What follows belongs to an exercise in optimizing a design on an open flow for small area; a production flow would make more cautious choices. Where RTL was checked, it was by simulation tests only, not by an equivalence proof against the original. Some runs may be left out. An edit can pass the tests and still lose a function that they never use. Only the layout flow was run in run 1; the RTL was not checked for function there.

--- flow/design.v: outline only ---
// module cordic_pipeline: 3955 lines
module cordic_pipeline(clk, x0, y0, z0, out_x, out_y, out_z);
  // ...
==> flow/flow/run.sh <==
#!/bin/bash
# Own layout flow: the standard synthesis, then a netlist clean-up that removes inverters
# (flow/invopt.py complements self-dual or De Morgan-dual cells such as full adders, xor/xnor,
# nand/nor and aoi/oai, and splits a half adder into xor2 + nand2 where its carry is wanted
# inverted, so fewer inverters are needed; registers and output ports are untouched), then
# the standard layout with buf_1 port buffers and a clock tree without dummy loads. Each tool writes its own
# log here: synth.log, invopt.log, layout.log.
set -euo pipefail
R=orfs/results/${FLOW_PLATFORM}/cordic_pipeline/base
bash standard.sh synth > synth.log 2>&1
cp $R/1_2_yosys.v synth_netlist.v
if ! python3 flow/invopt.py synth_netlist.v $R/1_2_yosys.v > invopt.log 2>&1; then
  echo "invopt failed; keeping the standard netlist" >> invopt.log
  cp synth_netlist.v $R/1_2_yosys.v
fi
rm -f $R/1_synth.odb $R/1_synth.sdc
bash standard.sh BUFFER_PORTS_ARGS="-buffer_cell sky130_fd_sc_hd__buf_1" \
  CTS_ARGS="-sink_clustering_enable -repair_clock_nets -sink_clustering_size 20 -sink_clustering_max_diameter 60 -buf_list sky130_fd_sc_hd__clkbuf_8 -dont_use_dummy_load" \
  finish > layout.log 2>&1
==> flow/flow/invopt.py <==
#!/usr/bin/env python3
"""Inverter clean-up after synthesis. Full adders, majority gates, buffers and muxes are
self-dual and nand/nor, and/or, aoi/oai pairs are De Morgan duals, so complementing all
(data) inputs and the output of such a cell keeps its function (the cell type changes to its
dual). xor/xnor cells take either input polarity by swapping type. This pass chooses which
cells to complement so that as few inverters as possible are needed; registers, half adders and
ports are left as they are. usage: invopt2.py IN.v OUT.v"""
import re, sys, random, collections

LIB = '/OpenROAD-flow-scripts/flow/platforms/sky130hd/lib/sky130_fd_sc_hd__tt_025C_1v80.lib'
import os
if 'FLOW_HOME' in os.environ:
    LIB = os.path.join(os.environ['FLOW_HOME'], 'platforms/sky130hd/lib/sky130_fd_sc_hd__tt_025C_1v80.lib')
libtxt = open(LIB).read()
AREA = {}
for m in re.finditer(r'cell\s*\(\s*"?(\w+)"?\s*\)\s*\{(.*?)area\s*:\s*([\d.]+)', libtxt, re.S):
    AREA[m.group(1)] = float(m.group(3))
DONT = set()
PFX = 'sky130_fd_sc_hd__'
PAIRS = [('nand2', 'nor2'), ('nand3', 'nor3'), ('nand4', 'nor4'), ('and2', 'or2'), ('and3', 'or3'),
         ('and4', 'or4'), ('a21oi', 'o21ai'), ('a21o', 'o21a'), ('a31oi', 'o31ai'), ('a31o', 'o31a'),
         ('a22oi', 'o22ai'), ('a22o', 'o22a'), ('a211oi', 'o211ai'), ('a211o', 'o211a'),
         ('a41oi', 'o41ai'), ('a41o', 'o41a'), ('a221oi', 'o221ai'), ('a311oi', 'o311ai'),
         ('a2111oi', 'o2111ai'), ('a32oi', 'o32ai'), ('a32o', 'o32a')]
DUAL = {}
for a, b in PAIRS:
    DUAL[a] = b; DUAL[b] = a
for s in ('fa', 'maj3', 'buf', 'mux2', 'mux2i'):
    DUAL[s] = s
DATA_ONLY = {'mux2': {'A0', 'A1'}, 'mux2i': {'A0', 'A1'}}

def split(t):
    m = re.fullmatch(PFX + r'([a-z0-9]+?)_(\d+)', t)
    return (m.group(1), m.group(2)) if m else (None, None)

def dual_type(t):
    base, drv = split(t)
    if base not in DUAL: return None
    d = DUAL[base]
    cand = [c for c in AREA if split(c)[0] == d]
    if not cand: return None
    same = PFX + d + '_' + drv
    if same in AREA: return same
    # closest area
    return min(cand, key=lambda c: abs(AREA[c] - AREA[t]))

src = open(sys.argv[1]).read()
cell_re = re.compile(r'\n  (sky130_fd_sc_hd__\w+)\s+(\S+)\s*\((.*?)\);', re.S)
OUTPINS = {'X', 'Y', 'Q', 'Q_N', 'SUM', 'COUT', 'HI', 'LO'}
cells = []
for mm in cell_re.finditer(src):
    typ, name, body = mm.group(1), mm.group(2), mm.group(3)
    pins = [(p, n.strip()) for p, n in re.findall(r'\.(\w+)\(([^()]*)\)', body)]
    cells.append([typ, name, pins, mm.start(), mm.end()])
ports_in = set(); ports_out = set()
for kind, rng, names in re.findall(r'\n  (input|output)\s+(\[\d+:\d+\])?\s*([^;]+);', src):
    for nm in names.split(','):
        nm = nm.strip()
        if rng:
            hi, lo = map(int, rng[1:-1].split(':'))
            for i in range(min(hi, lo), max(hi, lo) + 1):
                (ports_in if kind == 'input' else ports_out).add('%s[%d]' % (nm, i))
        else:
            (ports_in if kind == 'input' else ports_out).add(nm)

def is_inv(t): return re.fullmatch(PFX + r'(clk)?inv_\d+', t) is not None
def is_xor(t): return re.fullmatch(PFX + r'x(n)?or2_\d+', t) is not None
def is_ha(t): return re.fullmatch(PFX + r'ha_\d+', t) is not None
def flippable(t): return dual_type(t) is not None or is_ha(t)

drv = {}
for ci, (typ, name, pins, a, b) in enumerate(cells):
    for p, n in pins:
        if p in OUTPINS: drv[n] = (ci, p)

def root(n):
    pol = 0; seen = 0
    while n in drv and is_inv(cells[drv[n][0]][0]) and seen < 50:
        ci = drv[n][0]
        n = dict(cells[ci][2])['A']; pol ^= 1; seen += 1
    return n, pol

frozen_roots = set()
for ci, c in enumerate(cells):
    if is_inv(c[0]):
        pins = dict(c[2])
        if pins['Y'] in ports_out:
            frozen_roots.add(root(pins['A'])[0])
for p in ports_out:
    frozen_roots.add(root(p)[0])

def data_pin(ci, p):
    if is_ha(cells[ci][0]): return False
    base = split(cells[ci][0])[0]
    if base in DATA_ONLY: return p in DATA_ONLY[base]
    return True

cons = collections.defaultdict(list)
for ci, c in enumerate(cells):
    if is_inv(c[0]): continue
    for p, n in c[2]:
        if p in OUTPINS or n.startswith("1'"): continue
        r, pol = root(n)
        if is_xor(c[0]): continue
        cons[r].append((ci, p, pol))
for p in ports_out:
    r, pol = root(p)
    cons[r].append((-1, p, pol))
producer = {}
for ci, c in enumerate(cells):
    if is_inv(c[0]): continue
    for p, n in c[2]:
        if p in OUTPINS: producer[n] = ci
flip = [0] * len(cells)

def prod_pol(r):
    if r not in producer: return 0
    ci = producer[r]
    if is_ha(cells[ci][0]) and dict(cells[ci][2]).get('COUT') != r: return 0
    return flip[ci]

def sig_cost(r):
    if r in frozen_roots: return 0
    pi = prod_pol(r)
    for ci, p, pol in cons[r]:
        need = pol
        if ci >= 0 and flip[ci] and data_pin(ci, p): need ^= 1
        if need != pi: return 1
    return 0

def area_delta(ci):
    t = cells[ci][0]
    if is_xor(t) or is_ha(t): return 0.0
    d = dual_type(t)
    return (AREA[d] - AREA[t]) / 3.75 if flip[ci] else 0.0

def cell_sigs(ci):
    s = set()
    for p, n in cells[ci][2]:
        if n.startswith("1'"): continue
        if is_xor(cells[ci][0]) and p not in OUTPINS: continue
        if is_ha(cells[ci][0]) and p != 'COUT': continue
        s.add(root(n)[0])
    return s

cands = [ci for ci, c in enumerate(cells) if (flippable(c[0]) or is_xor(c[0])) and not is_inv(c[0])]
# cells with constant inputs are not flipped
cands = [ci for ci in cands if not any(n.startswith("1'") for p, n in cells[ci][2])]
sigs = {ci: cell_sigs(ci) for ci in cands}
movable = [ci for ci in cands if not (sigs[ci] & frozen_roots)]
allroots = set(cons) | set(producer)
def total():
    return sum(sig_cost(r) for r in allroots) + sum(area_delta(ci) for ci in movable)
before = total()
def try_group(g):
    ss = set()
    for ci in g: ss |= sigs[ci]
    c0 = sum(sig_cost(r) for r in ss) + sum(area_delta(ci) for ci in g)
    for ci in g: flip[ci] ^= 1
    c1 = sum(sig_cost(r) for r in ss) + sum(area_delta(ci) for ci in g)
    if c1 < c0 - 1e-9: return True
    for ci in g: flip[ci] ^= 1
    return False
# neighbours for pair moves
nbr = collections.defaultdict(set)
mset = set(movable)
for ci in movable:
    for r in sigs[ci]:
        if r in producer and producer[r] in mset and producer[r] != ci: nbr[ci].add(producer[r])
        for cj, p, pol in cons[r]:
            if cj in mset and cj != ci: nbr[ci].add(cj)
random.seed(1)
for it in range(30):
    changed = False
    order = movable[:]; random.shuffle(order)
    for ci in order:
        if try_group([ci]): changed = True
    for ci in order:
        for cj in nbr[ci]:
            if try_group([ci, cj]): changed = True
    if not changed: break
after = total()
pass

newcells = []; newwires = []; net_for = {}; cnt = 0
def get_net(r, pol):
    global cnt
    pi = prod_pol(r)
    if pol == pi: return r
    key = (r, pol)
    if key not in net_for:
        cnt += 1
        nn = 'invopt_n%d' % cnt
        newwires.append(nn)
        newcells.append('  sky130_fd_sc_hd__inv_1 invopt_i%d (\n    .A(%s),\n    .Y(%s)\n  );' % (cnt, r, nn))
        net_for[key] = nn
    return net_for[key]

keep_inv = set()
for ci, c in enumerate(cells):
    if is_inv(c[0]):
        pins = dict(c[2])
        if root(pins['A'])[0] in frozen_roots: keep_inv.add(ci)
out = []; pos = 0
for ci, c in enumerate(cells):
    typ, name, pins, a, b = c
    out.append(src[pos:a]); pos = b
    if is_inv(typ) and ci not in keep_inv: continue
    if is_inv(typ): out.append(src[a:b]); continue
    fl = flip[ci]
    newpins = []
    if is_xor(typ):
        par = fl
        for p, n in pins:
            if p in OUTPINS or n.startswith("1'") or root(n)[0] in frozen_roots:
                newpins.append((p, n)); continue
            r, pol = root(n)
            pi = prod_pol(r)
            newpins.append((p, get_net(r, pi)))
            par ^= pi ^ pol
        if par:
            if 'xnor2' in typ:
                typ = typ.replace('xnor2', 'xor2'); newpins = [('X' if p == 'Y' else p, n) for p, n in newpins]
            else:
                typ = typ.replace('xor2', 'xnor2'); newpins = [('Y' if p == 'X' else p, n) for p, n in newpins]
    elif is_ha(typ) and fl:
        pd = dict(pins)
        def inp(n):
            if n.startswith("1'") or root(n)[0] in frozen_roots: return n
            r, pol = root(n)
            return get_net(r, pol)
        a_, b_ = inp(pd['A']), inp(pd['B'])
        out.append('\n  sky130_fd_sc_hd__xor2_1 %s_hx (\n    .A(%s),\n    .B(%s),\n    .X(%s)\n  );' % (name.strip().lstrip('\\').replace('$', '_'), a_, b_, pd['SUM']))
        out.append('\n  sky130_fd_sc_hd__nand2_1 %s_hn (\n    .A(%s),\n    .B(%s),\n    .Y(%s)\n  );' % (name.strip().lstrip('\\').replace('$', '_'), a_, b_, pd['COUT']))
        continue
    else:
        for p, n in pins:
            if p in OUTPINS or n.startswith("1'") or root(n)[0] in frozen_roots:
                newpins.append((p, n)); continue
            r, pol = root(n)
            inv = fl and data_pin(ci, p)
            newpins.append((p, get_net(r, pol ^ inv)))
        if fl and not is_ha(typ):
            typ = dual_type(typ)
    body = ',\n'.join('    .%s(%s)' % (p, n) for p, n in newpins)
    out.append('\n  %s %s (\n%s\n  );' % (typ, name, body))
out.append(src[pos:])
res = ''.join(out)
decl = ''.join('  wire %s;\n' % w for w in newwires)
ins = res.index(';\n', res.index('module')) + 2
res = res[:ins] + decl + res[ins:]
endm = res.rindex('endmodule')
res = res[:endm] + '\n'.join(newcells) + '\n' + res[endm:]
open(sys.argv[2], 'w').write(res)
==> flow/standard.sh <==
#!/bin/bash
# synth_recipe.tcl (not shown) runs the flow's synth.tcl, then flattens the netlist and writes it again
# the make line also repeats each setting of config.mk as NAME=value (left out here)
make -C /OpenROAD-flow-scripts/flow DESIGN_CONFIG=/design/flow/config.mk WORK_HOME=/design/flow/orfs CLKGATE_MAP_FILE= SYNTH_SCRIPT=/design/flow/synth_recipe.tcl "${@:-finish}"
==> flow/config.mk <==
export PLATFORM = sky130hd
export DESIGN_NAME = cordic_pipeline
export DESIGN_NICKNAME = cordic_pipeline
export VERILOG_FILES = /design/flow/design.v
export SDC_FILE = /design/flow/constraint.sdc
export NUM_CORES = 4
export LEC_CHECK = 0
export CAP_MARGIN = 20
export CORE_MARGIN = 2
export CORE_UTILIZATION = 70
export CTS_BUF_LIST = sky130_fd_sc_hd__clkbuf_8
export CTS_CLUSTER_DIAMETER = 60
export CTS_CLUSTER_SIZE = 20
export PLACE_DENSITY = 0.8
export SLEW_MARGIN = 20
==> flow/constraint.sdc <==
create_clock -name core_clock -period 4.0 [get_ports {clk}]
set_input_delay 0.8000 -clock core_clock [delete_from_list [all_inputs] [get_ports {clk}]]
set_output_delay 0.8000 -clock core_clock [all_outputs]
set_load 0.01 [all_outputs]
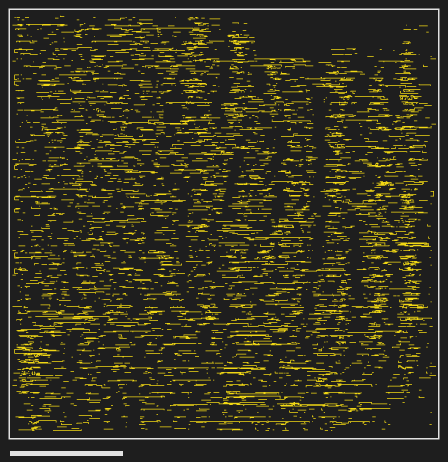
Figure 1: run 1, metal 1.
The bar under the picture is 50 µm long.
longest straight run	34.0 µm
main direction	horizontal
detailed-route via count: 11910
met1 usage: 0.1821

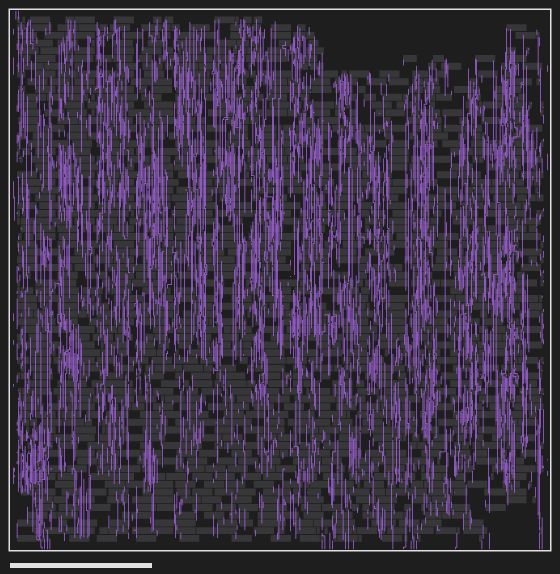
Figure 2: run 1, signal wires on met2.
The bar under the picture is 50 µm long.
wire length on this layer	21.2 mm
nets with wire on the layer	2040
longest straight run	92.5 µm
main direction	vertical
share of all routed wire	60%
met2 Track Usage GR: 0.4442
routed wire length: 35190 µm

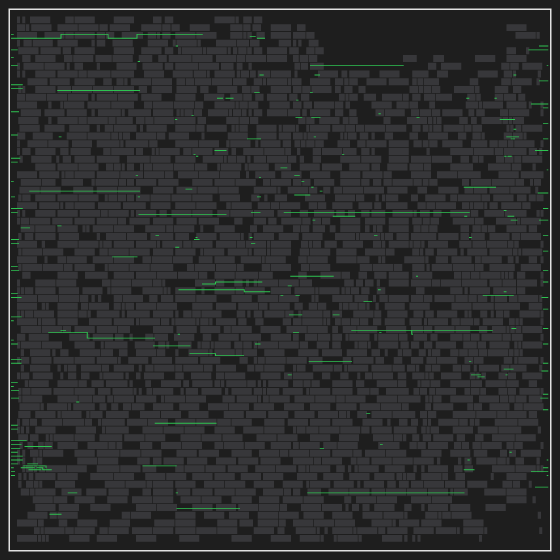
Figure 3: run 1, M3 wires.
wire length on this layer	952 µm
longest straight run	65.1 µm
share of all routed wire	2.7%
main direction	horizontal

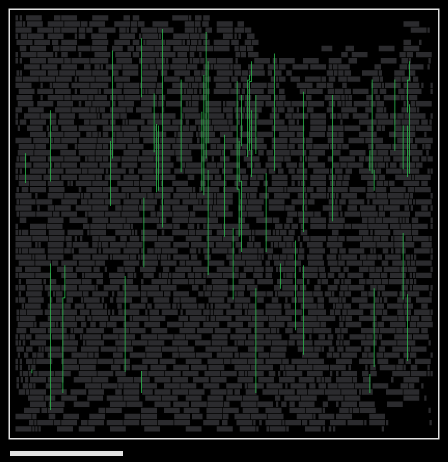
Figure 4: run 1, met4 routing.
The bar under the picture is 50 µm long.
longest straight run	87.7 µm
main direction	vertical
wire length on this layer	1770 µm
share of all routed wire	5.0%

==> run notes, run 1 <==
core area=34290 µm²; setup slack after layout=-0.1353 ns; Worst-path clk slew=0.11 ns; gr usage total=0.2070; final setup TNS=-0.4452 ns; GPL Wtd Cong=0.8654; first-pass GRT wire length=58770 µm; Setup Fix Bufs, Post-CTS=3; fmax=241.8 MHz; Port-buffer cells=96; vias in the first global route=13230; Final Hold Vio Count=0; CP most frequent cell=fa_2; WHS Path Cells=1; Pre-antenna DRT Iters=4; clk sinks=581; ANT nets after route=0; Initial Utilization=0.7048; Fill cells=2148; Worst Max-Slew Pin Slew=0.7368 ns; Core Util, Final=0.7606; FF-to-FF path depth=14; Starting DRT DRC Count=369; placed insts=2352; cell area after layout=26080 µm²; gr busiest metal=met2; status=failed layout checks; final worst path period need=4.135 ns; CP endpoint kind=flop; crit path cell chain=mux2i_1 -> inv_1 -> fa_2 -> fa_2 -> fa_2 -> fa_2 -> fa_2 -> inv_2 -> ha_4 -> or4b_4 -> or4_4 -> nor4_2 -> a41oi_1 -> xnor2_1; Post-Syn Instances=1823; CP delay by family, top=adder cells; worst min path class=input port to flop; Synth Net Count=2226; met2 WL=21220 µm; grt ovf=0; detailed placer's ending HPWL=28550 µm; CTS buffer count=39; CP max FO=4; max incr delay on CP=0.50 ns; total number of yosys warnings=1; Core Rows=68; layout check faults=setup timing; Post-route DRC=0; M3 GR Usage=0.02453; Critical Path RT=4.46 ns; WHS=0.3102 ns; Crit-path slowest cell=or4_4; Placed Area=25130 µm²; Net count, final=2351; initial antenna violation count=0; Die H=189.8 µm; met3 wire len=952 µm; Slew headroom=0.5071; DR WL/cell=14.66 µm; flop-to-flop setup slack=-0.14 ns; Via density=4.961; Crit path buffers/inverters=2; antenna cells=0; Levels on crit path=14; Cell Area, Synth=24160 µm²; Avg Inst Size Synth=13.26 µm²; IO Count=97; Place WS=-0.1791 ns; post-CTS sizing=35; arrival time of the worst setup path=4.60 ns; Setup crit start kind=flop; H-tree Lvls=2; final std cells w/o fill=2401; WS Path Type=flop to flop; CTS tree=built; clock latency (worst-skew pair)=0.56 ns; Final setup viols=7; Die Width=189.8 µm; die area=36020 µm²
run 1: cell type report:
cell class / count / area [µm²] / area share
clock buffer: 39 / 536.8 / 0.02058
tap: 455 / 569.3 / 0.02183
sequential: 581 / 11640 / 0.4465
timing repair buffer: 172 / 938.4 / 0.03598
inverter: 165 / 619.3 / 0.02375
multi-input combinational: 989 / 11770 / 0.4514
run 1: cell usage in the layout, fill, tap and decap left out, types with 3 or more instances in the layout:
master and instances:
nor3_1 4, a41oi_1 5, xor2_2 5, o21ai_0 13
fa_2 60, a31oi_1 16, and2_1 4, or4_4 4
buf_1 96, nand2b_1 7, a21oi_1 9, inv_2 4
nand4_1 10, dfxtp_1 571, nor2b_1 9, xor2_1 195
or2_2 6, inv_1 161, dfxtp_2 10, buf_4 74
nor3b_1 6, nand2_1 53, a21o_1 5, nand3_1 11
nor3_2 4, fa_1 220, ha_1 69, clkbuf_8 39
and3_1 8, o21a_1 13, or4b_4 5, and4_1 3
o31ai_1 4, mux2i_1 25, xnor2_1 155, nor2_1 24
ha_4 4
## Run 2: large edit since run 1, in outline
flow/design.v: 3955 -> 4425 lines; modules unchanged: 0
  cordic_pipeline: edited, 3955 -> 4425 lines
==> flow/run.sh (new file) <==
#!/bin/bash
# synth_recipe.tcl (not shown) runs the flow's synth.tcl, then flattens the netlist and writes it again
# the make line also repeats each setting of config.mk as NAME=value (left out here)
make -C /OpenROAD-flow-scripts/flow DESIGN_CONFIG=/design/flow/config.mk WORK_HOME=/design/flow/orfs CLKGATE_MAP_FILE= SYNTH_SCRIPT=/design/flow/synth_recipe.tcl finish
--- a/flow/config.mk
+++ b/flow/config.mk
@@ -8,8 +8,4 @@
 export CAP_MARGIN = 20
 export CORE_MARGIN = 2
-export CORE_UTILIZATION = 70
-export CTS_BUF_LIST = sky130_fd_sc_hd__clkbuf_8
-export CTS_CLUSTER_DIAMETER = 60
-export CTS_CLUSTER_SIZE = 20
-export PLACE_DENSITY = 0.8
+export CORE_UTILIZATION = 40
 export SLEW_MARGIN = 20
removed: flow/flow/run.sh
removed: flow/flow/invopt.py
removed: flow/standard.sh
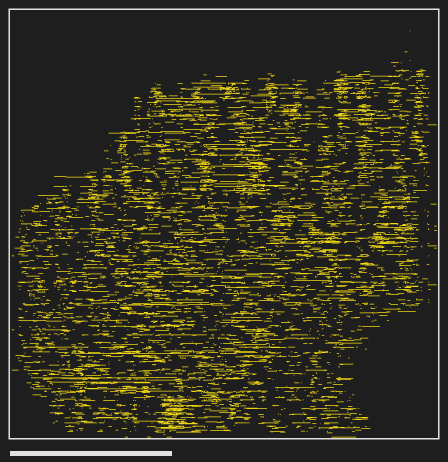
Figure 5: run 2, metal 1.
The bar under the picture is 100 µm long.
wire length on this layer	16800 µm
nets with wire on the layer	2671
main direction	horizontal
share of all routed wire	39%
longest straight run	63.5 µm

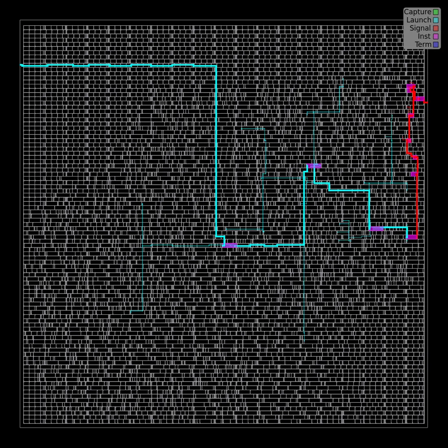
Figure 6: run 2, worst path highlighted.
final std cells w/o fill: 3359
final setup TNS: 0 ns

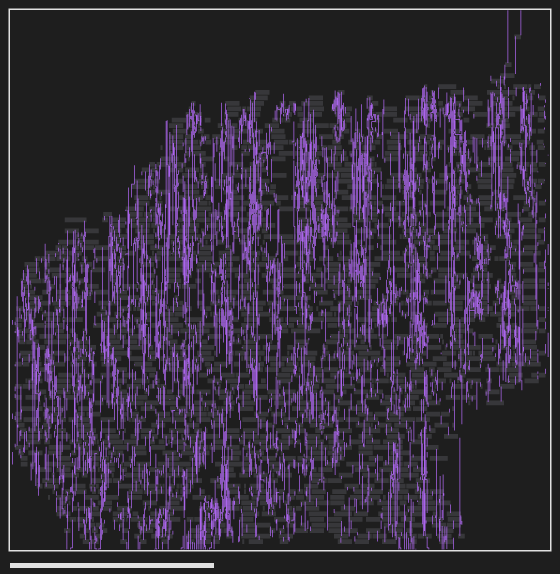
Figure 7: run 2, signal wires on met2.
The bar under the picture is 100 µm long.
main direction	vertical
longest straight run	96.6 µm
nets with wire on the layer	2386
wire length on this layer	23.2 mm
share of all routed wire	54%

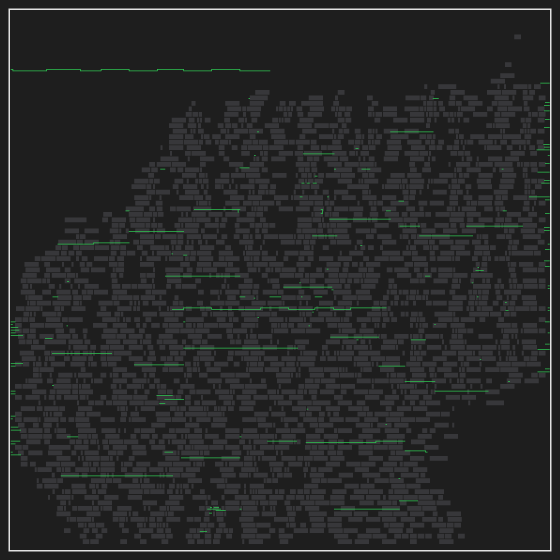
Figure 8: run 2, M3 wires.
longest straight run	55.9 µm
nets with wire on the layer	81
share of all routed wire	2.8%
main direction	horizontal
wire length on this layer	1180 µm

==> run 2 against run 1 <==
The run now finishes clean. Via count increased by 23%. Critical path depth decreased by 6. Routed wire length increased by 22%. Synthesized area increased by 13%. Core utilization decreased by 30 points. Final area increased by 19%. Hold slack improved by 0.011 ns. Register-to-register slack improved by 0.47 ns. Die area increased by 95%. Critical path type is now flop to output port. Largest cell class unchanged.
==> run notes, run 2 <==
status=finished clean; H-tree Lvls=2 (unchanged); Final setup viols=0 (-7); initial antenna violation count=0 (unchanged); flop-to-flop setup slack=0.33 ns (+0.47 ns); number of clock buffers in the layout=81 (+110%); setup slack after layout=0.2936 ns (+0.4289 ns); multi-input combinational area share=0.4347 (-0.01669); Cell Area, Synth=27190 µm² (+13%); IO Count=97 (unchanged); detailed-route via count=14640 (+23%); CP endpoint kind=output port; Setup crit start kind=flop; clk tree area frac=0.07072 (+0.05014); final worst path period need=3.706 ns (-0.4289 ns); CTS tree=built; clk sinks=595 (+2.4%); most frequent cells in the layout=595 x dfxtp_1, 337 x inv_1, 274 x xnor2_1, 220 x xor2_1, 218 x fa_1; GPL Wtd Cong=0.8320 (-3.9%); ANT nets after route=0 (unchanged); Critical Path RT=3.20 ns (-1.26 ns); clock latency (worst-skew pair)=0.62 ns (+0.06 ns); Slew headroom=0.4987 (-0.008413); CTS buffer count=60 (+54%); vias in the first global route=15930 (+20%); multi-input logic area=13530 µm² (+15%); Final Hold Vio Count=0 (unchanged); crit path cell chain=ha_1 -> nand2b_1 -> or4_1 -> nor3_2 -> nor4b_2 -> a31oi_1 -> xnor2_1 -> clkdlybuf4s50_1; Non-clock buffering overhead=0.03594 (-0.00003760); Levels on crit path=8 (-6); Post-Syn Instances=2341 (+28%); worst min path class=flop to flop; CP delay by family, top=simple AND/OR/NAND/NOR gates; grt ovf=0 (unchanged); bufs w/o clock=117 (-32%); gr usage total=0.1276 (-0.07942); Post-route DRC=0 (unchanged); Die Width=264.7 µm (+39%); DR WL/cell=12.76 µm (-13%)
run 2: metal layers:
metal  track usage  wire length, µm  vias up
met5             0                0        -
li1              -                -     7470
met3       0.02025             1183       99
met1        0.1290            16830     6903
met4       0.05772             1672        0
met2        0.2536            23170      172
run 2: through the flow:
step | area, µm²
finish | 31120
global route | 31120
floorplan | 27190
CTS | 31100
detailed placement | 28900
global placement | 28900
run 2: repair_timing:
item | in CTS | in global routing
setup endpoints to repair | 0 | 4
buffers inserted | 0 | 0
gates resized for setup | 0 | 4
run 2: cells by family after synthesis:
| logic type | Yosys count |
|---|---|
| AOI/OAI and AO/OA | 134 |
| xor gates and xnor gates | 496 |
| adders and majority gates | 371 |
| buffers and inverters | 423 |
| DFF | 595 |
| muxes | 39 |
| and+or+nand+nor | 283 |
## Run 3: what changed since run 2
--- a/flow/config.mk
+++ b/flow/config.mk
@@ -8,4 +8,6 @@
 export CAP_MARGIN = 20
 export CORE_MARGIN = 2
 export CORE_UTILIZATION = 40
+export CTS_BUF_LIST = sky130_fd_sc_hd__clkbuf_8
+export CTS_CLUSTER_SIZE = 25
 export SLEW_MARGIN = 20
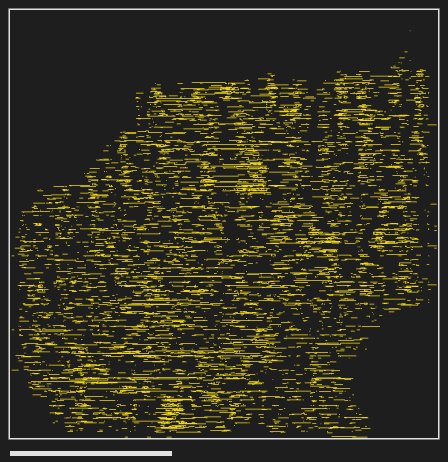
Figure 9: run 3, metal 1.
The bar under the picture is 100 µm long.
longest straight run	40.5 µm
main direction	horizontal

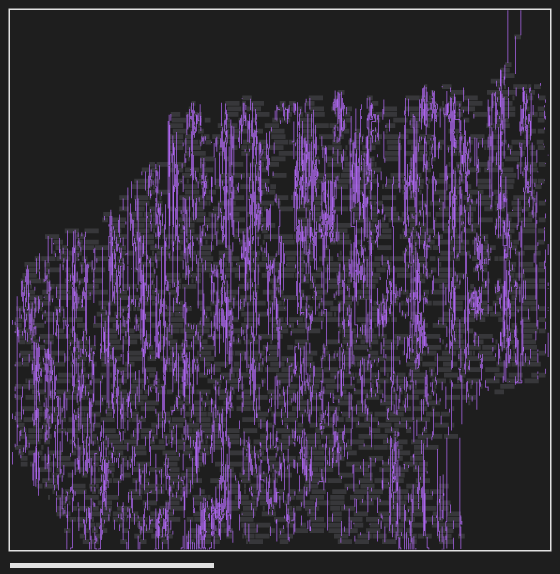
Figure 10: run 3, signal wires on met2.
The bar under the picture is 100 µm long.
longest straight run	80.6 µm
main direction	vertical

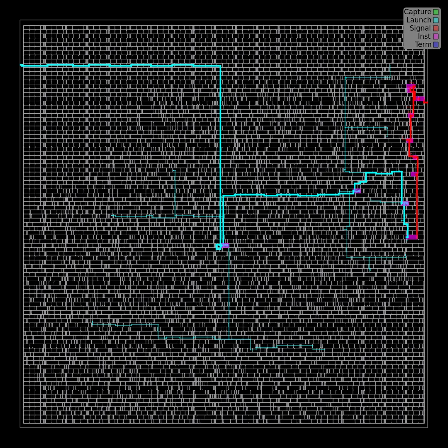
Figure 11: run 3, worst path highlighted.
setup slack after layout: 0.2862 ns
final std cells w/o fill: 3422
Core Util, Final: 0.4603
final worst path period need: 3.714 ns

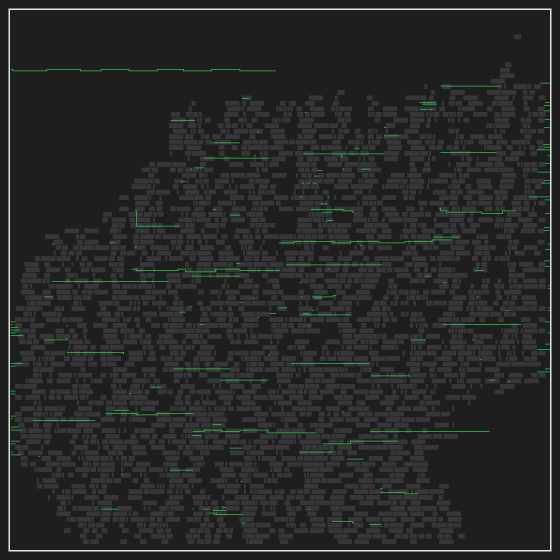
Figure 12: run 3, M3 wires.
share of all routed wire	3.6%
nets with wire on the layer	95
main direction	horizontal
wire length on this layer	1550 µm
routed wire length: 43500 µm
detailed-route via count: 14930
M3 GR Usage: 0.02963

==> run 3 against run 2 <==
Still clean. First-iteration DRC count is 9.9% higher. Critical path depth unchanged. Count of clock-buffer cells in the layout grew 42. Clock skew grew 0.011 ns. Setup slack got worse by 0.0075 ns. Cell count grew 1.9%. Synthesized area did not move. Die area is the same. Synthesized cell count unchanged. Via count rose by 2.0%.
==> run notes, run 3 <==
crit path cell chain=ha_1 -> nand2b_1 -> or4_4 -> nor3_2 -> nor4b_2 -> a31oi_1 -> xnor2_1 -> clkdlybuf4s50_1; gr busiest metal=met2; Final Hold Vio Count=0 (unchanged); Cell Area, Synth=27190 µm² (unchanged); CTS tree=built; IO Count=97 (unchanged); CP endpoint kind=output port; clk sinks=595 (unchanged); Setup crit start kind=flop; vias in the first global route=16320 (+2.4%); status=finished clean; share of the synthesized area in the top cell type=0.4380; met3 wire len=1550 µm (+31%); wire length on met1=16900 µm (+0.39%); cell area after layout=30970 µm² (-0.49%); H-tree Lvls=3 (+1); DR WL/cell=12.71 µm (-0.37%); top routing layer in use=met4; CTS buffer count=96 (+60%); GPL Wtd Cong=0.8320 (unchanged); Critical Path RT=3.20 ns (about the same); clock latency (worst-skew pair)=0.67 ns (+0.05 ns); ANT nets after route=0 (unchanged); met2 WL=23230 µm (+0.28%); Post-route DRC=0 (unchanged); Die Width=264.7 µm (unchanged); Placed Area=28900 µm² (unchanged); Slew headroom=0.5009 (+0.002236); worst min path class=flop to flop; CP delay by family, top=simple AND/OR/NAND/NOR gates; final setup TNS=0 ns (unchanged); Setup Fix Bufs, Post-CTS=0 (unchanged); flop-to-flop setup slack=0.34 ns (about the same); initial antenna violation count=1 (+1); most frequent cells in the layout=595 x dfxtp_1, 366 x inv_1, 274 x xnor2_1, 220 x xor2_1, 218 x fa_1; Levels on crit path=8 (unchanged); grt ovf=0 (unchanged); Post-Syn Instances=2341 (unchanged); met1 usage=0.1285 (-0.0005318)
-- run 3: cell types whose count changed in the layout (fill, tap and decap cells not counted), sizes merged --
| cell | change |
|---|---|
| clkinv | +3 |
| clkinvlp | -5 |
| bufinv | -7 |
| clkbuf | +42 |
| diode | +1 |
| inv | +29 |
-- run 3: worst register-to-register path, cell delays in order (launching register included) --
cell and delay (ns):
dfxtp_1 0.45, buf_4 0.27, xor2_1 0.11, fa_1 0.43, fa_1 0.37, inv_1 0.09
fa_1 0.45, o21ai_1 0.22, a31oi_1 0.17, inv_1 0.09, ha_1 0.18, nor4b_2 0.35
a21boi_0 0.18, xnor2_1 0.16
-- run 3: layout make-up --
| cell class | count | area [µm²] | share of cell area |
|---|---|---|---|
| timing repair buffer | 117 | 1119 | 0.03612 |
| tap | 873 | 1092 | 0.03527 |
| multi-input combinational | 1323 | 13530 | 0.4370 |
| clock buffer | 123 | 1693 | 0.05466 |
| antenna | 1 | 2.502 | 0.00008080 |
| inverter | 338 | 1269 | 0.04097 |
| sequential | 595 | 11910 | 0.3846 |
| clock inverter | 52 | 350.3 | 0.01131 |
-- run 3: repair_timing --
item | CTS | global route
gates resized for setup | 1 | 4
pin swaps | 0 | 0
setup endpoints to repair | 1 | 5
## Run 4: what changed since run 3
--- a/flow/config.mk
+++ b/flow/config.mk
@@ -9,5 +9,6 @@
 export CORE_MARGIN = 2
 export CORE_UTILIZATION = 40
 export CTS_BUF_LIST = sky130_fd_sc_hd__clkbuf_8
-export CTS_CLUSTER_SIZE = 25
+export CTS_CLUSTER_DIAMETER = 60
+export CTS_CLUSTER_SIZE = 20
 export SLEW_MARGIN = 20
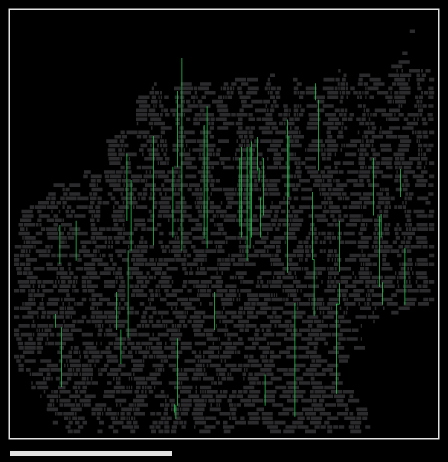
Figure 13: run 4, met4 routing.
The bar under the picture is 100 µm long.
longest straight run	119 µm
share of all routed wire	4.2%
wire length on this layer	1780 µm
main direction	vertical

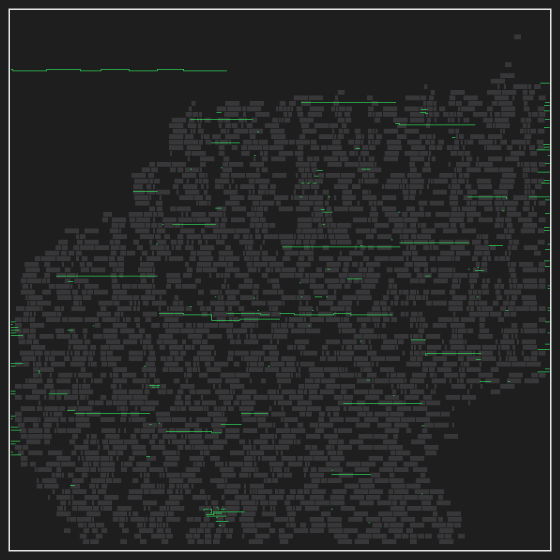
Figure 14: run 4, M3 wires.
nets with wire on the layer	92
longest straight run	57.5 µm
main direction	horizontal
share of all routed wire	2.5%
wire length on this layer	1060 µm

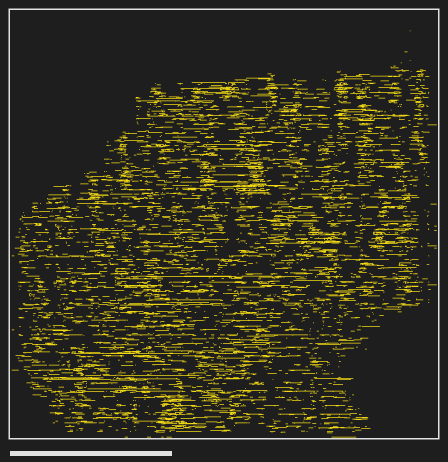
Figure 15: run 4, metal 1.
The bar under the picture is 100 µm long.
main direction	horizontal
longest straight run	48.3 µm
wire length on this layer	16600 µm
detailed-route via count: 14560
met1 usage: 0.1289
routed wire length: 42220 µm

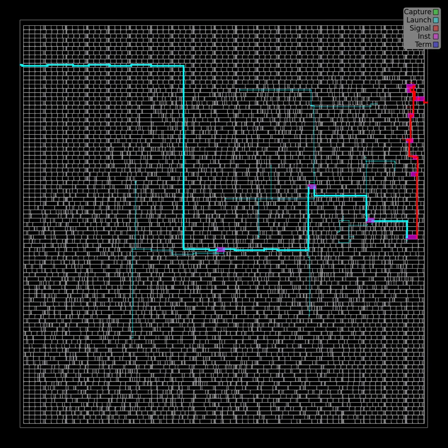
Figure 16: run 4, worst path highlighted.
final worst path period need: 3.692 ns
final std cells w/o fill: 3322

==> run 4 against run 3 <==
Still clean. Global-route usage shrank 0.40 points. Synthesized cell count is the same. Die area is the same. Flip-flop and latch count is the same. Count of clock-buffer cells in the layout shrank 73. Via count shrank 2.5%. Critical endpoint unchanged.
==> run notes, run 4 <==
flop-to-flop setup slack=0.35 ns (about the same); commonest non-fill, non-tap cell in the layout=dfxtp_1; top cells by area, synth=dfxtp_1 44%, fa_1 16%, xnor2_1 8.8%; Final Hold Vio Count=0 (unchanged); CP delay by family, top=simple AND/OR/NAND/NOR gates; Post-Syn Instances=2341 (unchanged); Critical Path RT=3.20 ns (about the same); wire length on met1=16570 µm (-1.9%); Setup crit start kind=flop; clk_skew=0.03714 ns; Final setup viols=0; Setup Fix Bufs, Post-CTS=0 (unchanged); largest family of logic cells by synthesized area=adder cells; Starting DRT DRC Count=382; FF-to-FF path depth=14; max-slew violations=0; crit path cell chain=ha_1 -> nand2b_1 -> or4_4 -> nor3_2 -> nor4b_2 -> a31oi_1 -> xnor2_1 -> clkdlybuf4s50_1; Post-route DRC=0 (unchanged); met3 wire len=1060 µm (-32%); CP max FO=5; Synth Area in Compound Gates=0.03419; detailed placer's ending HPWL=34710 µm; gr busiest metal=met2; Cell Area, Synth=27190 µm² (unchanged); core area=67280 µm²; count leader, synth=dfxtp_1; Worst Max-Slew Pin Slew=0.7461 ns; clk sinks=595 (unchanged); most frequent cells in the layout=595 x dfxtp_1, 340 x inv_1, 274 x xnor2_1, 220 x xor2_1, 218 x fa_1; top routing layer in use=met4; final setup TNS=0 ns (unchanged); total number of yosys warnings=1; Yosys top cell by area=dfxtp_1; IO Count=97 (unchanged); M3 GR Usage=0.01849 (-0.01115); share of the synthesized area in the top cell type=0.4380 (unchanged); CP endpoint kind=output port; worst min path class=flop to flop; WHS Path Cells=0; CTS buffer count=43 (-55%); met2 Track Usage GR=0.2500; multi-input logic area=13530 µm² (unchanged); post-synthesis register bit count=595; Area Growth Syn to Fin=9.782%; fin crit share=0.9229; Synth Net Count=2761; Core Rows=95; adder-cell share of the synthesized area=0.2309; Post-synth top flop=dfxtp_1; WS Path Type=flop to output port; H-tree Lvls=2 (-1); Synth Area in Simple Gates=0.05655; gr usage total=0.1260; Crit-path slowest cell=clkdlybuf4s50_1; met2 WL=22810 µm (-1.8%); post-synthesis mux area share=0.01463; arrival time of the worst setup path=2.89 ns; Crit path buffers/inverters=1; EDFF count, synth=0; fmax=270.9 MHz; CTS tree=built; Slew headroom=0.5025 (+0.001600); Core Util, Final=0.4437 (-0.01659); register area=11910 µm² (unchanged); Fill cells=6238; Initial Utilization=0.4042; ANT nets after route=0 (unchanged); vias in the first global route=15730 (-3.6%); sequential fraction of the synthesis area=0.4380; Die Width=264.7 µm (unchanged); max incr delay on CP=0.54 ns; DR WL/cell=12.71 µm (about the same); status=finished clean; Levels on crit path=8 (unchanged); clock buffer depth=3; GPL Wtd Cong=0.8320 (unchanged); fraction of registers with async set/reset=0; clock latency (worst-skew pair)=0.65 ns (-0.02 ns); largest net degree at the start of global routing=21; grt ovf=0 (unchanged); most frequent cells after synthesis=595 x dfxtp_1, 337 x inv_1, 274 x xnor2_1; Net count, final=2838; die area=70080 µm²; initial antenna violation count=1 (unchanged); root buf cell=clkbuf_8
## run 4: stage by stage
stage	instance area, µm²	std cells	setup WS [ns]	hold slack, ns
floorplan	27190	2341	0.03386	0.3096
global placement	28900	3246	0.3990	0.3098
detailed placement	28900	3246	0.2060	0.3121
CTS	29830	3321	0.05965	0.3304
global route	29850	3322	0.03359	0.3372
finish	29850	3322	0.3084	0.3246
## run 4: cell type report
cell class,instances,area share
Timing Repair Buffer,117,0.03747
Clock buffer,50,0.02305
Antenna cell,1,0.00008383
Sequential cell,595,0.3990
Tap cell,873,0.03659
Multi-Input combinational cell,1323,0.4533
Clock inverter,25,0.008005
Inverter,338,0.04250
## run 4: what timing repair did
action                                  CTS  global route
gates resized for setup                   1             4
hold buffers                              0             0
endpoints found under the setup margin    1             4
## Run 5: what changed since run 4
--- a/flow/config.mk
+++ b/flow/config.mk
@@ -8,7 +8,7 @@
 export CAP_MARGIN = 20
 export CORE_MARGIN = 2
 export CORE_UTILIZATION = 40
-export CTS_BUF_LIST = sky130_fd_sc_hd__clkbuf_8
+export CTS_BUF_LIST = sky130_fd_sc_hd__clkbuf_8 sky130_fd_sc_hd__clkbuf_16
 export CTS_CLUSTER_DIAMETER = 60
 export CTS_CLUSTER_SIZE = 20
 export SLEW_MARGIN = 20
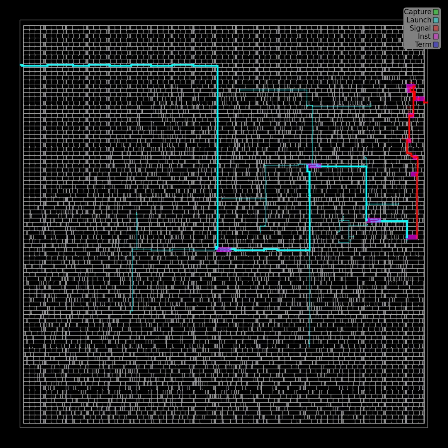
Figure 17: run 5, worst path highlighted.
setup slack after layout: 0.3294 ns
final std cells w/o fill: 3321

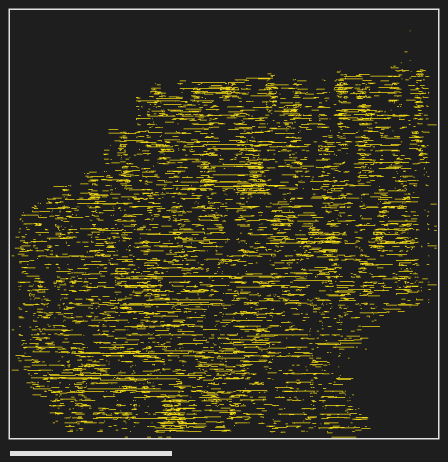
Figure 18: run 5, metal 1.
The bar under the picture is 100 µm long.
share of all routed wire	39%
nets with wire on the layer	2653
longest straight run	50.1 µm

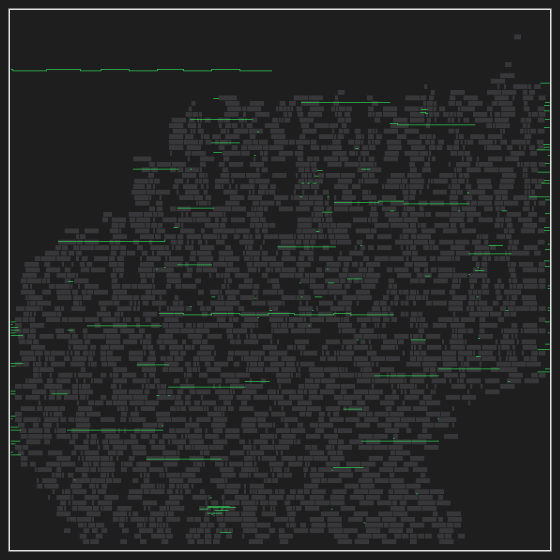
Figure 19: run 5, M3 wires.
nets with wire on the layer	88
longest straight run	52.2 µm
wire length on this layer	1210 µm
routed wire length: 42410 µm
M3 GR Usage: 0.01923

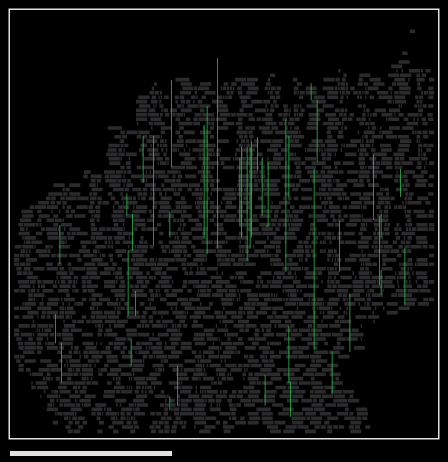
Figure 20: run 5, met4 routing.
The bar under the picture is 100 µm long.
nets with wire on the layer	25
share of all routed wire	3.9%
main direction	vertical
wire length on this layer	1660 µm
longest straight run	118 µm

==> run 5 against run 4 <==
Fmax is 0.57% higher. Core utilization is 0.74 points higher. Cell count hardly changed. Setup slack better by 0.021 ns. Count of clock-buffer cells in the layout stayed put. Highest routed layer unchanged. Die area stayed put. Synthesized area stayed put. Via count hardly changed.
==> run notes, run 5 <==
Setup Fix Bufs, Post-CTS=0 (unchanged); initial antenna violation count=0 (-1); clk_skew=0.01634 ns (-0.02080 ns); largest net degree at the start of global routing=21 (unchanged); GPL Wtd Cong=0.8320 (unchanged); Fill cells=6166 (-1.2%); # hold bufs at CTS=0 (unchanged); root buf cell=clkbuf_16; flop-to-flop setup slack=0.34 ns (about the same); FF-to-FF path depth=14 (unchanged); fraction of registers with async set/reset=0 (unchanged); multi-input logic area=13530 µm² (about the same); WS Path Type=flop to output port; Net count, final=2838 (unchanged); Crit path buffers/inverters=1 (unchanged); Initial Utilization=0.4042 (unchanged); grt ovf=0 (unchanged); IO Count=97 (unchanged); placed insts=3246 (unchanged); Cell Area, Synth=27190 µm² (unchanged); Die Width=264.7 µm (unchanged); H-tree Lvls=2 (unchanged); Setup crit start kind=flop; detailed placer's ending HPWL=34710 µm (unchanged); post-synthesis register bit count=595 (unchanged); CP delay by family, top=simple AND/OR/NAND/NOR gates; core area=67280 µm² (unchanged); register area=11910 µm² (unchanged); worst min path class=flop to flop; share of the synthesized area in the top cell type=0.4380 (unchanged); CP endpoint kind=output port; status=finished clean; Post-Syn Instances=2341 (unchanged); top cells by area, synth=dfxtp_1 44%, fa_1 16%, xnor2_1 8.8%; Crit-path slowest cell=clkdlybuf4s50_1; final worst path period need=3.671 ns (-0.02099 ns); Critical Path RT=3.20 ns (about the same); count leader, synth=dfxtp_1; arrival time of the worst setup path=2.87 ns (-0.02 ns); most frequent cells after synthesis=595 x dfxtp_1, 337 x inv_1, 274 x xnor2_1; Starting DRT DRC Count=357 (-6.5%); clock buffer depth=3 (unchanged); Levels on crit path=8 (unchanged); DR WL/cell=12.77 µm (+0.48%); Post-synth top flop=dfxtp_1; sequential fraction of the synthesis area=0.4380 (unchanged); most frequent cells in the layout=595 x dfxtp_1, 340 x inv_1, 274 x xnor2_1, 220 x xor2_1, 218 x fa_1; vias in the first global route=15750 (+0.083%); detailed-route via count=14570 (+0.082%); antenna cells=0 (-1); clock latency (worst-skew pair)=0.58 ns (-0.07 ns); WHS Path Cells=0 (unchanged); clk sinks=595 (unchanged); Core Util, Final=0.4511 (+0.007402); commonest non-fill, non-tap cell in the layout=dfxtp_1; EDFF count, synth=0 (unchanged)
[run 5: cell families after synthesis]
family	after synthesis	share of synthesized area
xor gates and xnor gates	496	0.1603
adders and majority gates	371	0.2309
DFF	595	0.4380
and+or+nand+nor	283	0.05655
AOI/OAI and AO/OA	134	0.03419
buffers and inverters	423	0.06538
muxes	39	0.01463
[run 5: layer usage]
metal,global-route usage,vias up,part of all wire
met4,0.05619,0,0.039
met2,0.2514,173,0.54
met5,0,-,0
li1,-,7430,-
met1,0.1292,6876,0.39
met3,0.01923,94,0.029
[run 5: layout make-up]
type                       count  area share
multi-input combinational   1323      0.4457
clock inverter                25    0.008163
inverter                     338     0.04180
clock buffer                  50     0.03900
timing repair buffer         117     0.03686
tap                          873     0.03599
sequential                   595      0.3925
[run 5: metrics by stage]
stage	setup WS [ns]	hold slack, ns	area [µm²]
floorplan	0.03386	0.3096	27190
global placement	0.3990	0.3098	28900
detailed placement	0.2060	0.3121	28900
CTS	0.1119	0.3254	30330
global route	0.02381	0.3312	30350
finish	0.3294	0.3221	30350
## Run 6: what changed since run 5
--- a/flow/config.mk
+++ b/flow/config.mk
@@ -8,7 +8,7 @@
 export CAP_MARGIN = 20
 export CORE_MARGIN = 2
 export CORE_UTILIZATION = 40
-export CTS_BUF_LIST = sky130_fd_sc_hd__clkbuf_8 sky130_fd_sc_hd__clkbuf_16
-export CTS_CLUSTER_DIAMETER = 60
-export CTS_CLUSTER_SIZE = 20
+export CTS_BUF_LIST = sky130_fd_sc_hd__clkbuf_8
+export CTS_CLUSTER_DIAMETER = 45
+export CTS_CLUSTER_SIZE = 22
 export SLEW_MARGIN = 20
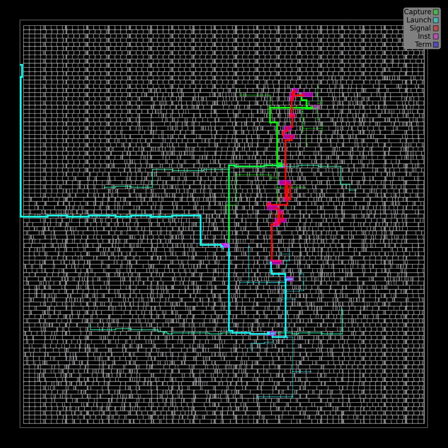
Figure 21: run 6, worst path highlighted.
setup slack after layout: 0.2923 ns
final std cells w/o fill: 3365
Core Util, Final: 0.4524
final worst path period need: 3.708 ns

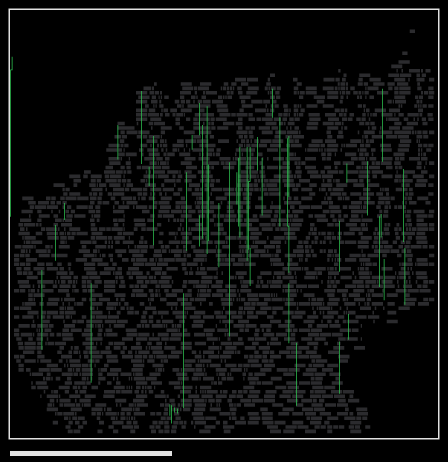
Figure 22: run 6, met4 routing.
The bar under the picture is 100 µm long.
main direction	vertical
nets with wire on the layer	33
share of all routed wire	4.4%
routed wire length: 42880 µm
detailed-route via count: 14730

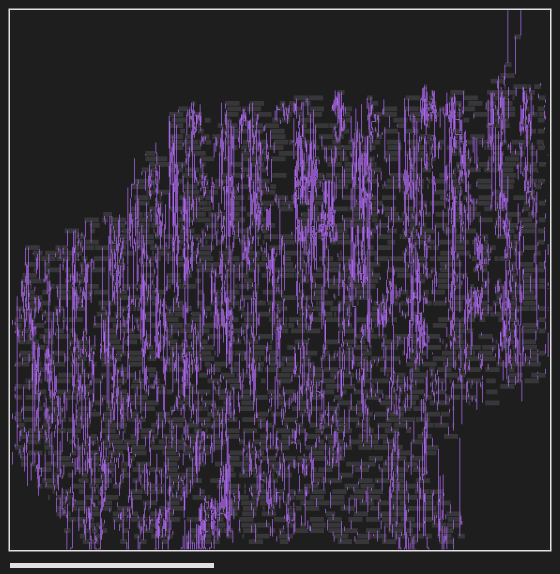
Figure 23: run 6, signal wires on met2.
The bar under the picture is 100 µm long.
wire length on this layer	23.0 mm
nets with wire on the layer	2405
longest straight run	82.4 µm
main direction	vertical
share of all routed wire	54%
met2 Track Usage GR: 0.2524

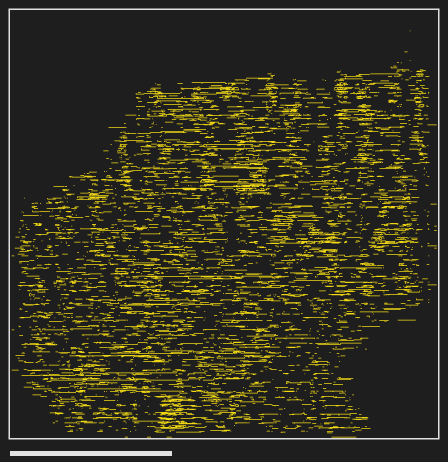
Figure 24: run 6, metal 1.
The bar under the picture is 100 µm long.
main direction	horizontal
share of all routed wire	39%
met1 usage: 0.1285

==> run 6 against run 5 <==
Still clean on timing, DRC and antenna. Synthesized cell count unchanged. Setup slack got worse by 0.037 ns. Routed wire length grew 1.1%. Count of clock-buffer cells in the layout increased by 21. Largest cell class unchanged.
==> run notes, run 6 <==
share of the synthesized area in the top cell type=0.4380 (unchanged); Starting DRT DRC Count=390 (+9.2%); WS Path Type=flop to flop; IO Count=97 (unchanged); Net count, final=2861 (+0.81%); wire length on met1=16660 µm (+0.25%); # hold bufs at CTS=0 (unchanged); most frequent cells after synthesis=595 x dfxtp_1, 337 x inv_1, 274 x xnor2_1; Crit path buffers/inverters=3 (+2); Fill cells=6193 (+0.44%); EDFF count, synth=0 (unchanged); placed insts=3246 (unchanged); Inverters=338 (unchanged); bufs w/o clock=117 (unchanged); Die Width=264.7 µm (unchanged); arrival time of the worst setup path=4.26 ns (+1.39 ns); met3 wire len=1313 µm (+8.3%); Levels on crit path=14 (+6); Place WS=0.2060 ns (unchanged); Post-synth top flop=dfxtp_1; CP delay by family, top=adder cells; Setup crit start kind=flop; core area=67280 µm² (unchanged); WHS=0.3128 ns (-0.009294 ns); fraction of registers with async set/reset=0 (unchanged); clk tree area frac=0.04946 (+0.002298); count leader, synth=dfxtp_1; #MultiIn Comb=1323 (unchanged); Seq area share=0.3914 (-0.001064); clock latency (worst-skew pair)=0.66 ns (+0.08 ns); clk_skew=0.05582 ns (+0.03948 ns); number of clock buffers in the layout=71 (+42%); commonest non-fill, non-tap cell in the layout=dfxtp_1; status=finished clean; grt ovf=0 (unchanged); multi-input combinational area share=0.4446 (-0.001087); antenna cells=2 (+2); largest net degree at the start of global routing=23 (+9.5%); detailed placer's ending HPWL=34710 µm (unchanged); DR WL/cell=12.74 µm (-0.22%); M3 GR Usage=0.02750 (+0.008268); multi-input logic area=13530 µm² (about the same); worst min path class=flop to flop; top cells by area, synth=dfxtp_1 44%, fa_1 16%, xnor2_1 8.8%; clk sinks=595 (unchanged); flop-to-flop setup slack=0.29 ns (-0.05 ns); Post-Syn Instances=2341 (unchanged); root buf cell=clkbuf_8; post-synthesis register bit count=595 (unchanged); initial antenna violation count=1 (+1); clock buffer depth=3 (unchanged); GPL Wtd Cong=0.8320 (unchanged); Tap Count=873 (unchanged); WHS Path Cells=0 (unchanged); Largest cell class=multi-input combinational cells; vias in the first global route=15900 (+0.98%); top routing layer in use=met4
[run 6: changes by cell type in the layout (fill, tap and decap cells not counted), moves of 4 or more]
cell        previous run  this run
clkbuf_8               6        71
clkbuf_16             44         0
clkinv_8               1         7
clkinvlp_4             1         7
bufinv_16              1         6
inv_1                340       344
[run 6: cells by family after synthesis]
| group | after synthesis | synth area share |
|---|---|---|
| XOR/XNOR | 496 | 0.1603 |
| buffers and inverters | 423 | 0.06538 |
| multiplexers | 39 | 0.01463 |
| AO/OA/AOI/OAI | 134 | 0.03419 |
| flip-flops | 595 | 0.4380 |
| AND/OR/NAND/NOR | 283 | 0.05655 |
| adder cells (fa/ha/maj) | 371 | 0.2309 |
[run 6: timing repair]
item / 4_1_cts / 5_1_grt
setup buffers: 0 / 0
resized for setup: 0 / 5
setup endpoints to repair: 0 / 5
[run 6: through the flow]
stage | cell area (µm²) | utilization
2_1_floorplan | 27190 | -
3_3_place_gp | 28900 | 0.4296
3_5_place_dp | 28900 | 0.4296
4_1_cts | 30410 | 0.4520
5_1_grt | 30430 | 0.4524
6_report | 30430 | 0.4524
## Run 7: what changed since run 6
--- a/flow/config.mk
+++ b/flow/config.mk
@@ -8,7 +8,7 @@
 export CAP_MARGIN = 20
 export CORE_MARGIN = 2
 export CORE_UTILIZATION = 40
-export CTS_BUF_LIST = sky130_fd_sc_hd__clkbuf_8
-export CTS_CLUSTER_DIAMETER = 45
-export CTS_CLUSTER_SIZE = 22
+export CTS_BUF_LIST = sky130_fd_sc_hd__clkbuf_4 sky130_fd_sc_hd__clkbuf_8
+export CTS_CLUSTER_DIAMETER = 50
+export CTS_CLUSTER_SIZE = 16
 export SLEW_MARGIN = 20
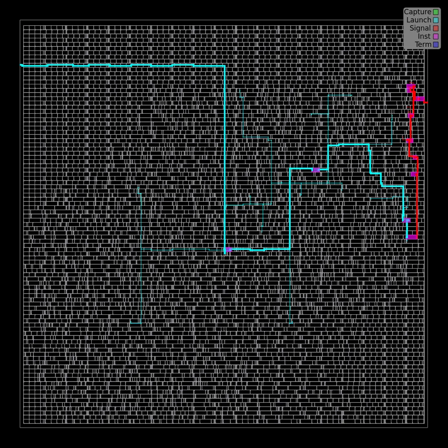
Figure 25: run 7, worst path highlighted.
setup slack after layout: 0.2925 ns
Core Util, Final: 0.4485
final worst path period need: 3.707 ns

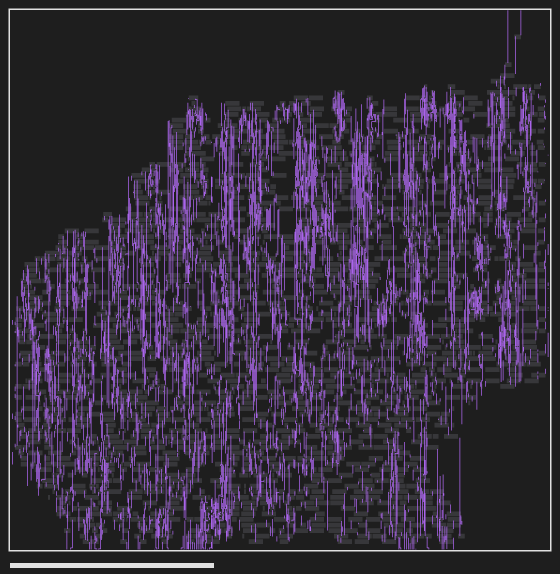
Figure 26: run 7, signal wires on met2.
The bar under the picture is 100 µm long.
wire length on this layer	23.1 mm
share of all routed wire	54%

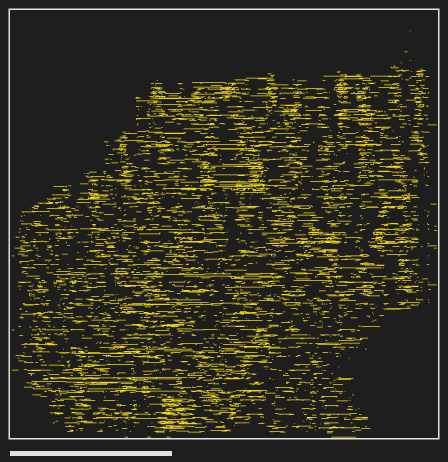
Figure 27: run 7, metal 1.
The bar under the picture is 100 µm long.
share of all routed wire	39%
main direction	horizontal
wire length on this layer	16500 µm
nets with wire on the layer	2665
met1 usage: 0.1293
routed wire length: 42690 µm
detailed-route via count: 14680

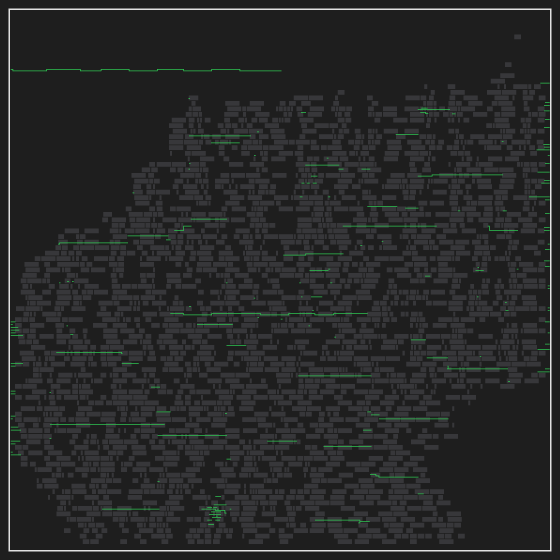
Figure 28: run 7, M3 wires.
main direction	horizontal
nets with wire on the layer	91
share of all routed wire	2.9%
wire length on this layer	1240 µm
longest straight run	55.9 µm

==> run 7 against run 6 <==
Critical path depth is 6 lower. Still clean on timing, DRC and antenna. Non-clock buffer count stayed put. Critical endpoint is now out_x[15]. Register-to-register slack better by 0.06 ns. Highest routed layer unchanged. Clock skew is 0.018 ns lower. Synthesized area stayed put. Routed wire length is 0.44% lower.
==> run notes, run 7 <==
post-CTS sizing=1 (+1); WS Path Type=flop to output port; Die Width=264.7 µm (unchanged); Levels on crit path=8 (-6); fraction of registers with async set/reset=0 (unchanged); WHS Path Cells=0 (unchanged); arrival time of the worst setup path=2.91 ns (-1.35 ns); Setup crit start kind=flop; # hold bufs at CTS=0 (unchanged); status=finished clean; root buf cell=clkbuf_8; Synth Area in Simple Gates=0.05655 (unchanged); initial antenna violation count=1 (unchanged); post-synthesis mux area share=0.01463 (unchanged); largest family of logic cells by synthesized area=adder cells; Starting DRT DRC Count=380 (-2.6%); adder-cell share of the synthesized area=0.2309 (unchanged); Placed Area=28900 µm² (unchanged); most frequent cells after synthesis=595 x dfxtp_1, 337 x inv_1, 274 x xnor2_1; Net count, final=2852 (-0.31%); XOR/XNOR share of the synthesized area=0.1603 (unchanged); commonest non-fill, non-tap cell in the layout=dfxtp_1; DR WL/cell=12.75 µm (about the same); crit path cell chain=ha_1 -> nand2b_1 -> or4_4 -> nor3_2 -> nor4b_2 -> a31oi_1 -> xnor2_1 -> clkdlybuf4s50_1; Setup Fix Bufs, Post-CTS=0 (unchanged); placed insts=3246 (unchanged); GPL Wtd Cong=0.8320 (unchanged); Crit path buffers/inverters=1 (-2); detailed placer's ending HPWL=34710 µm (unchanged); core area=67280 µm² (unchanged); WHS=0.3199 ns (+0.007123 ns); clock buffer depth=3 (unchanged); largest net degree at the start of global routing=17 (-26%); IO Count=97 (unchanged); share of the synthesized area in the top cell type=0.4380 (unchanged); clk_skew=0.03785 ns (-0.01797 ns); EDFF count, synth=0 (unchanged); worst min path class=flop to flop; cell area after layout=30180 µm² (-0.85%); Post-Syn Instances=2341 (unchanged); flop-to-flop setup slack=0.35 ns (+0.06 ns); vias in the first global route=15920 (+0.094%); count leader, synth=dfxtp_1; post-synthesis register bit count=595 (unchanged); clock latency (worst-skew pair)=0.68 ns (+0.02 ns); top cells by area, synth=dfxtp_1 44%, fa_1 16%, xnor2_1 8.8%; final std cells w/o fill=3348 (-0.51%)
[run 7: cell counts after synthesis]
No cell type changed its count.
[run 7: logic make-up after synthesis]
logic type                 Yosys count
AOI/OAI and AO/OA                  134
xor gates and xnor gates           496
adders and majority gates          371
buffers and inverters              423
DFF                                595
muxes                               39
and+or+nand+nor                    283
[run 7: per-layer routing]
layer,up-vias,part of all wire,wire [µm],GRT usage
met1,6910,0.39,16540,0.1293
met2,191,0.54,23120,0.2532
met4,0,0.042,1794,0.05894
met3,108,0.029,1236,0.02025
li1,7466,-,-,-
met5,-,0,0,0
[run 7: area by class of cell]
class,count,area (µm²),area share
clock buffers,69,912.1,0.03023
inverters,338,1269,0.04205
clock inverters,32,337.8,0.01120
diodes,1,2.502,0.00008293
multi-input cells,1323,13530,0.4484
flip-flops and latches,595,11910,0.3947
well taps,873,1092,0.03620
repair buffers,117,1119,0.03707
## Run 8: what changed since run 7
--- a/flow/config.mk
+++ b/flow/config.mk
@@ -8,7 +8,7 @@
 export CAP_MARGIN = 20
 export CORE_MARGIN = 2
 export CORE_UTILIZATION = 40
-export CTS_BUF_LIST = sky130_fd_sc_hd__clkbuf_4 sky130_fd_sc_hd__clkbuf_8
-export CTS_CLUSTER_DIAMETER = 50
-export CTS_CLUSTER_SIZE = 16
+export CTS_BUF_LIST = sky130_fd_sc_hd__clkbuf_16
+export CTS_CLUSTER_DIAMETER = 80
+export CTS_CLUSTER_SIZE = 40
 export SLEW_MARGIN = 20
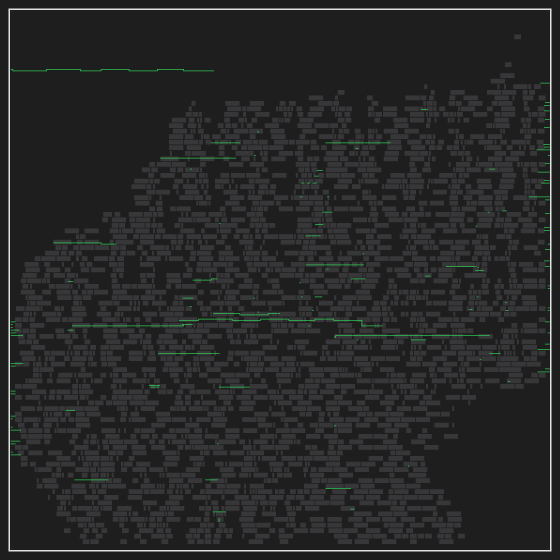
Figure 29: run 8, M3 wires.
nets with wire on the layer	82
longest straight run	75.4 µm
main direction	horizontal

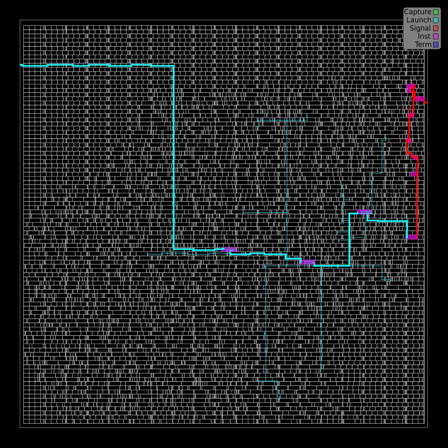
Figure 30: run 8, worst path highlighted.
final worst path period need: 3.719 ns
setup slack after layout: 0.2811 ns
final std cells w/o fill: 3301
Core Util, Final: 0.4474

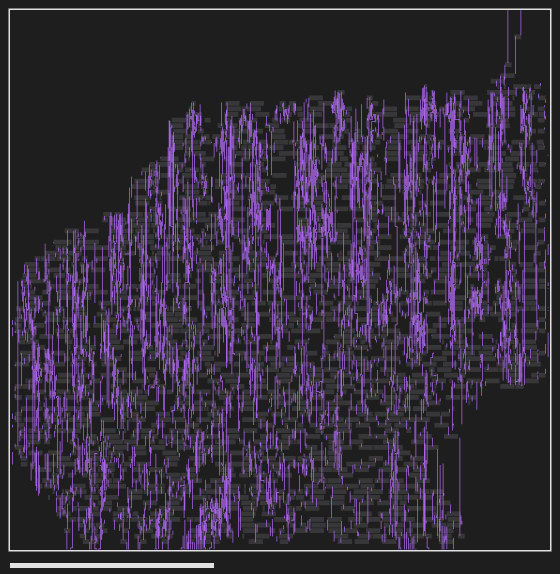
Figure 31: run 8, signal wires on met2.
The bar under the picture is 100 µm long.
longest straight run	80.6 µm
wire length on this layer	23.1 mm
main direction	vertical
nets with wire on the layer	2358

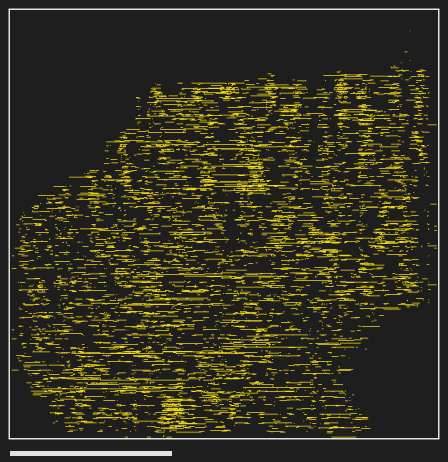
Figure 32: run 8, metal 1.
The bar under the picture is 100 µm long.
longest straight run	53.4 µm
share of all routed wire	40%
wire length on this layer	16700 µm
nets with wire on the layer	2643
main direction	horizontal

==> run 8 against run 7 <==
Clock skew about the same. Via count down 1.5%. Synthesized cell count unchanged. Global-route usage down 0.27 points. Final area down 0.25%. Routed wire length down 1.2%. Hold slack better by 0.0063 ns. Highest routed layer unchanged.
==> run notes, run 8 <==
met1 usage=0.1303 (+0.001083); clock buffer depth=3 (unchanged); met2 WL=23050 µm (-0.28%); placed insts=3246 (unchanged); commonest non-fill, non-tap cell in the layout=dfxtp_1; count leader, synth=dfxtp_1; largest net degree at the start of global routing=41 (+24); arrival time of the worst setup path=2.92 ns (about the same); vias in the first global route=15660 (-1.6%); GPL Wtd Cong=0.8320 (unchanged); multi-input logic area=13530 µm² (about the same); met3 wire len=870 µm (-30%); top cells by area, synth=dfxtp_1 44%, fa_1 16%, xnor2_1 8.8%; EDFF count, synth=0 (unchanged); post-synthesis register bit count=595 (unchanged); post-synthesis mux area share=0.01463 (unchanged); flop-to-flop setup slack=0.32 ns (-0.03 ns); Die Width=264.7 µm (unchanged); Net count, final=2825 (-0.95%); fraction of registers with async set/reset=0 (unchanged); register area=11910 µm² (unchanged); top routing layer in use=met4; Setup crit start kind=flop; WHS Path Cells=0 (unchanged); most frequent cells after synthesis=595 x dfxtp_1, 337 x inv_1, 274 x xnor2_1; routed wire length=42200 µm (-1.2%); WHS=0.3262 ns (+0.006333 ns); worst min path class=flop to flop; status=finished clean; detailed placer's ending HPWL=34710 µm (unchanged); gr busiest metal=met2; root buf cell=clkbuf_16; WS Path Type=flop to output port; Starting DRT DRC Count=329 (-13%); Placed Area=28900 µm² (unchanged); Synth Area in Simple Gates=0.05655 (unchanged); initial antenna violation count=0 (-1); cell area after layout=30100 µm² (-0.25%)
==> run 8: cell families after synthesis <==
family | after synthesis
AOI/OAI and AO/OA | 134
xor gates and xnor gates | 496
adders and majority gates | 371
buffers and inverters | 423
DFF | 595
muxes | 39
and+or+nand+nor | 283
==> run 8: final cells by class <==
cell class / count / area share
clock inverter: 24 / 0.01330
sequential: 595 / 0.3957
clock buffer: 31 / 0.02577
tap: 873 / 0.03629
multi-input combinational: 1323 / 0.4496
timing repair buffer: 117 / 0.03716
inverter: 338 / 0.04215
==> run 8: repair_timing <==
action / 4_1_cts / 5_1_grt
buffers inserted: 0 / 0
hold buffers: 0 / 0
resized for setup: 0 / 5
endpoints found under the hold margin: 0 / 0
setup endpoints to repair: 0 / 5
==> run 8: worst max-delay path, cell delays in order, from the launching register on <==
cell and delay (ns):
dfxtp_1 0.38, ha_1 0.16, nand2b_1 0.10, or4_1 0.51, nor3_2 0.17, nor4b_2 0.21
a31oi_1 0.08, xnor2_1 0.15, clkdlybuf4s50_1 0.54
## Run 9: what changed since run 8
==> flow/flow/run.sh (new file) <==
#!/bin/bash
# Own layout flow: the standard synthesis, then a netlist clean-up that pushes inverters
# through full adders and xor/xnor cells (flow/invopt.py; registers and ports untouched),
# then the standard layout with smaller port buffers.
set -euo pipefail
R=orfs/results/${FLOW_PLATFORM}/cordic_pipeline/base
bash standard.sh synth > synth.log 2>&1
cp $R/1_2_yosys.v synth_netlist.v
python3 flow/invopt.py synth_netlist.v $R/1_2_yosys.v > invopt.log 2>&1
rm -f $R/1_synth.odb $R/1_synth.sdc
bash standard.sh BUFFER_PORTS_ARGS="-buffer_cell sky130_fd_sc_hd__buf_2" finish > layout.log 2>&1
==> flow/flow/invopt.py (new file) <==
#!/usr/bin/env python3
"""Push inverters through full adders (a full adder is self-dual: inverting all three inputs
inverts both outputs) to remove inverters that synthesis left around sky130 fa cells.
Registers, ports and every other cell are kept as they are. usage: invopt.py IN.v OUT.v"""
import re, sys, random, collections

src = open(sys.argv[1]).read()
m = re.search(r'\bmodule\b.*?;\n', src, re.S)
cell_re = re.compile(r'\n  (sky130_fd_sc_hd__\w+)\s+(\S+)\s*\((.*?)\);', re.S)
OUTPINS = {'X', 'Y', 'Q', 'Q_N', 'SUM', 'COUT', 'HI', 'LO'}
cells = []
for mm in cell_re.finditer(src):
    typ, name, body = mm.group(1), mm.group(2), mm.group(3)
    pins = [(p, n.strip()) for p, n in re.findall(r'\.(\w+)\(([^()]*)\)', body)]
    cells.append([typ, name, pins, mm.start(), mm.end()])
ports_in = set(); ports_out = set()
for kind, rng, names in re.findall(r'\n  (input|output)\s+(\[\d+:\d+\])?\s*([^;]+);', src):
    for nm in names.split(','):
        nm = nm.strip()
        if rng:
            hi, lo = map(int, rng[1:-1].split(':'))
            for i in range(min(hi, lo), max(hi, lo) + 1):
                (ports_in if kind == 'input' else ports_out).add('%s[%d]' % (nm, i))
        else:
            (ports_in if kind == 'input' else ports_out).add(nm)

def is_inv(t): return re.fullmatch(r'sky130_fd_sc_hd__inv_\d+', t) is not None
def is_fa(t): return re.fullmatch(r'sky130_fd_sc_hd__fa_\d+', t) is not None
def is_xor(t): return re.fullmatch(r'sky130_fd_sc_hd__x(n)?or2_\d+', t) is not None

drv = {}
loads = collections.defaultdict(list)   # net -> [(cell idx, pin)]
for ci, (typ, name, pins, a, b) in enumerate(cells):
    for p, n in pins:
        if p in OUTPINS: drv[n] = (ci, p)
        else: loads[n].append((ci, p))

def root(n):
    """(root net, polarity) following inverters back to a non-inverter driver."""
    pol = 0
    seen = 0
    while n in drv and is_inv(cells[drv[n][0]][0]) and seen < 50:
        ci = drv[n][0]
        n = dict(cells[ci][2])['A']; pol ^= 1; seen += 1
    return n, pol

# nets touching ports are left alone
frozen_roots = set()
for ci, c in enumerate(cells):
    if is_inv(c[0]):
        pins = dict(c[2])
        if pins['A'] in ports_in or pins['Y'] in ports_out:
            frozen_roots.add(root(pins['A'])[0])
for p in ports_out:
    frozen_roots.add(root(p)[0])

import os
MODE = os.environ.get('INVOPT', 'fx')
fas = [ci for ci, c in enumerate(cells) if (is_fa(c[0]) and 'f' in MODE) or (is_xor(c[0]) and 'x' in MODE)]
fa_index = {ci: i for i, ci in enumerate(fas)}
# consumers per root: list of (cell idx, pin, needed polarity relative to root)
cons = collections.defaultdict(list)
for ci, c in enumerate(cells):
    if is_inv(c[0]): continue
    for p, n in c[2]:
        if p in OUTPINS: continue
        if n in ('1\'h0', '1\'h1') or n.startswith("1'"): continue
        r, pol = root(n)
        if is_xor(c[0]): continue          # xor/xnor inputs take either polarity
        cons[r].append((ci, p, pol))
for p in ports_out:
    r, pol = root(p)
    cons[r].append((-1, p, pol))
producer = {}
for ci, c in enumerate(cells):
    if is_inv(c[0]): continue
    for p, n in c[2]:
        if p in OUTPINS: producer[n] = ci
flip = [0] * len(cells)

def sig_cost(r):
    if r in frozen_roots: return 0
    pi = flip[producer[r]] if r in producer else 0
    for ci, p, pol in cons[r]:
        need = pol ^ (flip[ci] if ci >= 0 else 0)
        if need != pi: return 1
    return 0

def fa_sigs(ci):
    s = set()
    for p, n in cells[ci][2]:
        if is_xor(cells[ci][0]) and p not in OUTPINS: continue
        s.add(root(n)[0])
    return s

cache_sigs = {ci: fa_sigs(ci) for ci in fas}
movable = [ci for ci in fas if not (cache_sigs[ci] & frozen_roots)]
allroots = set(cons) | set(producer)
before = sum(sig_cost(r) for r in allroots)
random.seed(1)
improved = True; rounds = 0
while improved and rounds < 50:
    improved = False; rounds += 1
    order = movable[:]; random.shuffle(order)
    for ci in order:
        sigs = cache_sigs[ci]
        c0 = sum(sig_cost(r) for r in sigs)
        flip[ci] ^= 1
        c1 = sum(sig_cost(r) for r in sigs)
        if c1 < c0: improved = True
        else: flip[ci] ^= 1
after = sum(sig_cost(r) for r in allroots)
print('inverters needed: before %d after %d (flipped %d of %d adders)' % (before, after, sum(flip), len(fas)),
      file=sys.stderr)

# ---- rewrite: every root gets its producer net (polarity pi) and, if needed, one inverter
newcells = []
newwires = []
net_for = {}   # (root, polarity) -> net name
cnt = 0
def get_net(r, pol):
    global cnt
    pi = flip[producer[r]] if r in producer else 0
    if pol == pi: return r
    key = (r, pol)
    if key not in net_for:
        cnt += 1
        nn = 'invopt_n%d' % cnt
        newwires.append(nn)
        newcells.append('  sky130_fd_sc_hd__inv_1 invopt_i%d (\n    .A(%s),\n    .Y(%s)\n  );' % (cnt, r, nn))
        net_for[key] = nn
    return net_for[key]

out = []
pos = 0
keep_inv = set()
# inverters feeding ports or fed by ports, or on frozen roots, are kept
for ci, c in enumerate(cells):
    if is_inv(c[0]):
        pins = dict(c[2])
        if root(pins['A'])[0] in frozen_roots: keep_inv.add(ci)
for ci, c in enumerate(cells):
    typ, name, pins, a, b = c
    out.append(src[pos:a]); pos = b
    if is_inv(typ) and ci not in keep_inv:
        continue
    if is_inv(typ):
        out.append(src[a:b]); continue
    fl = flip[ci]
    newpins = []
    if is_xor(typ):
        par = fl
        for p, n in pins:
            if p in OUTPINS or n.startswith("1'") or root(n)[0] in frozen_roots:
                newpins.append((p, n)); continue
            r, pol = root(n)
            pi = flip[producer[r]] if r in producer else 0
            newpins.append((p, get_net(r, pi)))
            par ^= pi ^ pol
        if par:
            if 'xnor2' in typ:
                typ = typ.replace('xnor2', 'xor2')
                newpins = [('X' if p == 'Y' else p, n) for p, n in newpins]
            else:
                typ = typ.replace('xor2', 'xnor2')
                newpins = [('Y' if p == 'X' else p, n) for p, n in newpins]
    else:
      for p, n in pins:
        if p in OUTPINS or n.startswith("1'") or root(n)[0] in frozen_roots:
            newpins.append((p, n)); continue
        r, pol = root(n)
        newpins.append((p, get_net(r, pol ^ fl)))
    body = ',\n'.join('    .%s(%s)' % (p, n) for p, n in newpins)
    out.append('\n  %s %s (\n%s\n  );' % (typ, name, body))
out.append(src[pos:])
res = ''.join(out)
decl = ''.join('  wire %s;\n' % w for w in newwires)
ins = res.index(';\n', res.index('module')) + 2
res = res[:ins] + decl + res[ins:]
endm = res.rindex('endmodule')
res = res[:endm] + '\n'.join(newcells) + '\n' + res[endm:]
open(sys.argv[2], 'w').write(res)
==> flow/standard.sh (new file) <==
#!/bin/bash
# synth_recipe.tcl (not shown) runs the flow's synth.tcl, then flattens the netlist and writes it again
# the make line also repeats each setting of config.mk as NAME=value (left out here)
make -C /OpenROAD-flow-scripts/flow DESIGN_CONFIG=/design/flow/config.mk WORK_HOME=/design/flow/orfs CLKGATE_MAP_FILE= SYNTH_SCRIPT=/design/flow/synth_recipe.tcl "${@:-finish}"
--- a/flow/config.mk
+++ b/flow/config.mk
@@ -8,7 +8,7 @@
 export CAP_MARGIN = 20
 export CORE_MARGIN = 2
 export CORE_UTILIZATION = 40
-export CTS_BUF_LIST = sky130_fd_sc_hd__clkbuf_16
-export CTS_CLUSTER_DIAMETER = 80
-export CTS_CLUSTER_SIZE = 40
+export CTS_BUF_LIST = sky130_fd_sc_hd__clkbuf_8
+export CTS_CLUSTER_DIAMETER = 60
+export CTS_CLUSTER_SIZE = 20
 export SLEW_MARGIN = 20
removed: flow/run.sh
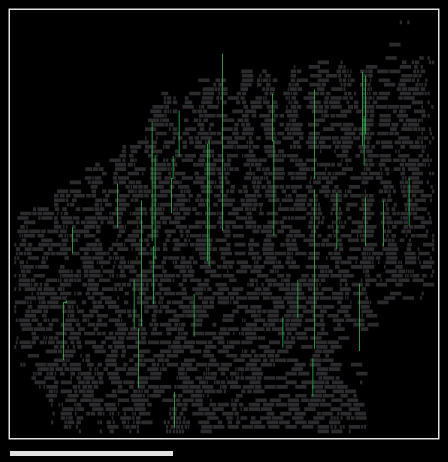
Figure 33: run 9, met4 routing.
The bar under the picture is 100 µm long.
nets with wire on the layer	19
share of all routed wire	3.3%
longest straight run	108 µm
main direction	vertical
wire length on this layer	1340 µm
detailed-route via count: 13970
routed wire length: 41050 µm

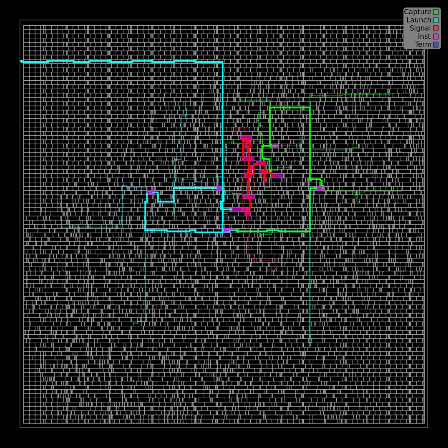
Figure 34: run 9, worst path highlighted.
final worst path period need: 3.772 ns
Core Util, Final: 0.4372
final std cells w/o fill: 3148
setup slack after layout: 0.2278 ns

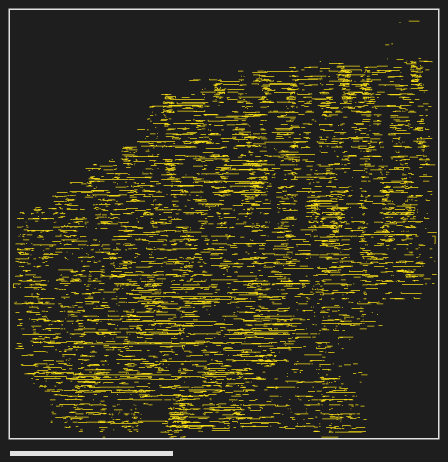
Figure 35: run 9, metal 1.
The bar under the picture is 100 µm long.
wire length on this layer	16300 µm
longest straight run	71.3 µm
met1 usage: 0.1309

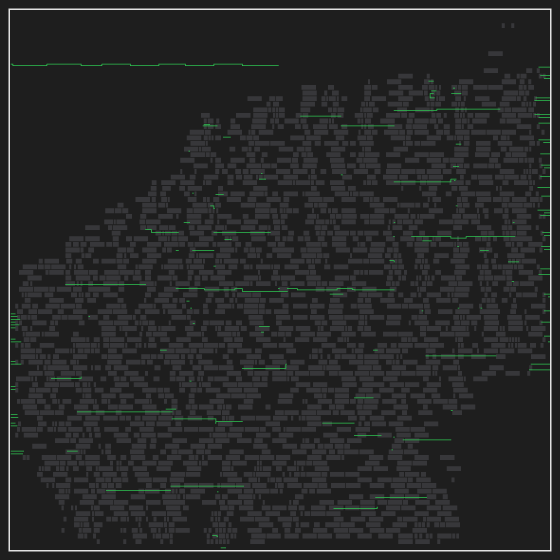
Figure 36: run 9, M3 wires.
main direction	horizontal
longest straight run	46.0 µm
nets with wire on the layer	82
wire length on this layer	1160 µm
share of all routed wire	2.8%

==> run 9 against run 8 <==
Still clean. Critical path depth increased by 8. Via count down 3.4%. First-iteration DRC count up 14%. Register-to-register slack got worse by 0.09 ns. Cell count down 4.6%. Synthesized area fell by 2.1%. Non-clock buffer count fell by 1. Setup slack worse by 0.053 ns. Critical path type is now flop to flop. Highest routed layer unchanged.
==> run notes, run 9 <==
status=finished clean; Setup Fix Bufs, Post-CTS=0 (unchanged); register area=11910 µm² (unchanged); met3 wire len=1159 µm (+33%); Place WS=0.1723 ns; Post-Syn Instances=2186; Seq cells=595 (unchanged); FF-to-FF path depth=16; Starting DRT DRC Count=374 (+14%); Die H=261.9 µm; Placed Area=27820 µm² (-3.7%); first-pass GRT wire length=69430 µm; Fill cells=6135; # Max-Cap Violations=0; H-tree Lvls=2; multi-input combinational area share=0.4700 (+0.02042); clk sinks=595; wire length on met1=16280 µm; Die Width=261.9 µm (-1.1%); Crit-path slowest cell=dfxtp_1; clock latency (worst-skew pair)=0.64 ns; CP delay by family, top=adder cells; Slew headroom=0.4497; WHS Path Cells=1 (+1); fin crit share=0.9430; WS Path Type=flop to flop; clock buffer depth=3 (unchanged); largest net degree at the start of global routing=21 (-49%); antenna cells=1; placed insts=3081 (-5.1%); GPL Wtd Cong=0.8237 (-1.0%); #MultiIn Comb=1323 (unchanged); arrival time of the worst setup path=4.30 ns (+1.38 ns); WHS=0.2505 ns (-0.07578 ns); bufs w/o clock=116 (-0.85%); met2 WL=22280 µm (-3.4%); Levels on crit path=16 (+8); worst min path class=input port to flop; Seq area share=0.4136 (+0.01790); Final Hold Vio Count=0; commonest non-fill, non-tap cell in the layout=dfxtp_1; IO Count=97; CTS tree=built; core area=65860 µm²; Via density=4.436; Initial Utilization=0.4040; multi-input logic area=13540 µm² (about the same); Net count, final=2680 (-5.1%); most frequent cells in the layout=595 x dfxtp_1, 254 x xor2_1, 240 x xnor2_1, 218 x fa_1, 183 x inv_1; Crit path buffers/inverters=3 (+2); grt ovf=0; clk tree area frac=0.03298 (-0.006097); vias in the first global route=14880 (-5.0%); gr usage total=0.1247; max-slew violations=0; Area Growth Syn to Fin=8.219%; cell area after layout=28800 µm² (-4.3%); Synth Net Count=2606; crit path cell chain=buf_4 -> mux2i_1 -> inv_1 -> fa_1 -> fa_1 -> fa_1 -> and3_1 -> nand2_1 -> o21ai_0 -> a31oi_1 -> inv_1 -> ha_1 -> nor4b_2 -> nand3_1 -> o21ai_0 -> xor2_1; detailed placer's ending HPWL=33540 µm (-3.4%); ANT nets after route=0; Largest cell class=multi-input combinational cells; clk_skew=0.03773 ns; top routing layer in use=met4; layout cell share with drive strength beyond 1=0.09461; Port-buffer cells=96; flop-to-flop setup slack=0.23 ns (-0.09 ns); CP endpoint kind=flop; CP max FO=9; initial antenna violation count=1 (+1); Worst-path clk slew=0.11 ns; Critical Path RT=4.52 ns; CTS buffer count=41; Non-clock buffering overhead=0.02190 (-0.01526); CP most frequent cell=fa_1; fmax=265.1 MHz; Worst Max-Slew Pin Slew=0.8254 ns; Setup crit start kind=flop; number of clock buffers in the layout=47 (+52%); root buf cell=clkbuf_8; Inverters=183 (-46%); DR WL/cell=13.04 µm; max incr delay on CP=0.45 ns (-0.09 ns); Avg Inst Size Synth=12.17 µm²; Tap Count=864 (-1.0%); total number of yosys warnings=1; Cell Area, Synth=26610 µm²; final setup TNS=0 ns; Core Rows=94; Post-route DRC=0; Pre-antenna DRT Iters=4; Final setup viols=0
[run 9: worst reg2reg max path, stage by stage (launching register included)]
cell	delay, ns
dfxtp_1	0.45
buf_4	0.24
mux2i_1	0.13
inv_1	0.07
fa_1	0.41
fa_1	0.42
fa_1	0.41
and3_1	0.18
nand2_1	0.10
o21ai_0	0.12
a31oi_1	0.30
inv_1	0.08
ha_1	0.22
nor4b_2	0.18
nand3_1	0.12
o21ai_0	0.10
xor2_1	0.16
[run 9: per-layer routing]
layer / track usage / up-vias
li1: - / 7081
met1: 0.1309 / 6655
met2: 0.2469 / 157
met3: 0.01890 / 72
met4: 0.04739 / 0
met5: 0 / -
[run 9: timing repair]
action / 4_1_cts / 5_1_grt
hold buffers: 0 / 0
gates resized for setup: 0 / 4
endpoints found under the setup margin: 0 / 4
## Run 10: what changed since run 9
--- a/flow/flow/invopt.py
+++ b/flow/flow/invopt.py
@@ -109,6 +109,43 @@
         c1 = sum(sig_cost(r) for r in sigs)
         if c1 < c0: improved = True
         else: flip[ci] ^= 1
+# group moves: runs of adders joined by their carries
+carry_next = {}
+for ci in movable:
+    if not is_fa(cells[ci][0]): continue
+    co = dict(cells[ci][2]).get('COUT')
+    if co is None: continue
+    for cj in movable:
+        pass
+fa_by_cin_root = collections.defaultdict(list)
+for ci in movable:
+    if is_fa(cells[ci][0]):
+        fa_by_cin_root[root(dict(cells[ci][2])['CIN'])[0]].append(ci)
+for ci in movable:
+    if is_fa(cells[ci][0]):
+        co = dict(cells[ci][2])['COUT']
+        nx = fa_by_cin_root.get(co, [])
+        if len(nx) == 1: carry_next[ci] = nx[0]
+def try_group(g):
+    sigs = set()
+    for ci in g: sigs |= cache_sigs[ci]
+    c0 = sum(sig_cost(r) for r in sigs)
+    for ci in g: flip[ci] ^= 1
+    c1 = sum(sig_cost(r) for r in sigs)
+    if c1 < c0: return True
+    for ci in g: flip[ci] ^= 1
+    return False
+for it in range(20):
+    changed = False
+    for ci in movable:
+        g = [ci]
+        while g[-1] in carry_next and len(g) < 16:
+            g.append(carry_next[g[-1]])
+            if try_group(g): changed = True
+    order = movable[:]; random.shuffle(order)
+    for ci in order:
+        if try_group([ci]): changed = True
+    if not changed: break
 after = sum(sig_cost(r) for r in allroots)
 print('inverters needed: before %d after %d (flipped %d of %d adders)' % (before, after, sum(flip), len(fas)),
       file=sys.stderr)
--- a/flow/config.mk
+++ b/flow/config.mk
@@ -7,8 +7,9 @@
 export LEC_CHECK = 0
 export CAP_MARGIN = 20
 export CORE_MARGIN = 2
-export CORE_UTILIZATION = 40
+export CORE_UTILIZATION = 70
 export CTS_BUF_LIST = sky130_fd_sc_hd__clkbuf_8
 export CTS_CLUSTER_DIAMETER = 60
 export CTS_CLUSTER_SIZE = 20
+export PLACE_DENSITY = 0.8
 export SLEW_MARGIN = 20
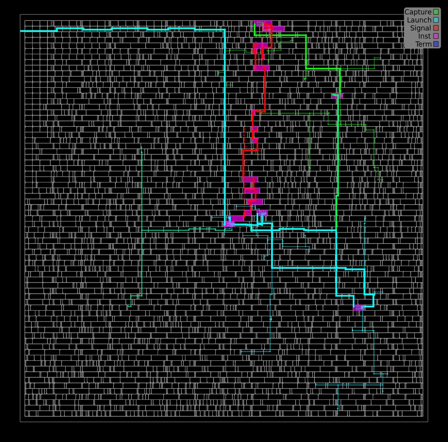
Figure 37: run 10, worst path highlighted.
setup slack after layout: 0.2028 ns
Core Util, Final: 0.7488
final std cells w/o fill: 2772
final worst path period need: 3.797 ns

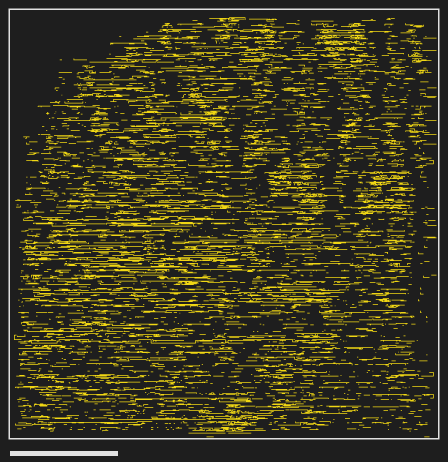
Figure 38: run 10, metal 1.
The bar under the picture is 50 µm long.
nets with wire on the layer	2511
main direction	horizontal
share of all routed wire	42%
wire length on this layer	17400 µm
longest straight run	44.2 µm
routed wire length: 41450 µm
met1 usage: 0.2622

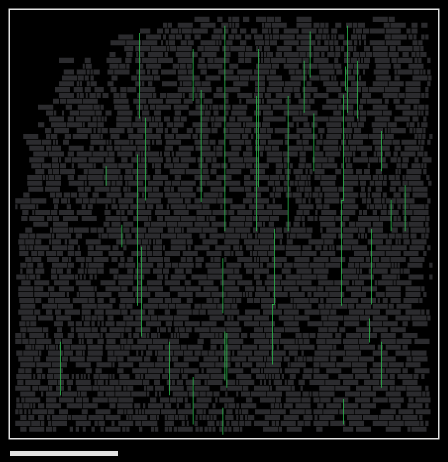
Figure 39: run 10, met4 routing.
The bar under the picture is 50 µm long.
nets with wire on the layer	21
main direction	vertical
detailed-route via count: 14090

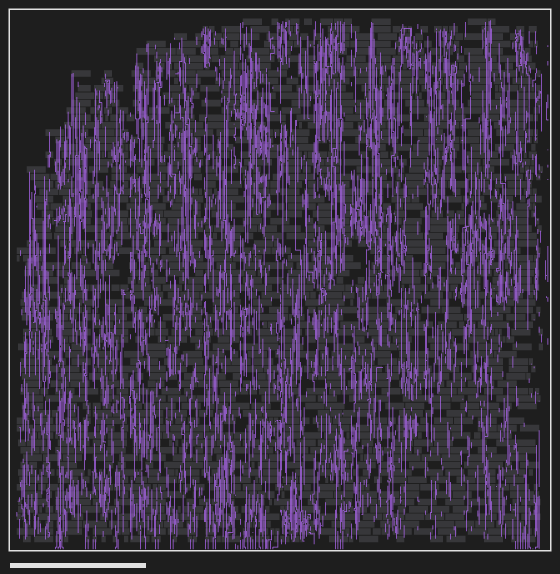
Figure 40: run 10, signal wires on met2.
The bar under the picture is 50 µm long.
main direction	vertical
longest straight run	56.9 µm
share of all routed wire	52%
nets with wire on the layer	2300

==> run 10 against run 9 <==
Flip-flop and latch count unchanged. Fmax decreased by 0.66%. Count of clock-buffer cells in the layout decreased by 7. Cell count decreased by 12%. Hold slack improved by 0.0014 ns. Non-clock buffer count decreased by 4. Clock skew decreased by 0.016 ns. Largest cell class unchanged. Setup slack got worse by 0.025 ns. Routed wire length increased by 0.97%. First-iteration DRC count increased by 23%.
==> run notes, run 10 <==
Setup Fix Bufs, Post-CTS=0 (unchanged); fin crit share=0.9493 (+0.006261); grt ovf=0 (unchanged); placed insts=2714 (-12%); root buf cell=clkbuf_8; Die H=198.8 µm (-24%); clk_skew=0.02129 ns (-0.01644 ns); gr usage total=0.2256 (+0.1010); ANT nets after route=0 (unchanged); Fill cells=2531 (-59%); Via density=5.083 (+15%); antenna cells=0 (-1); fmax=263.4 MHz (-0.66%); clk sinks=595 (unchanged); status=finished clean; Net count, final=2664 (-0.60%); WHS Path Cells=1 (unchanged); Critical Path RT=4.51 ns (about the same); vias in the first global route=15160 (+1.8%); layout cell share with drive strength beyond 1=0.09067 (-0.003945); GPL Wtd Cong=0.8311 (+0.90%); Post-route DRC=0 (unchanged); Area Growth Syn to Fin=5.636%; register area=11910 µm² (about the same); DR WL/cell=14.95 µm (+15%); final setup TNS=0 ns (unchanged); Die Width=198.8 µm (-24%); # Max-Cap Violations=0 (unchanged); Starting DRT DRC Count=459 (+23%); CP endpoint kind=flop; total number of yosys warnings=1 (unchanged); core area=37490 µm² (-43%)
[run 10: changes by cell type in the layout (fill, tap and decap cells not counted), sizes merged]
cell / delta
buf: -4
bufinv: -4
clkbuf: -7
clkinvlp: -1
diode: -1
inv: -6
xnor2: +4
xor2: -4
[run 10: layer usage]
layer  global-route usage  share of wire  vias up
li1                     -              -     7046
met1               0.2622           0.42     6788
met2               0.4242           0.52      177
met3              0.03204          0.029       78
met4              0.07739          0.028        0
met5                    0              0        -
[run 10: what timing repair did]
action / CTS / global route
endpoints found under the setup margin: 0 / 5
resized for setup: 0 / 5
hold buffers: 0 / 0
[run 10: worst max-delay path, stage by stage (launching register included)]
cell	delay, ns
dfxtp_1	0.60
xor2_1	0.16
fa_1	0.43
fa_1	0.39
fa_1	0.43
nand4_1	0.14
o21a_1	0.13
inv_1	0.05
fa_1	0.39
inv_1	0.08
ha_1	0.16
nand2_1	0.09
nor4_1	0.33
mux2i_1	0.15
xnor2_1	0.14
[run 10: layout make-up]
cell class	count	area share
well taps	511	0.02278
inverters	173	0.02313
clock inverters	18	0.006775
repair buffers	112	0.02140
flip-flops and latches	595	0.4244
clock buffers	40	0.01961
multi-input cells	1323	0.4819
## Run 11: what changed since run 10
--- a/flow/config.mk
+++ b/flow/config.mk
@@ -7,9 +7,9 @@
 export LEC_CHECK = 0
 export CAP_MARGIN = 20
 export CORE_MARGIN = 2
-export CORE_UTILIZATION = 70
+export CORE_UTILIZATION = 60
 export CTS_BUF_LIST = sky130_fd_sc_hd__clkbuf_8
 export CTS_CLUSTER_DIAMETER = 60
 export CTS_CLUSTER_SIZE = 20
-export PLACE_DENSITY = 0.8
+export PLACE_DENSITY = 0.7
 export SLEW_MARGIN = 20
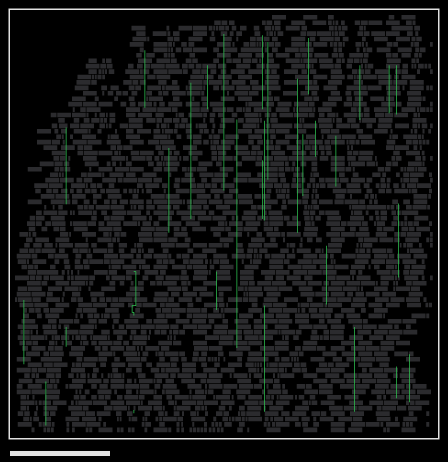
Figure 41: run 11, met4 routing.
The bar under the picture is 50 µm long.
main direction	vertical
wire length on this layer	1140 µm
detailed-route via count: 14110
routed wire length: 41750 µm

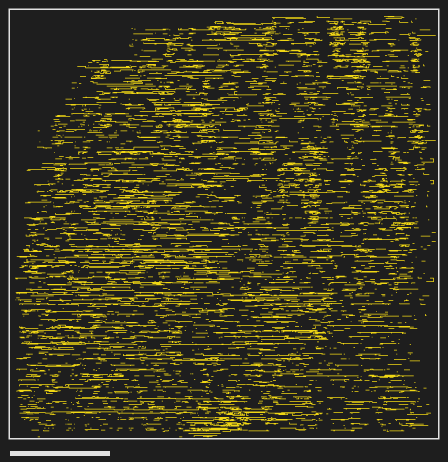
Figure 42: run 11, metal 1.
The bar under the picture is 50 µm long.
share of all routed wire	42%
longest straight run	41.7 µm
main direction	horizontal
nets with wire on the layer	2493
wire length on this layer	17400 µm
met1 usage: 0.2233

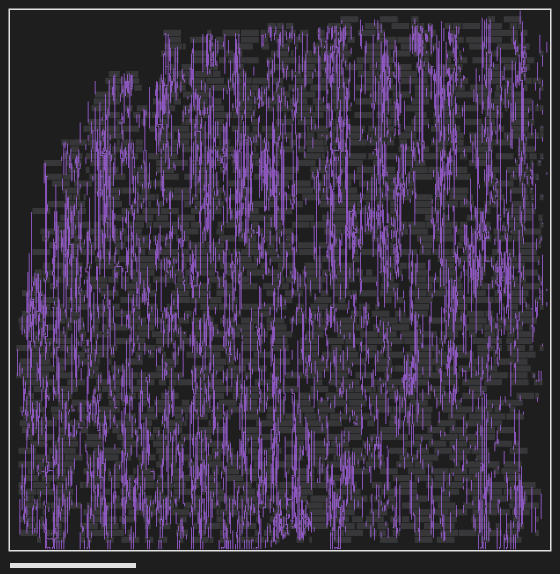
Figure 43: run 11, signal wires on met2.
The bar under the picture is 50 µm long.
wire length on this layer	22.0 mm
nets with wire on the layer	2308
share of all routed wire	53%
met2 Track Usage GR: 0.3536

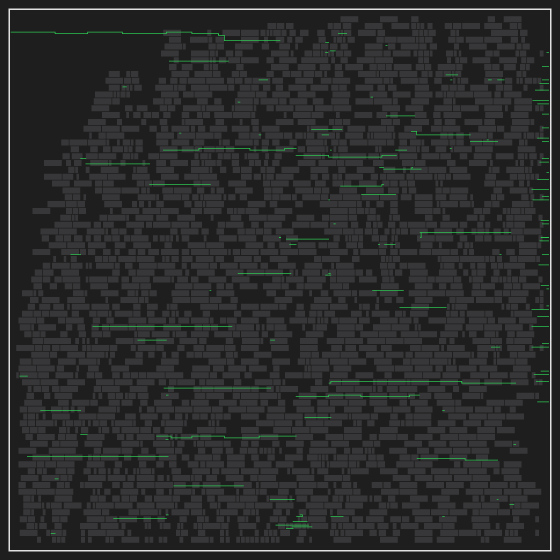
Figure 44: run 11, M3 wires.
wire length on this layer	1200 µm
share of all routed wire	2.9%
main direction	horizontal
nets with wire on the layer	68
longest straight run	55.9 µm

==> run 11 against run 10 <==
Non-clock buffer count increased by 1. Cell count increased by 3.4%. Synthesized area unchanged. Flip-flop and latch count unchanged. Critical path depth decreased by 2. Die area increased by 16%. Still clean. Count of clock-buffer cells in the layout increased by 5.
==> run notes, run 11 <==
Avg Inst Size Synth=12.21 µm²; Die Width=214.4 µm (+7.9%); Crit-path slowest cell=or3b_2; Die H=214.4 µm (+7.9%); wire length on met1=17440 µm (+0.40%); Core Rows=77; final std cells w/o fill=2865 (+3.4%); Starting DRT DRC Count=554 (+21%); met3 wire len=1198 µm (-0.58%); commonest non-fill, non-tap cell in the layout=dfxtp_1; Critical Path RT=4.55 ns (+0.04 ns); Net count, final=2668 (+0.15%); ANT nets after route=0 (unchanged); core area=43930 µm² (+17%); WHS Path Cells=1 (unchanged); placed insts=2796 (+3.0%); vias in the first global route=14890 (-1.7%); crit path cell chain=mux2i_1 -> inv_1 -> fa_1 -> fa_1 -> fa_1 -> a31oi_1 -> ha_1 -> or3b_2 -> a211o_1 -> nor4b_1 -> mux2i_1 -> xnor2_1; Post-route DRC=0 (unchanged); total number of yosys warnings=1 (unchanged); Via density=4.924 (-3.1%); grt ovf=0 (unchanged); root buf cell=clkbuf_8; DR WL/cell=14.57 µm (-2.6%); fin crit share=0.9498 (about the same); # Max-Cap Violations=0 (unchanged); Setup Fix Bufs, Post-CTS=0 (unchanged); detailed placer's ending HPWL=33710 µm; final worst path period need=3.799 ns (+0.001838 ns); gr usage total=0.1904 (-0.03523); Area Growth Syn to Fin=6.912%; CP endpoint kind=flop; fmax=263.2 MHz (about the same); CP most frequent cell=fa_1; final setup TNS=0 ns (unchanged); gr busiest metal=met2; max incr delay on CP=0.47 ns (-0.13 ns); met2 WL=21970 µm (+1.2%); GPL Wtd Cong=0.8326 (+0.18%); status=finished clean; Core Util, Final=0.6467 (-0.1021); setup slack after layout=0.2009 ns (-0.001838 ns); clk_skew=0.03848 ns (+0.01719 ns); M3 GR Usage=0.03234 (+0.0002957); top routing layer in use=met4; clk sinks=595 (unchanged); layout cell share with drive strength beyond 1=0.09459 (+0.003921)
run 11: cell types whose count changed in the layout (fill, tap and decap cells not counted), sizes merged:
cell    previous run  this run
inv              181       182
bufinv             2         6
clkbuf            40        45
buf              112       113
clkinv             6         7
run 11: critical path, delay by kind of cell (launching register included):
family          cells  cell delay [ns]
fa+ha+maj           4             1.36
simple gates        2             0.83
compound gates      2             0.56
flops               1             0.38
mux                 2             0.35
xor+xnor            1             0.14
buf+inv             1             0.07
run 11: area by class of cell:
type                            count  area (µm²)
Inverter                          173       649.4
Clock buffer                       45       619.3
Multi-Input combinational cell   1323       13530
Fill cell                        3454       15520
Clock inverter                     24       354.1
Tap cell                          592       740.7
Timing Repair Buffer              113       608.1
Sequential cell                   595       11910
run 11: timing repair:
item                       4_1_cts  5_1_grt
setup endpoints to repair        0        5
gates resized for setup          0        4
hold buffers                     0        0
## Run 12: what changed since run 11
--- a/flow/config.mk
+++ b/flow/config.mk
@@ -7,9 +7,9 @@
 export LEC_CHECK = 0
 export CAP_MARGIN = 20
 export CORE_MARGIN = 2
-export CORE_UTILIZATION = 60
+export CORE_UTILIZATION = 80
 export CTS_BUF_LIST = sky130_fd_sc_hd__clkbuf_8
 export CTS_CLUSTER_DIAMETER = 60
 export CTS_CLUSTER_SIZE = 20
-export PLACE_DENSITY = 0.7
+export PLACE_DENSITY = 0.9
 export SLEW_MARGIN = 20
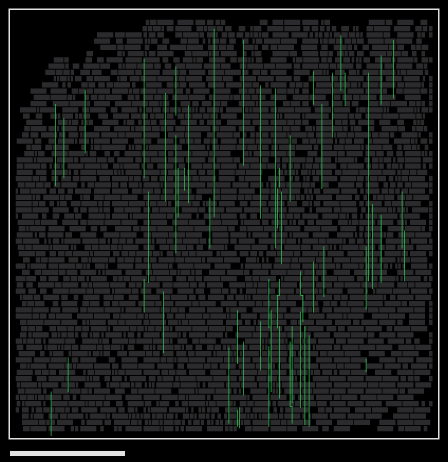
Figure 45: run 12, met4 routing.
The bar under the picture is 50 µm long.
longest straight run	90.4 µm
nets with wire on the layer	46
share of all routed wire	3.8%
main direction	vertical
wire length on this layer	1730 µm

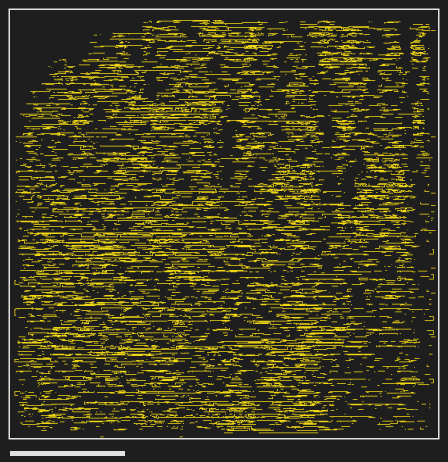
Figure 46: run 12, metal 1.
The bar under the picture is 50 µm long.
longest straight run	51.5 µm
wire length on this layer	17900 µm
share of all routed wire	39%

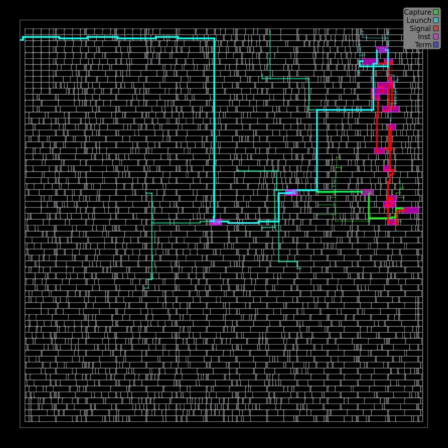
Figure 47: run 12, worst path highlighted.
Core Util, Final: 0.8596
setup slack after layout: 0.1936 ns
final std cells w/o fill: 2705

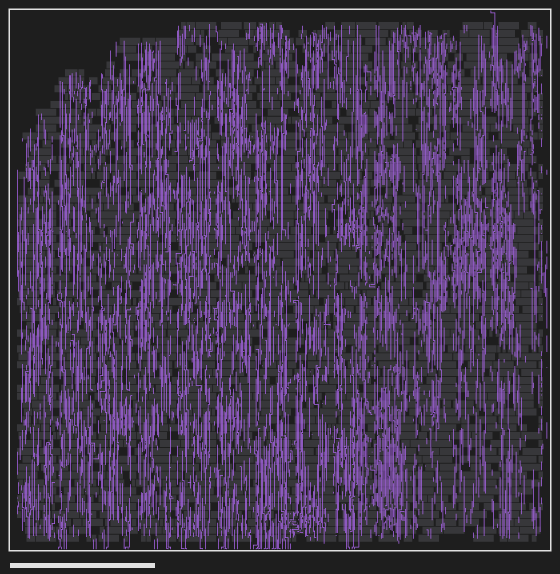
Figure 48: run 12, signal wires on met2.
The bar under the picture is 50 µm long.
share of all routed wire	54%
longest straight run	50.3 µm
wire length on this layer	24.9 mm
main direction	vertical
nets with wire on the layer	2373
met2 Track Usage GR: 0.5368
routed wire length: 46260 µm

==> run 12 against run 11 <==
Cell count decreased by 5.6%. Clock skew fell by 0.013 ns. Die area down 25%.
==> run notes, run 12 <==
CTS buffer count=39; WHS Path Cells=1 (unchanged); H-tree Lvls=2; worst min path class=input port to flop; Worst-path clk slew=0.11 ns; Port-buffer cells=96; first-pass GRT wire length=77110 µm; Crit path buffers/inverters=1 (unchanged); Crit-path slowest cell=or3b_2; clock buffer depth=3; max incr delay on CP=0.48 ns (about the same); detailed-route via count=14720 (+4.4%); WS Path Type=flop to flop; Post-Syn Instances=2176; Pre-antenna DRT Iters=5; Area Growth Syn to Fin=5.514%; commonest non-fill, non-tap cell in the layout=dfxtp_1; CP endpoint kind=flop; Setup Fix Bufs, Post-CTS=0 (unchanged); ANT nets after route=0 (unchanged); detailed placer's ending HPWL=35310 µm (+4.7%); CP max FO=4; Synth Net Count=2596; CP most frequent cell=fa_1; arrival time of the worst setup path=4.29 ns; largest net degree at the start of global routing=30; Final setup viols=0; Core Rows=66 (-14%); FF-to-FF path depth=12; final setup TNS=0 ns (unchanged); Placed Area=27220 µm²; root buf cell=clkbuf_8; crit path cell chain=mux2i_1 -> inv_1 -> fa_1 -> fa_1 -> fa_1 -> a31oi_1 -> ha_1 -> or3b_2 -> a211o_1 -> nor4b_2 -> mux2i_1 -> xnor2_1; Setup crit start kind=flop; layout cell share with drive strength beyond 1=0.08882 (-0.005768); clock latency (worst-skew pair)=0.59 ns; Levels on crit path=12 (unchanged); die area=34690 µm²; Starting DRT DRC Count=629 (+14%); Cell Area, Synth=26570 µm²; Via density=5.443 (+11%); cell area after layout=28040 µm²; # Max-Cap Violations=0 (unchanged); fin crit share=0.9516 (+0.001846); flop-to-flop setup slack=0.19 ns; initial antenna violation count=0; GPL Wtd Cong=0.8662 (+4.0%); Slew headroom=0.3809; core area=32620 µm² (-26%); Worst Max-Slew Pin Slew=0.9286 ns; gr usage total=0.2832 (+0.09278); grt ovf=0 (unchanged); multi-input logic area=13520 µm² (about the same); register area=11910 µm² (about the same); CP delay by family, top=adder cells; Die Width=186.3 µm (-13%); clk_skew=0.02521 ns (-0.01327 ns); Fill cells=1560 (-55%); antenna cells=0; CTS tree=built; clk sinks=595 (unchanged); Net count, final=2664 (-0.15%); IO Count=97; final worst path period need=3.806 ns (+0.007385 ns); total number of yosys warnings=1 (unchanged); Post-route DRC=0 (unchanged); status=finished clean; Final Hold Vio Count=0; Initial Utilization=0.8147; Place WS=0.09920 ns; fmax=262.7 MHz (-0.19%); most frequent cells in the layout=595 x dfxtp_1, 250 x xor2_1, 244 x xnor2_1, 218 x fa_1, 176 x inv_1; Critical Path RT=4.48 ns (-0.07 ns); Die H=186.3 µm (-13%); max-slew violations=0; vias in the first global route=16120 (+8.2%); Avg Inst Size Synth=12.21 µm² (unchanged); DR WL/cell=17.10 µm (+17%)
## run 12: changes by cell type in the layout (fill, tap and decap cells not counted), sizes merged
cell and change:
buf -1, bufinv -2, clkbuf -2, clkinv -1
clkinvlp -1, inv -3
## run 12: layer usage
metal,share of wire,GRT usage,routed length (µm)
met5,0,0,0
met4,0.037,0.1140,1734
met3,0.037,0.03914,1722
met2,0.54,0.5368,24920
met1,0.39,0.3208,17880
## run 12: what timing repair did
action | in CTS | in global routing
hold buffers | 0 | 0
endpoints found under the setup margin | 0 | 4
resized for setup | 0 | 2
## run 12: area by class of cell
class,instances,share of cell area
Clock buffer,43,0.02111
Clock inverter,17,0.007452
Inverter,173,0.02316
Multi-Input combinational cell,1323,0.4823
Sequential cell,595,0.4248
Tap cell,442,0.01972
Timing Repair Buffer,112,0.02142
## run 12: through the flow
stage          std cells  hold slack, ns
6_report            2705          0.3196
4_1_cts             2705          0.2960
2_1_floorplan       2176          0.3096
3_3_place_gp        2645          0.3102
5_1_grt             2705          0.2925
3_5_place_dp        2645          0.3121
## Run 13: what changed since run 12
--- a/flow/config.mk
+++ b/flow/config.mk
@@ -7,9 +7,8 @@
 export LEC_CHECK = 0
 export CAP_MARGIN = 20
 export CORE_MARGIN = 2
-export CORE_UTILIZATION = 80
+export CORE_UTILIZATION = 40
 export CTS_BUF_LIST = sky130_fd_sc_hd__clkbuf_8
 export CTS_CLUSTER_DIAMETER = 60
 export CTS_CLUSTER_SIZE = 20
-export PLACE_DENSITY = 0.9
 export SLEW_MARGIN = 20
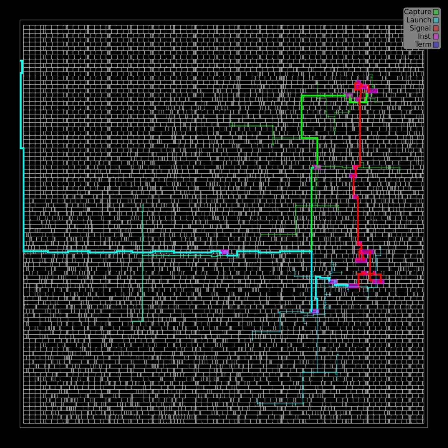
Figure 49: run 13, worst path highlighted.
setup slack after layout: 0.2505 ns
Core Util, Final: 0.4373
final std cells w/o fill: 3141

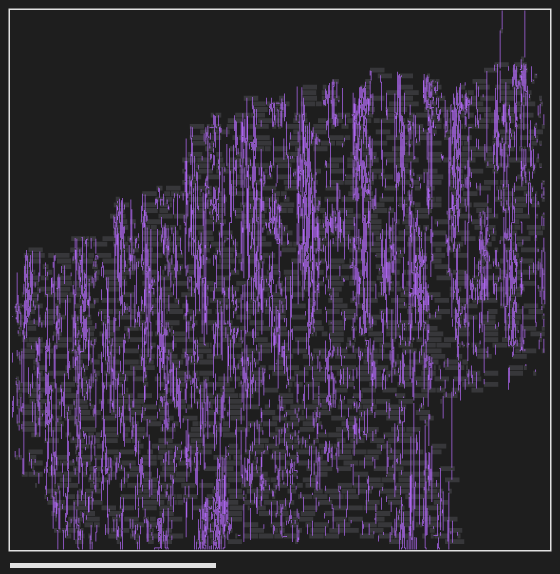
Figure 50: run 13, signal wires on met2.
The bar under the picture is 100 µm long.
longest straight run	73.8 µm
share of all routed wire	55%
nets with wire on the layer	2246
main direction	vertical

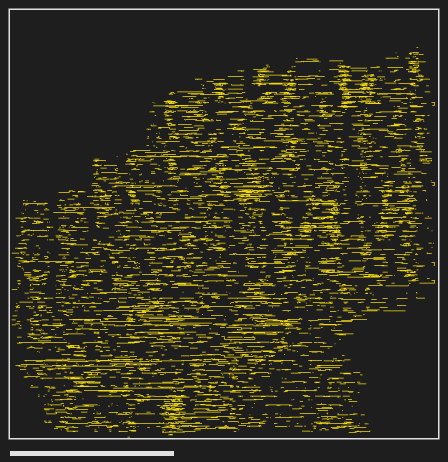
Figure 51: run 13, metal 1.
The bar under the picture is 100 µm long.
nets with wire on the layer	2488
share of all routed wire	39%
main direction	horizontal

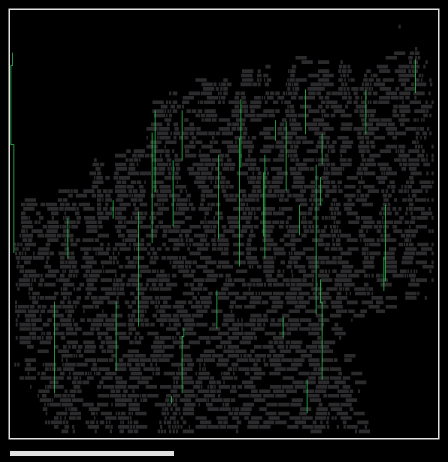
Figure 52: run 13, met4 routing.
The bar under the picture is 100 µm long.
longest straight run	91.1 µm
main direction	vertical
wire length on this layer	1290 µm
share of all routed wire	3.1%
nets with wire on the layer	18
detailed-route via count: 13890
routed wire length: 41160 µm

==> run 13 against run 12 <==
Count of clock-buffer cells in the layout rose by 1. Final area is 2.5% higher. Setup slack better by 0.057 ns. Flip-flop and latch count unchanged. First-iteration DRC count is 35% lower. Register-to-register slack improved by 0.06 ns. Critical path type unchanged.
==> run notes, run 13 <==
DR WL/cell=13.11 µm (-23%); M3 GR Usage=0.01881 (-0.02033); WHS Path Cells=1 (unchanged); # Max-Cap Violations=0 (unchanged); Area Growth Syn to Fin=8.197%; #MultiIn Comb=1323 (unchanged); Pre-antenna DRT Iters=6 (+1); met3 wire len=1116 µm (-35%); clock buffer depth=3 (unchanged); Critical Path RT=4.52 ns (+0.04 ns); Largest cell class=multi-input combinational cells; Starting DRT DRC Count=411 (-35%); antenna cells=2 (+2); Levels on crit path=16 (+4); vias in the first global route=15040 (-6.7%); Die H=261.7 µm (+41%); GPL Wtd Cong=0.8185 (-5.5%); Worst Max-Slew Pin Slew=0.7275 ns (-0.2011 ns); CP max FO=5 (+1); top routing layer in use=met4; layout cell share with drive strength beyond 1=0.09582 (+0.007004); Placed Area=27780 µm² (+2.0%); clk_skew=0.02809 ns (+0.002876 ns); max-slew violations=0 (unchanged); first-pass GRT wire length=70610 µm (-8.4%); cell area after layout=28750 µm² (+2.5%); arrival time of the worst setup path=4.27 ns (-0.02 ns); Final Hold Vio Count=0 (unchanged); Final setup viols=0 (unchanged); met1 usage=0.1313 (-0.1895); clk tree area frac=0.03286 (+0.004296); Port-buffer cells=96 (unchanged); Die Width=261.7 µm (+41%); Post-Syn Instances=2176 (unchanged); Seq area share=0.4143 (-0.01049); CTS tree=built; clock latency (worst-skew pair)=0.64 ns (+0.05 ns); Seq cells=595 (unchanged); Crit-path slowest cell=dfxtp_1; IO Count=97 (unchanged); core area=65750 µm² (+100%); multi-input combinational area share=0.4708 (-0.01153); H-tree Lvls=2 (unchanged); root buf cell=clkbuf_8; status=finished clean; crit path cell chain=nor2_1 -> a21oi_1 -> inv_1 -> fa_1 -> fa_1 -> fa_1 -> inv_1 -> nor2_1 -> nand2_1 -> o21a_1 -> ha_1 -> nor3b_1 -> o211ai_1 -> nor4_1 -> mux2i_1 -> xnor2_1; multi-input logic area=13540 µm² (about the same); met2 Track Usage GR=0.2519 (-0.2849); Avg Inst Size Synth=12.21 µm² (unchanged); # hold bufs at CTS=0 (unchanged); number of clock buffers in the layout=44 (+2.3%); final setup TNS=0 ns (unchanged); Inverters=173 (unchanged); gr usage total=0.1262 (-0.1570); CTS buffer count=42 (+7.7%); Via density=4.421 (-19%); commonest non-fill, non-tap cell in the layout=dfxtp_1; post-CTS sizing=0 (unchanged); FF-to-FF path depth=16 (+4); Core Rows=94 (+42%); grt ovf=0 (unchanged); wire length on met1=16170 µm (-9.6%); detailed placer's ending HPWL=33490 µm (-5.1%); Cell Area, Synth=26570 µm² (unchanged); bufs w/o clock=115 (+2.7%); Crit path buffers/inverters=2 (+1); Setup crit start kind=flop; most frequent cells in the layout=594 x dfxtp_1, 250 x xor2_1, 244 x xnor2_1, 218 x fa_1, 174 x inv_1
## run 13: cell types whose count changed in the layout (fill, tap and decap cells not counted), sizes merged
cell      before  now
clkinvlp       1    2
clkinv         6   11
buf          112  115
clkbuf        43   44
diode          0    2
inv          179  180
bufinv         4    5
## run 13: stage by stage
step | hold slack, ns | worst slack, ns | util | instances
after floorplan | 0.3096 | 0.04954 | - | 2176
after global routing | 0.1991 | 0.01374 | 0.4373 | 3141
after global placement | 0.3100 | 0.2446 | 0.4225 | 3070
final | 0.2531 | 0.2505 | 0.4373 | 3141
after detailed placement | 0.3121 | 0.1043 | 0.4225 | 3070
after CTS | 0.1780 | 0.08533 | 0.4368 | 3139
## Run 14: large edit since run 13, in outline
flow/design.v: 4425 -> 4139 lines; modules unchanged: 0
  cordic_pipeline: edited, 4425 -> 4139 lines
--- a/flow/config.mk
+++ b/flow/config.mk
@@ -8,7 +8,8 @@
 export CAP_MARGIN = 20
 export CORE_MARGIN = 2
-export CORE_UTILIZATION = 40
+export CORE_UTILIZATION = 70
 export CTS_BUF_LIST = sky130_fd_sc_hd__clkbuf_8
 export CTS_CLUSTER_DIAMETER = 60
 export CTS_CLUSTER_SIZE = 20
+export PLACE_DENSITY = 0.8
 export SLEW_MARGIN = 20
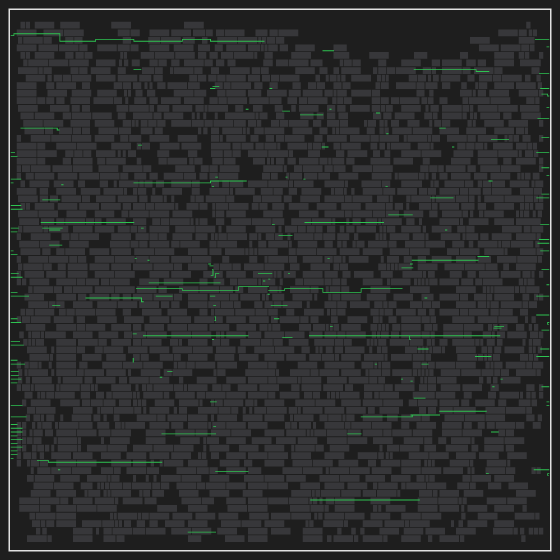
Figure 53: run 14, M3 wires.
nets with wire on the layer	103
wire length on this layer	1050 µm
detailed-route via count: 12850
M3 GR Usage: 0.02950
routed wire length: 36710 µm

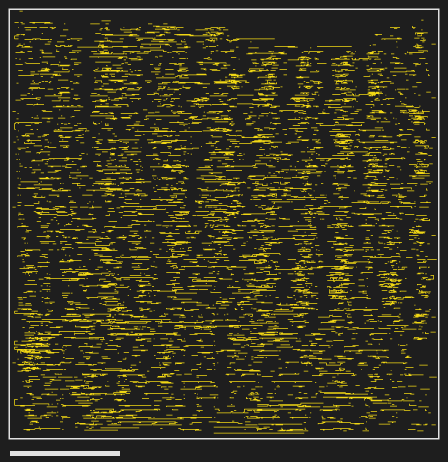
Figure 54: run 14, metal 1.
The bar under the picture is 50 µm long.
share of all routed wire	35%
main direction	horizontal
nets with wire on the layer	2339

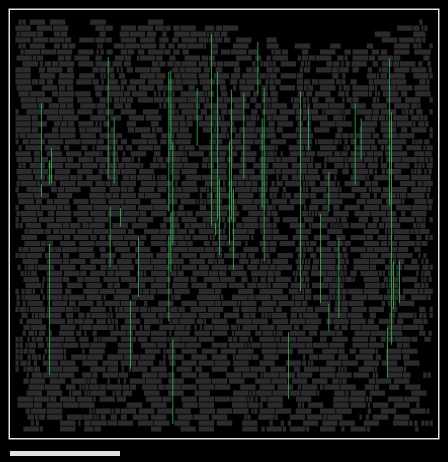
Figure 55: run 14, met4 routing.
The bar under the picture is 50 µm long.
main direction	vertical
wire length on this layer	1630 µm
longest straight run	105 µm
share of all routed wire	4.4%
nets with wire on the layer	32

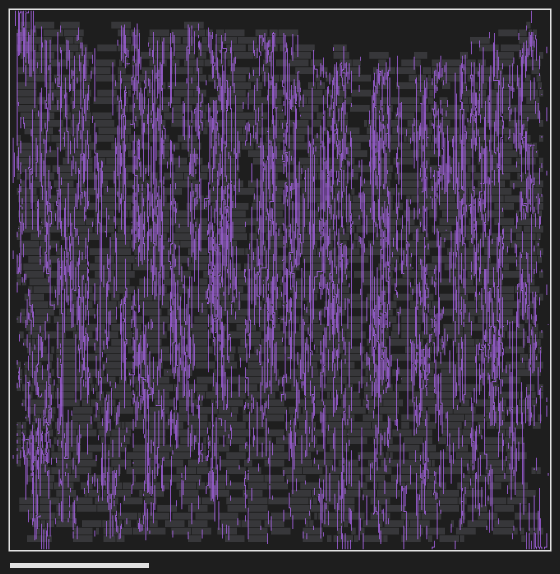
Figure 56: run 14, signal wires on met2.
The bar under the picture is 50 µm long.
nets with wire on the layer	2132
wire length on this layer	21.3 mm
main direction	vertical
longest straight run	91.5 µm
met2 Track Usage GR: 0.4281

==> run 14 against run 13 <==
Final area shrank 5.8%. Fmax shrank 4.0%. First-iteration DRC count shrank 32%. Global-route usage grew 7.8 points. Hold slack gained 0.050 ns. Count of clock-buffer cells in the layout shrank 1. Flip-flop and latch count shrank 3. Sequential share of layout area grew 2.3 points. Non-clock buffer count grew 14. Routed wire length shrank 11%. Largest cell class unchanged.
==> run notes, run 14 <==
Port-buffer cells=96 (unchanged); Pre-antenna DRT Iters=6 (unchanged); gr usage total=0.2038 (+0.07762); detailed placer's ending HPWL=29750 µm (-11%); GPL Wtd Cong=0.8598 (+5.0%); FF-to-FF path depth=9 (-7); final setup TNS=0 ns (unchanged); cell area after layout=27090 µm² (-5.8%); met1 usage=0.1894 (+0.05813); status=finished clean; top routing layer in use=met4; WHS=0.3030 ns (+0.04994 ns); Final Hold Vio Count=0 (unchanged); CTS tree=built; Critical Path RT=3.20 ns (-1.32 ns); vias in the first global route=14080 (-6.4%); core area=35660 µm² (-46%); most frequent cells in the layout=588 x dfxtp_1, 247 x xor2_1, 244 x fa_1, 185 x xnor2_1, 178 x inv_1; wire length on met1=12690 µm (-21%); IO Count=97 (unchanged); Placed Area=26160 µm² (-5.8%); Final setup viols=0 (unchanged); final std cells w/o fill=2583 (-18%); # Max-Cap Violations=0 (unchanged); # hold bufs at CTS=0 (unchanged); Die Width=194.5 µm (-26%); commonest non-fill, non-tap cell in the layout=dfxtp_1; Die H=194.5 µm (-26%); Via density=4.975 (+13%); arrival time of the worst setup path=3.11 ns (-1.16 ns); Starting DRT DRC Count=279 (-32%); Worst Max-Slew Pin Slew=0.7364 ns (+0.008926 ns); placed insts=2518 (-18%); WHS Path Cells=1 (unchanged); Area Growth Syn to Fin=6.623%; Post-Syn Instances=2023 (-7.0%); Cell Area, Synth=25410 µm² (-4.4%); CTS buffer count=40 (-4.8%); grt ovf=0 (unchanged); CP max FO=4 (-1); first-pass GRT wire length=62300 µm (-12%); antenna cells=0 (-2); layout cell share with drive strength beyond 1=0.1056 (+0.009737); DR WL/cell=14.21 µm (+8.5%); met3 wire len=1049 µm (-6.0%); root buf cell=clkbuf_8
## run 14: area by class of cell
cell class / count / area [µm²]
clock buffer: 43 / 591.8
clock inverter: 17 / 210.2
fill: 2315 / 8563
inverter: 177 / 664.4
multi-input combinational: 1164 / 12460
sequential: 592 / 11860
tap: 461 / 576.8
timing repair buffer: 129 / 728.2
## run 14: per-stage QoR
step / worst slack, ns
floorplan: -0.05064
global placement: -0.1149
detailed placement: -0.1686
CTS: 0.01162
global route: -0.09746
finish: 0.09398
## run 14: critical path, stage by stage (launching register included)
cell	delay (ns)
dfxtp_2	0.35
xor2_2	0.18
fa_2	0.35
inv_2	0.07
ha_4	0.12
or4b_4	0.46
or4_4	0.48
nor3_1	0.15
a31oi_1	0.07
xnor2_1	0.15
buf_2	0.15

## static timing again, ports no longer ideal
How much do the figures lean on ideal ports? The routed layouts below were timed once more, with nothing changed but the port constraints. Step 1 sets driving cells, clkbuf_16 on the clock port and buf_2 on the other inputs (assumed; they add their load-dependent delay and slew). Step 2 times the ports against the registers' clock, not the clock port: input delays grow and output delays shrink by t, the midpoint of the rising clock arrivals with the driver on. Three values: ideal, step 1, step 2; two values: the first two.
| run | shift t [ns] | setup WS [ns] | hold slack, ns | clock arrival spread, ns |
|---|---|---|---|---|
| run 1 | 0.593 | -0.135 / -0.135 / -0.135 | 0.310 / 0.282 / 0.332 | 0.063 / 0.063 |
| run 2 | 0.663 | 0.294 / 0.235 / 0.332 | 0.321 / 0.321 / 0.321 | 0.026 / 0.026 |
| run 3 | 0.714 | 0.286 / 0.230 / 0.345 | 0.307 / 0.307 / 0.307 | 0.046 / 0.046 |
| run 4 | 0.689 | 0.308 / 0.251 / 0.347 | 0.325 / 0.325 / 0.325 | 0.039 / 0.039 |
| run 5 | 0.631 | 0.329 / 0.271 / 0.343 | 0.322 / 0.322 / 0.322 | 0.018 / 0.018 |
| run 6 | 0.691 | 0.292 / 0.286 / 0.292 | 0.313 / 0.313 / 0.313 | 0.058 / 0.058 |
| run 7 | 0.709 | 0.293 / 0.236 / 0.349 | 0.320 / 0.320 / 0.320 | 0.046 / 0.046 |
| run 8 | 0.667 | 0.281 / 0.221 / 0.321 | 0.326 / 0.326 / 0.326 | 0.041 / 0.042 |
| run 9 | 0.676 | 0.228 / 0.228 / 0.228 | 0.250 / 0.215 / 0.329 | 0.038 / 0.038 |
| run 10 | 0.685 | 0.203 / 0.203 / 0.203 | 0.252 / 0.222 / 0.331 | 0.030 / 0.031 |
| run 11 | 0.690 | 0.201 / 0.201 / 0.201 | 0.245 / 0.217 / 0.335 | 0.042 / 0.043 |
| run 12 | 0.625 | 0.194 / 0.194 / 0.194 | 0.320 / 0.294 / 0.335 | 0.026 / 0.026 |
| run 13 | 0.681 | 0.250 / 0.250 / 0.250 | 0.253 / 0.219 / 0.332 | 0.032 / 0.032 |
| run 14 | 0.631 | 0.094 / 0.043 / 0.148 | 0.303 / 0.273 / 0.332 | 0.022 / 0.022 |
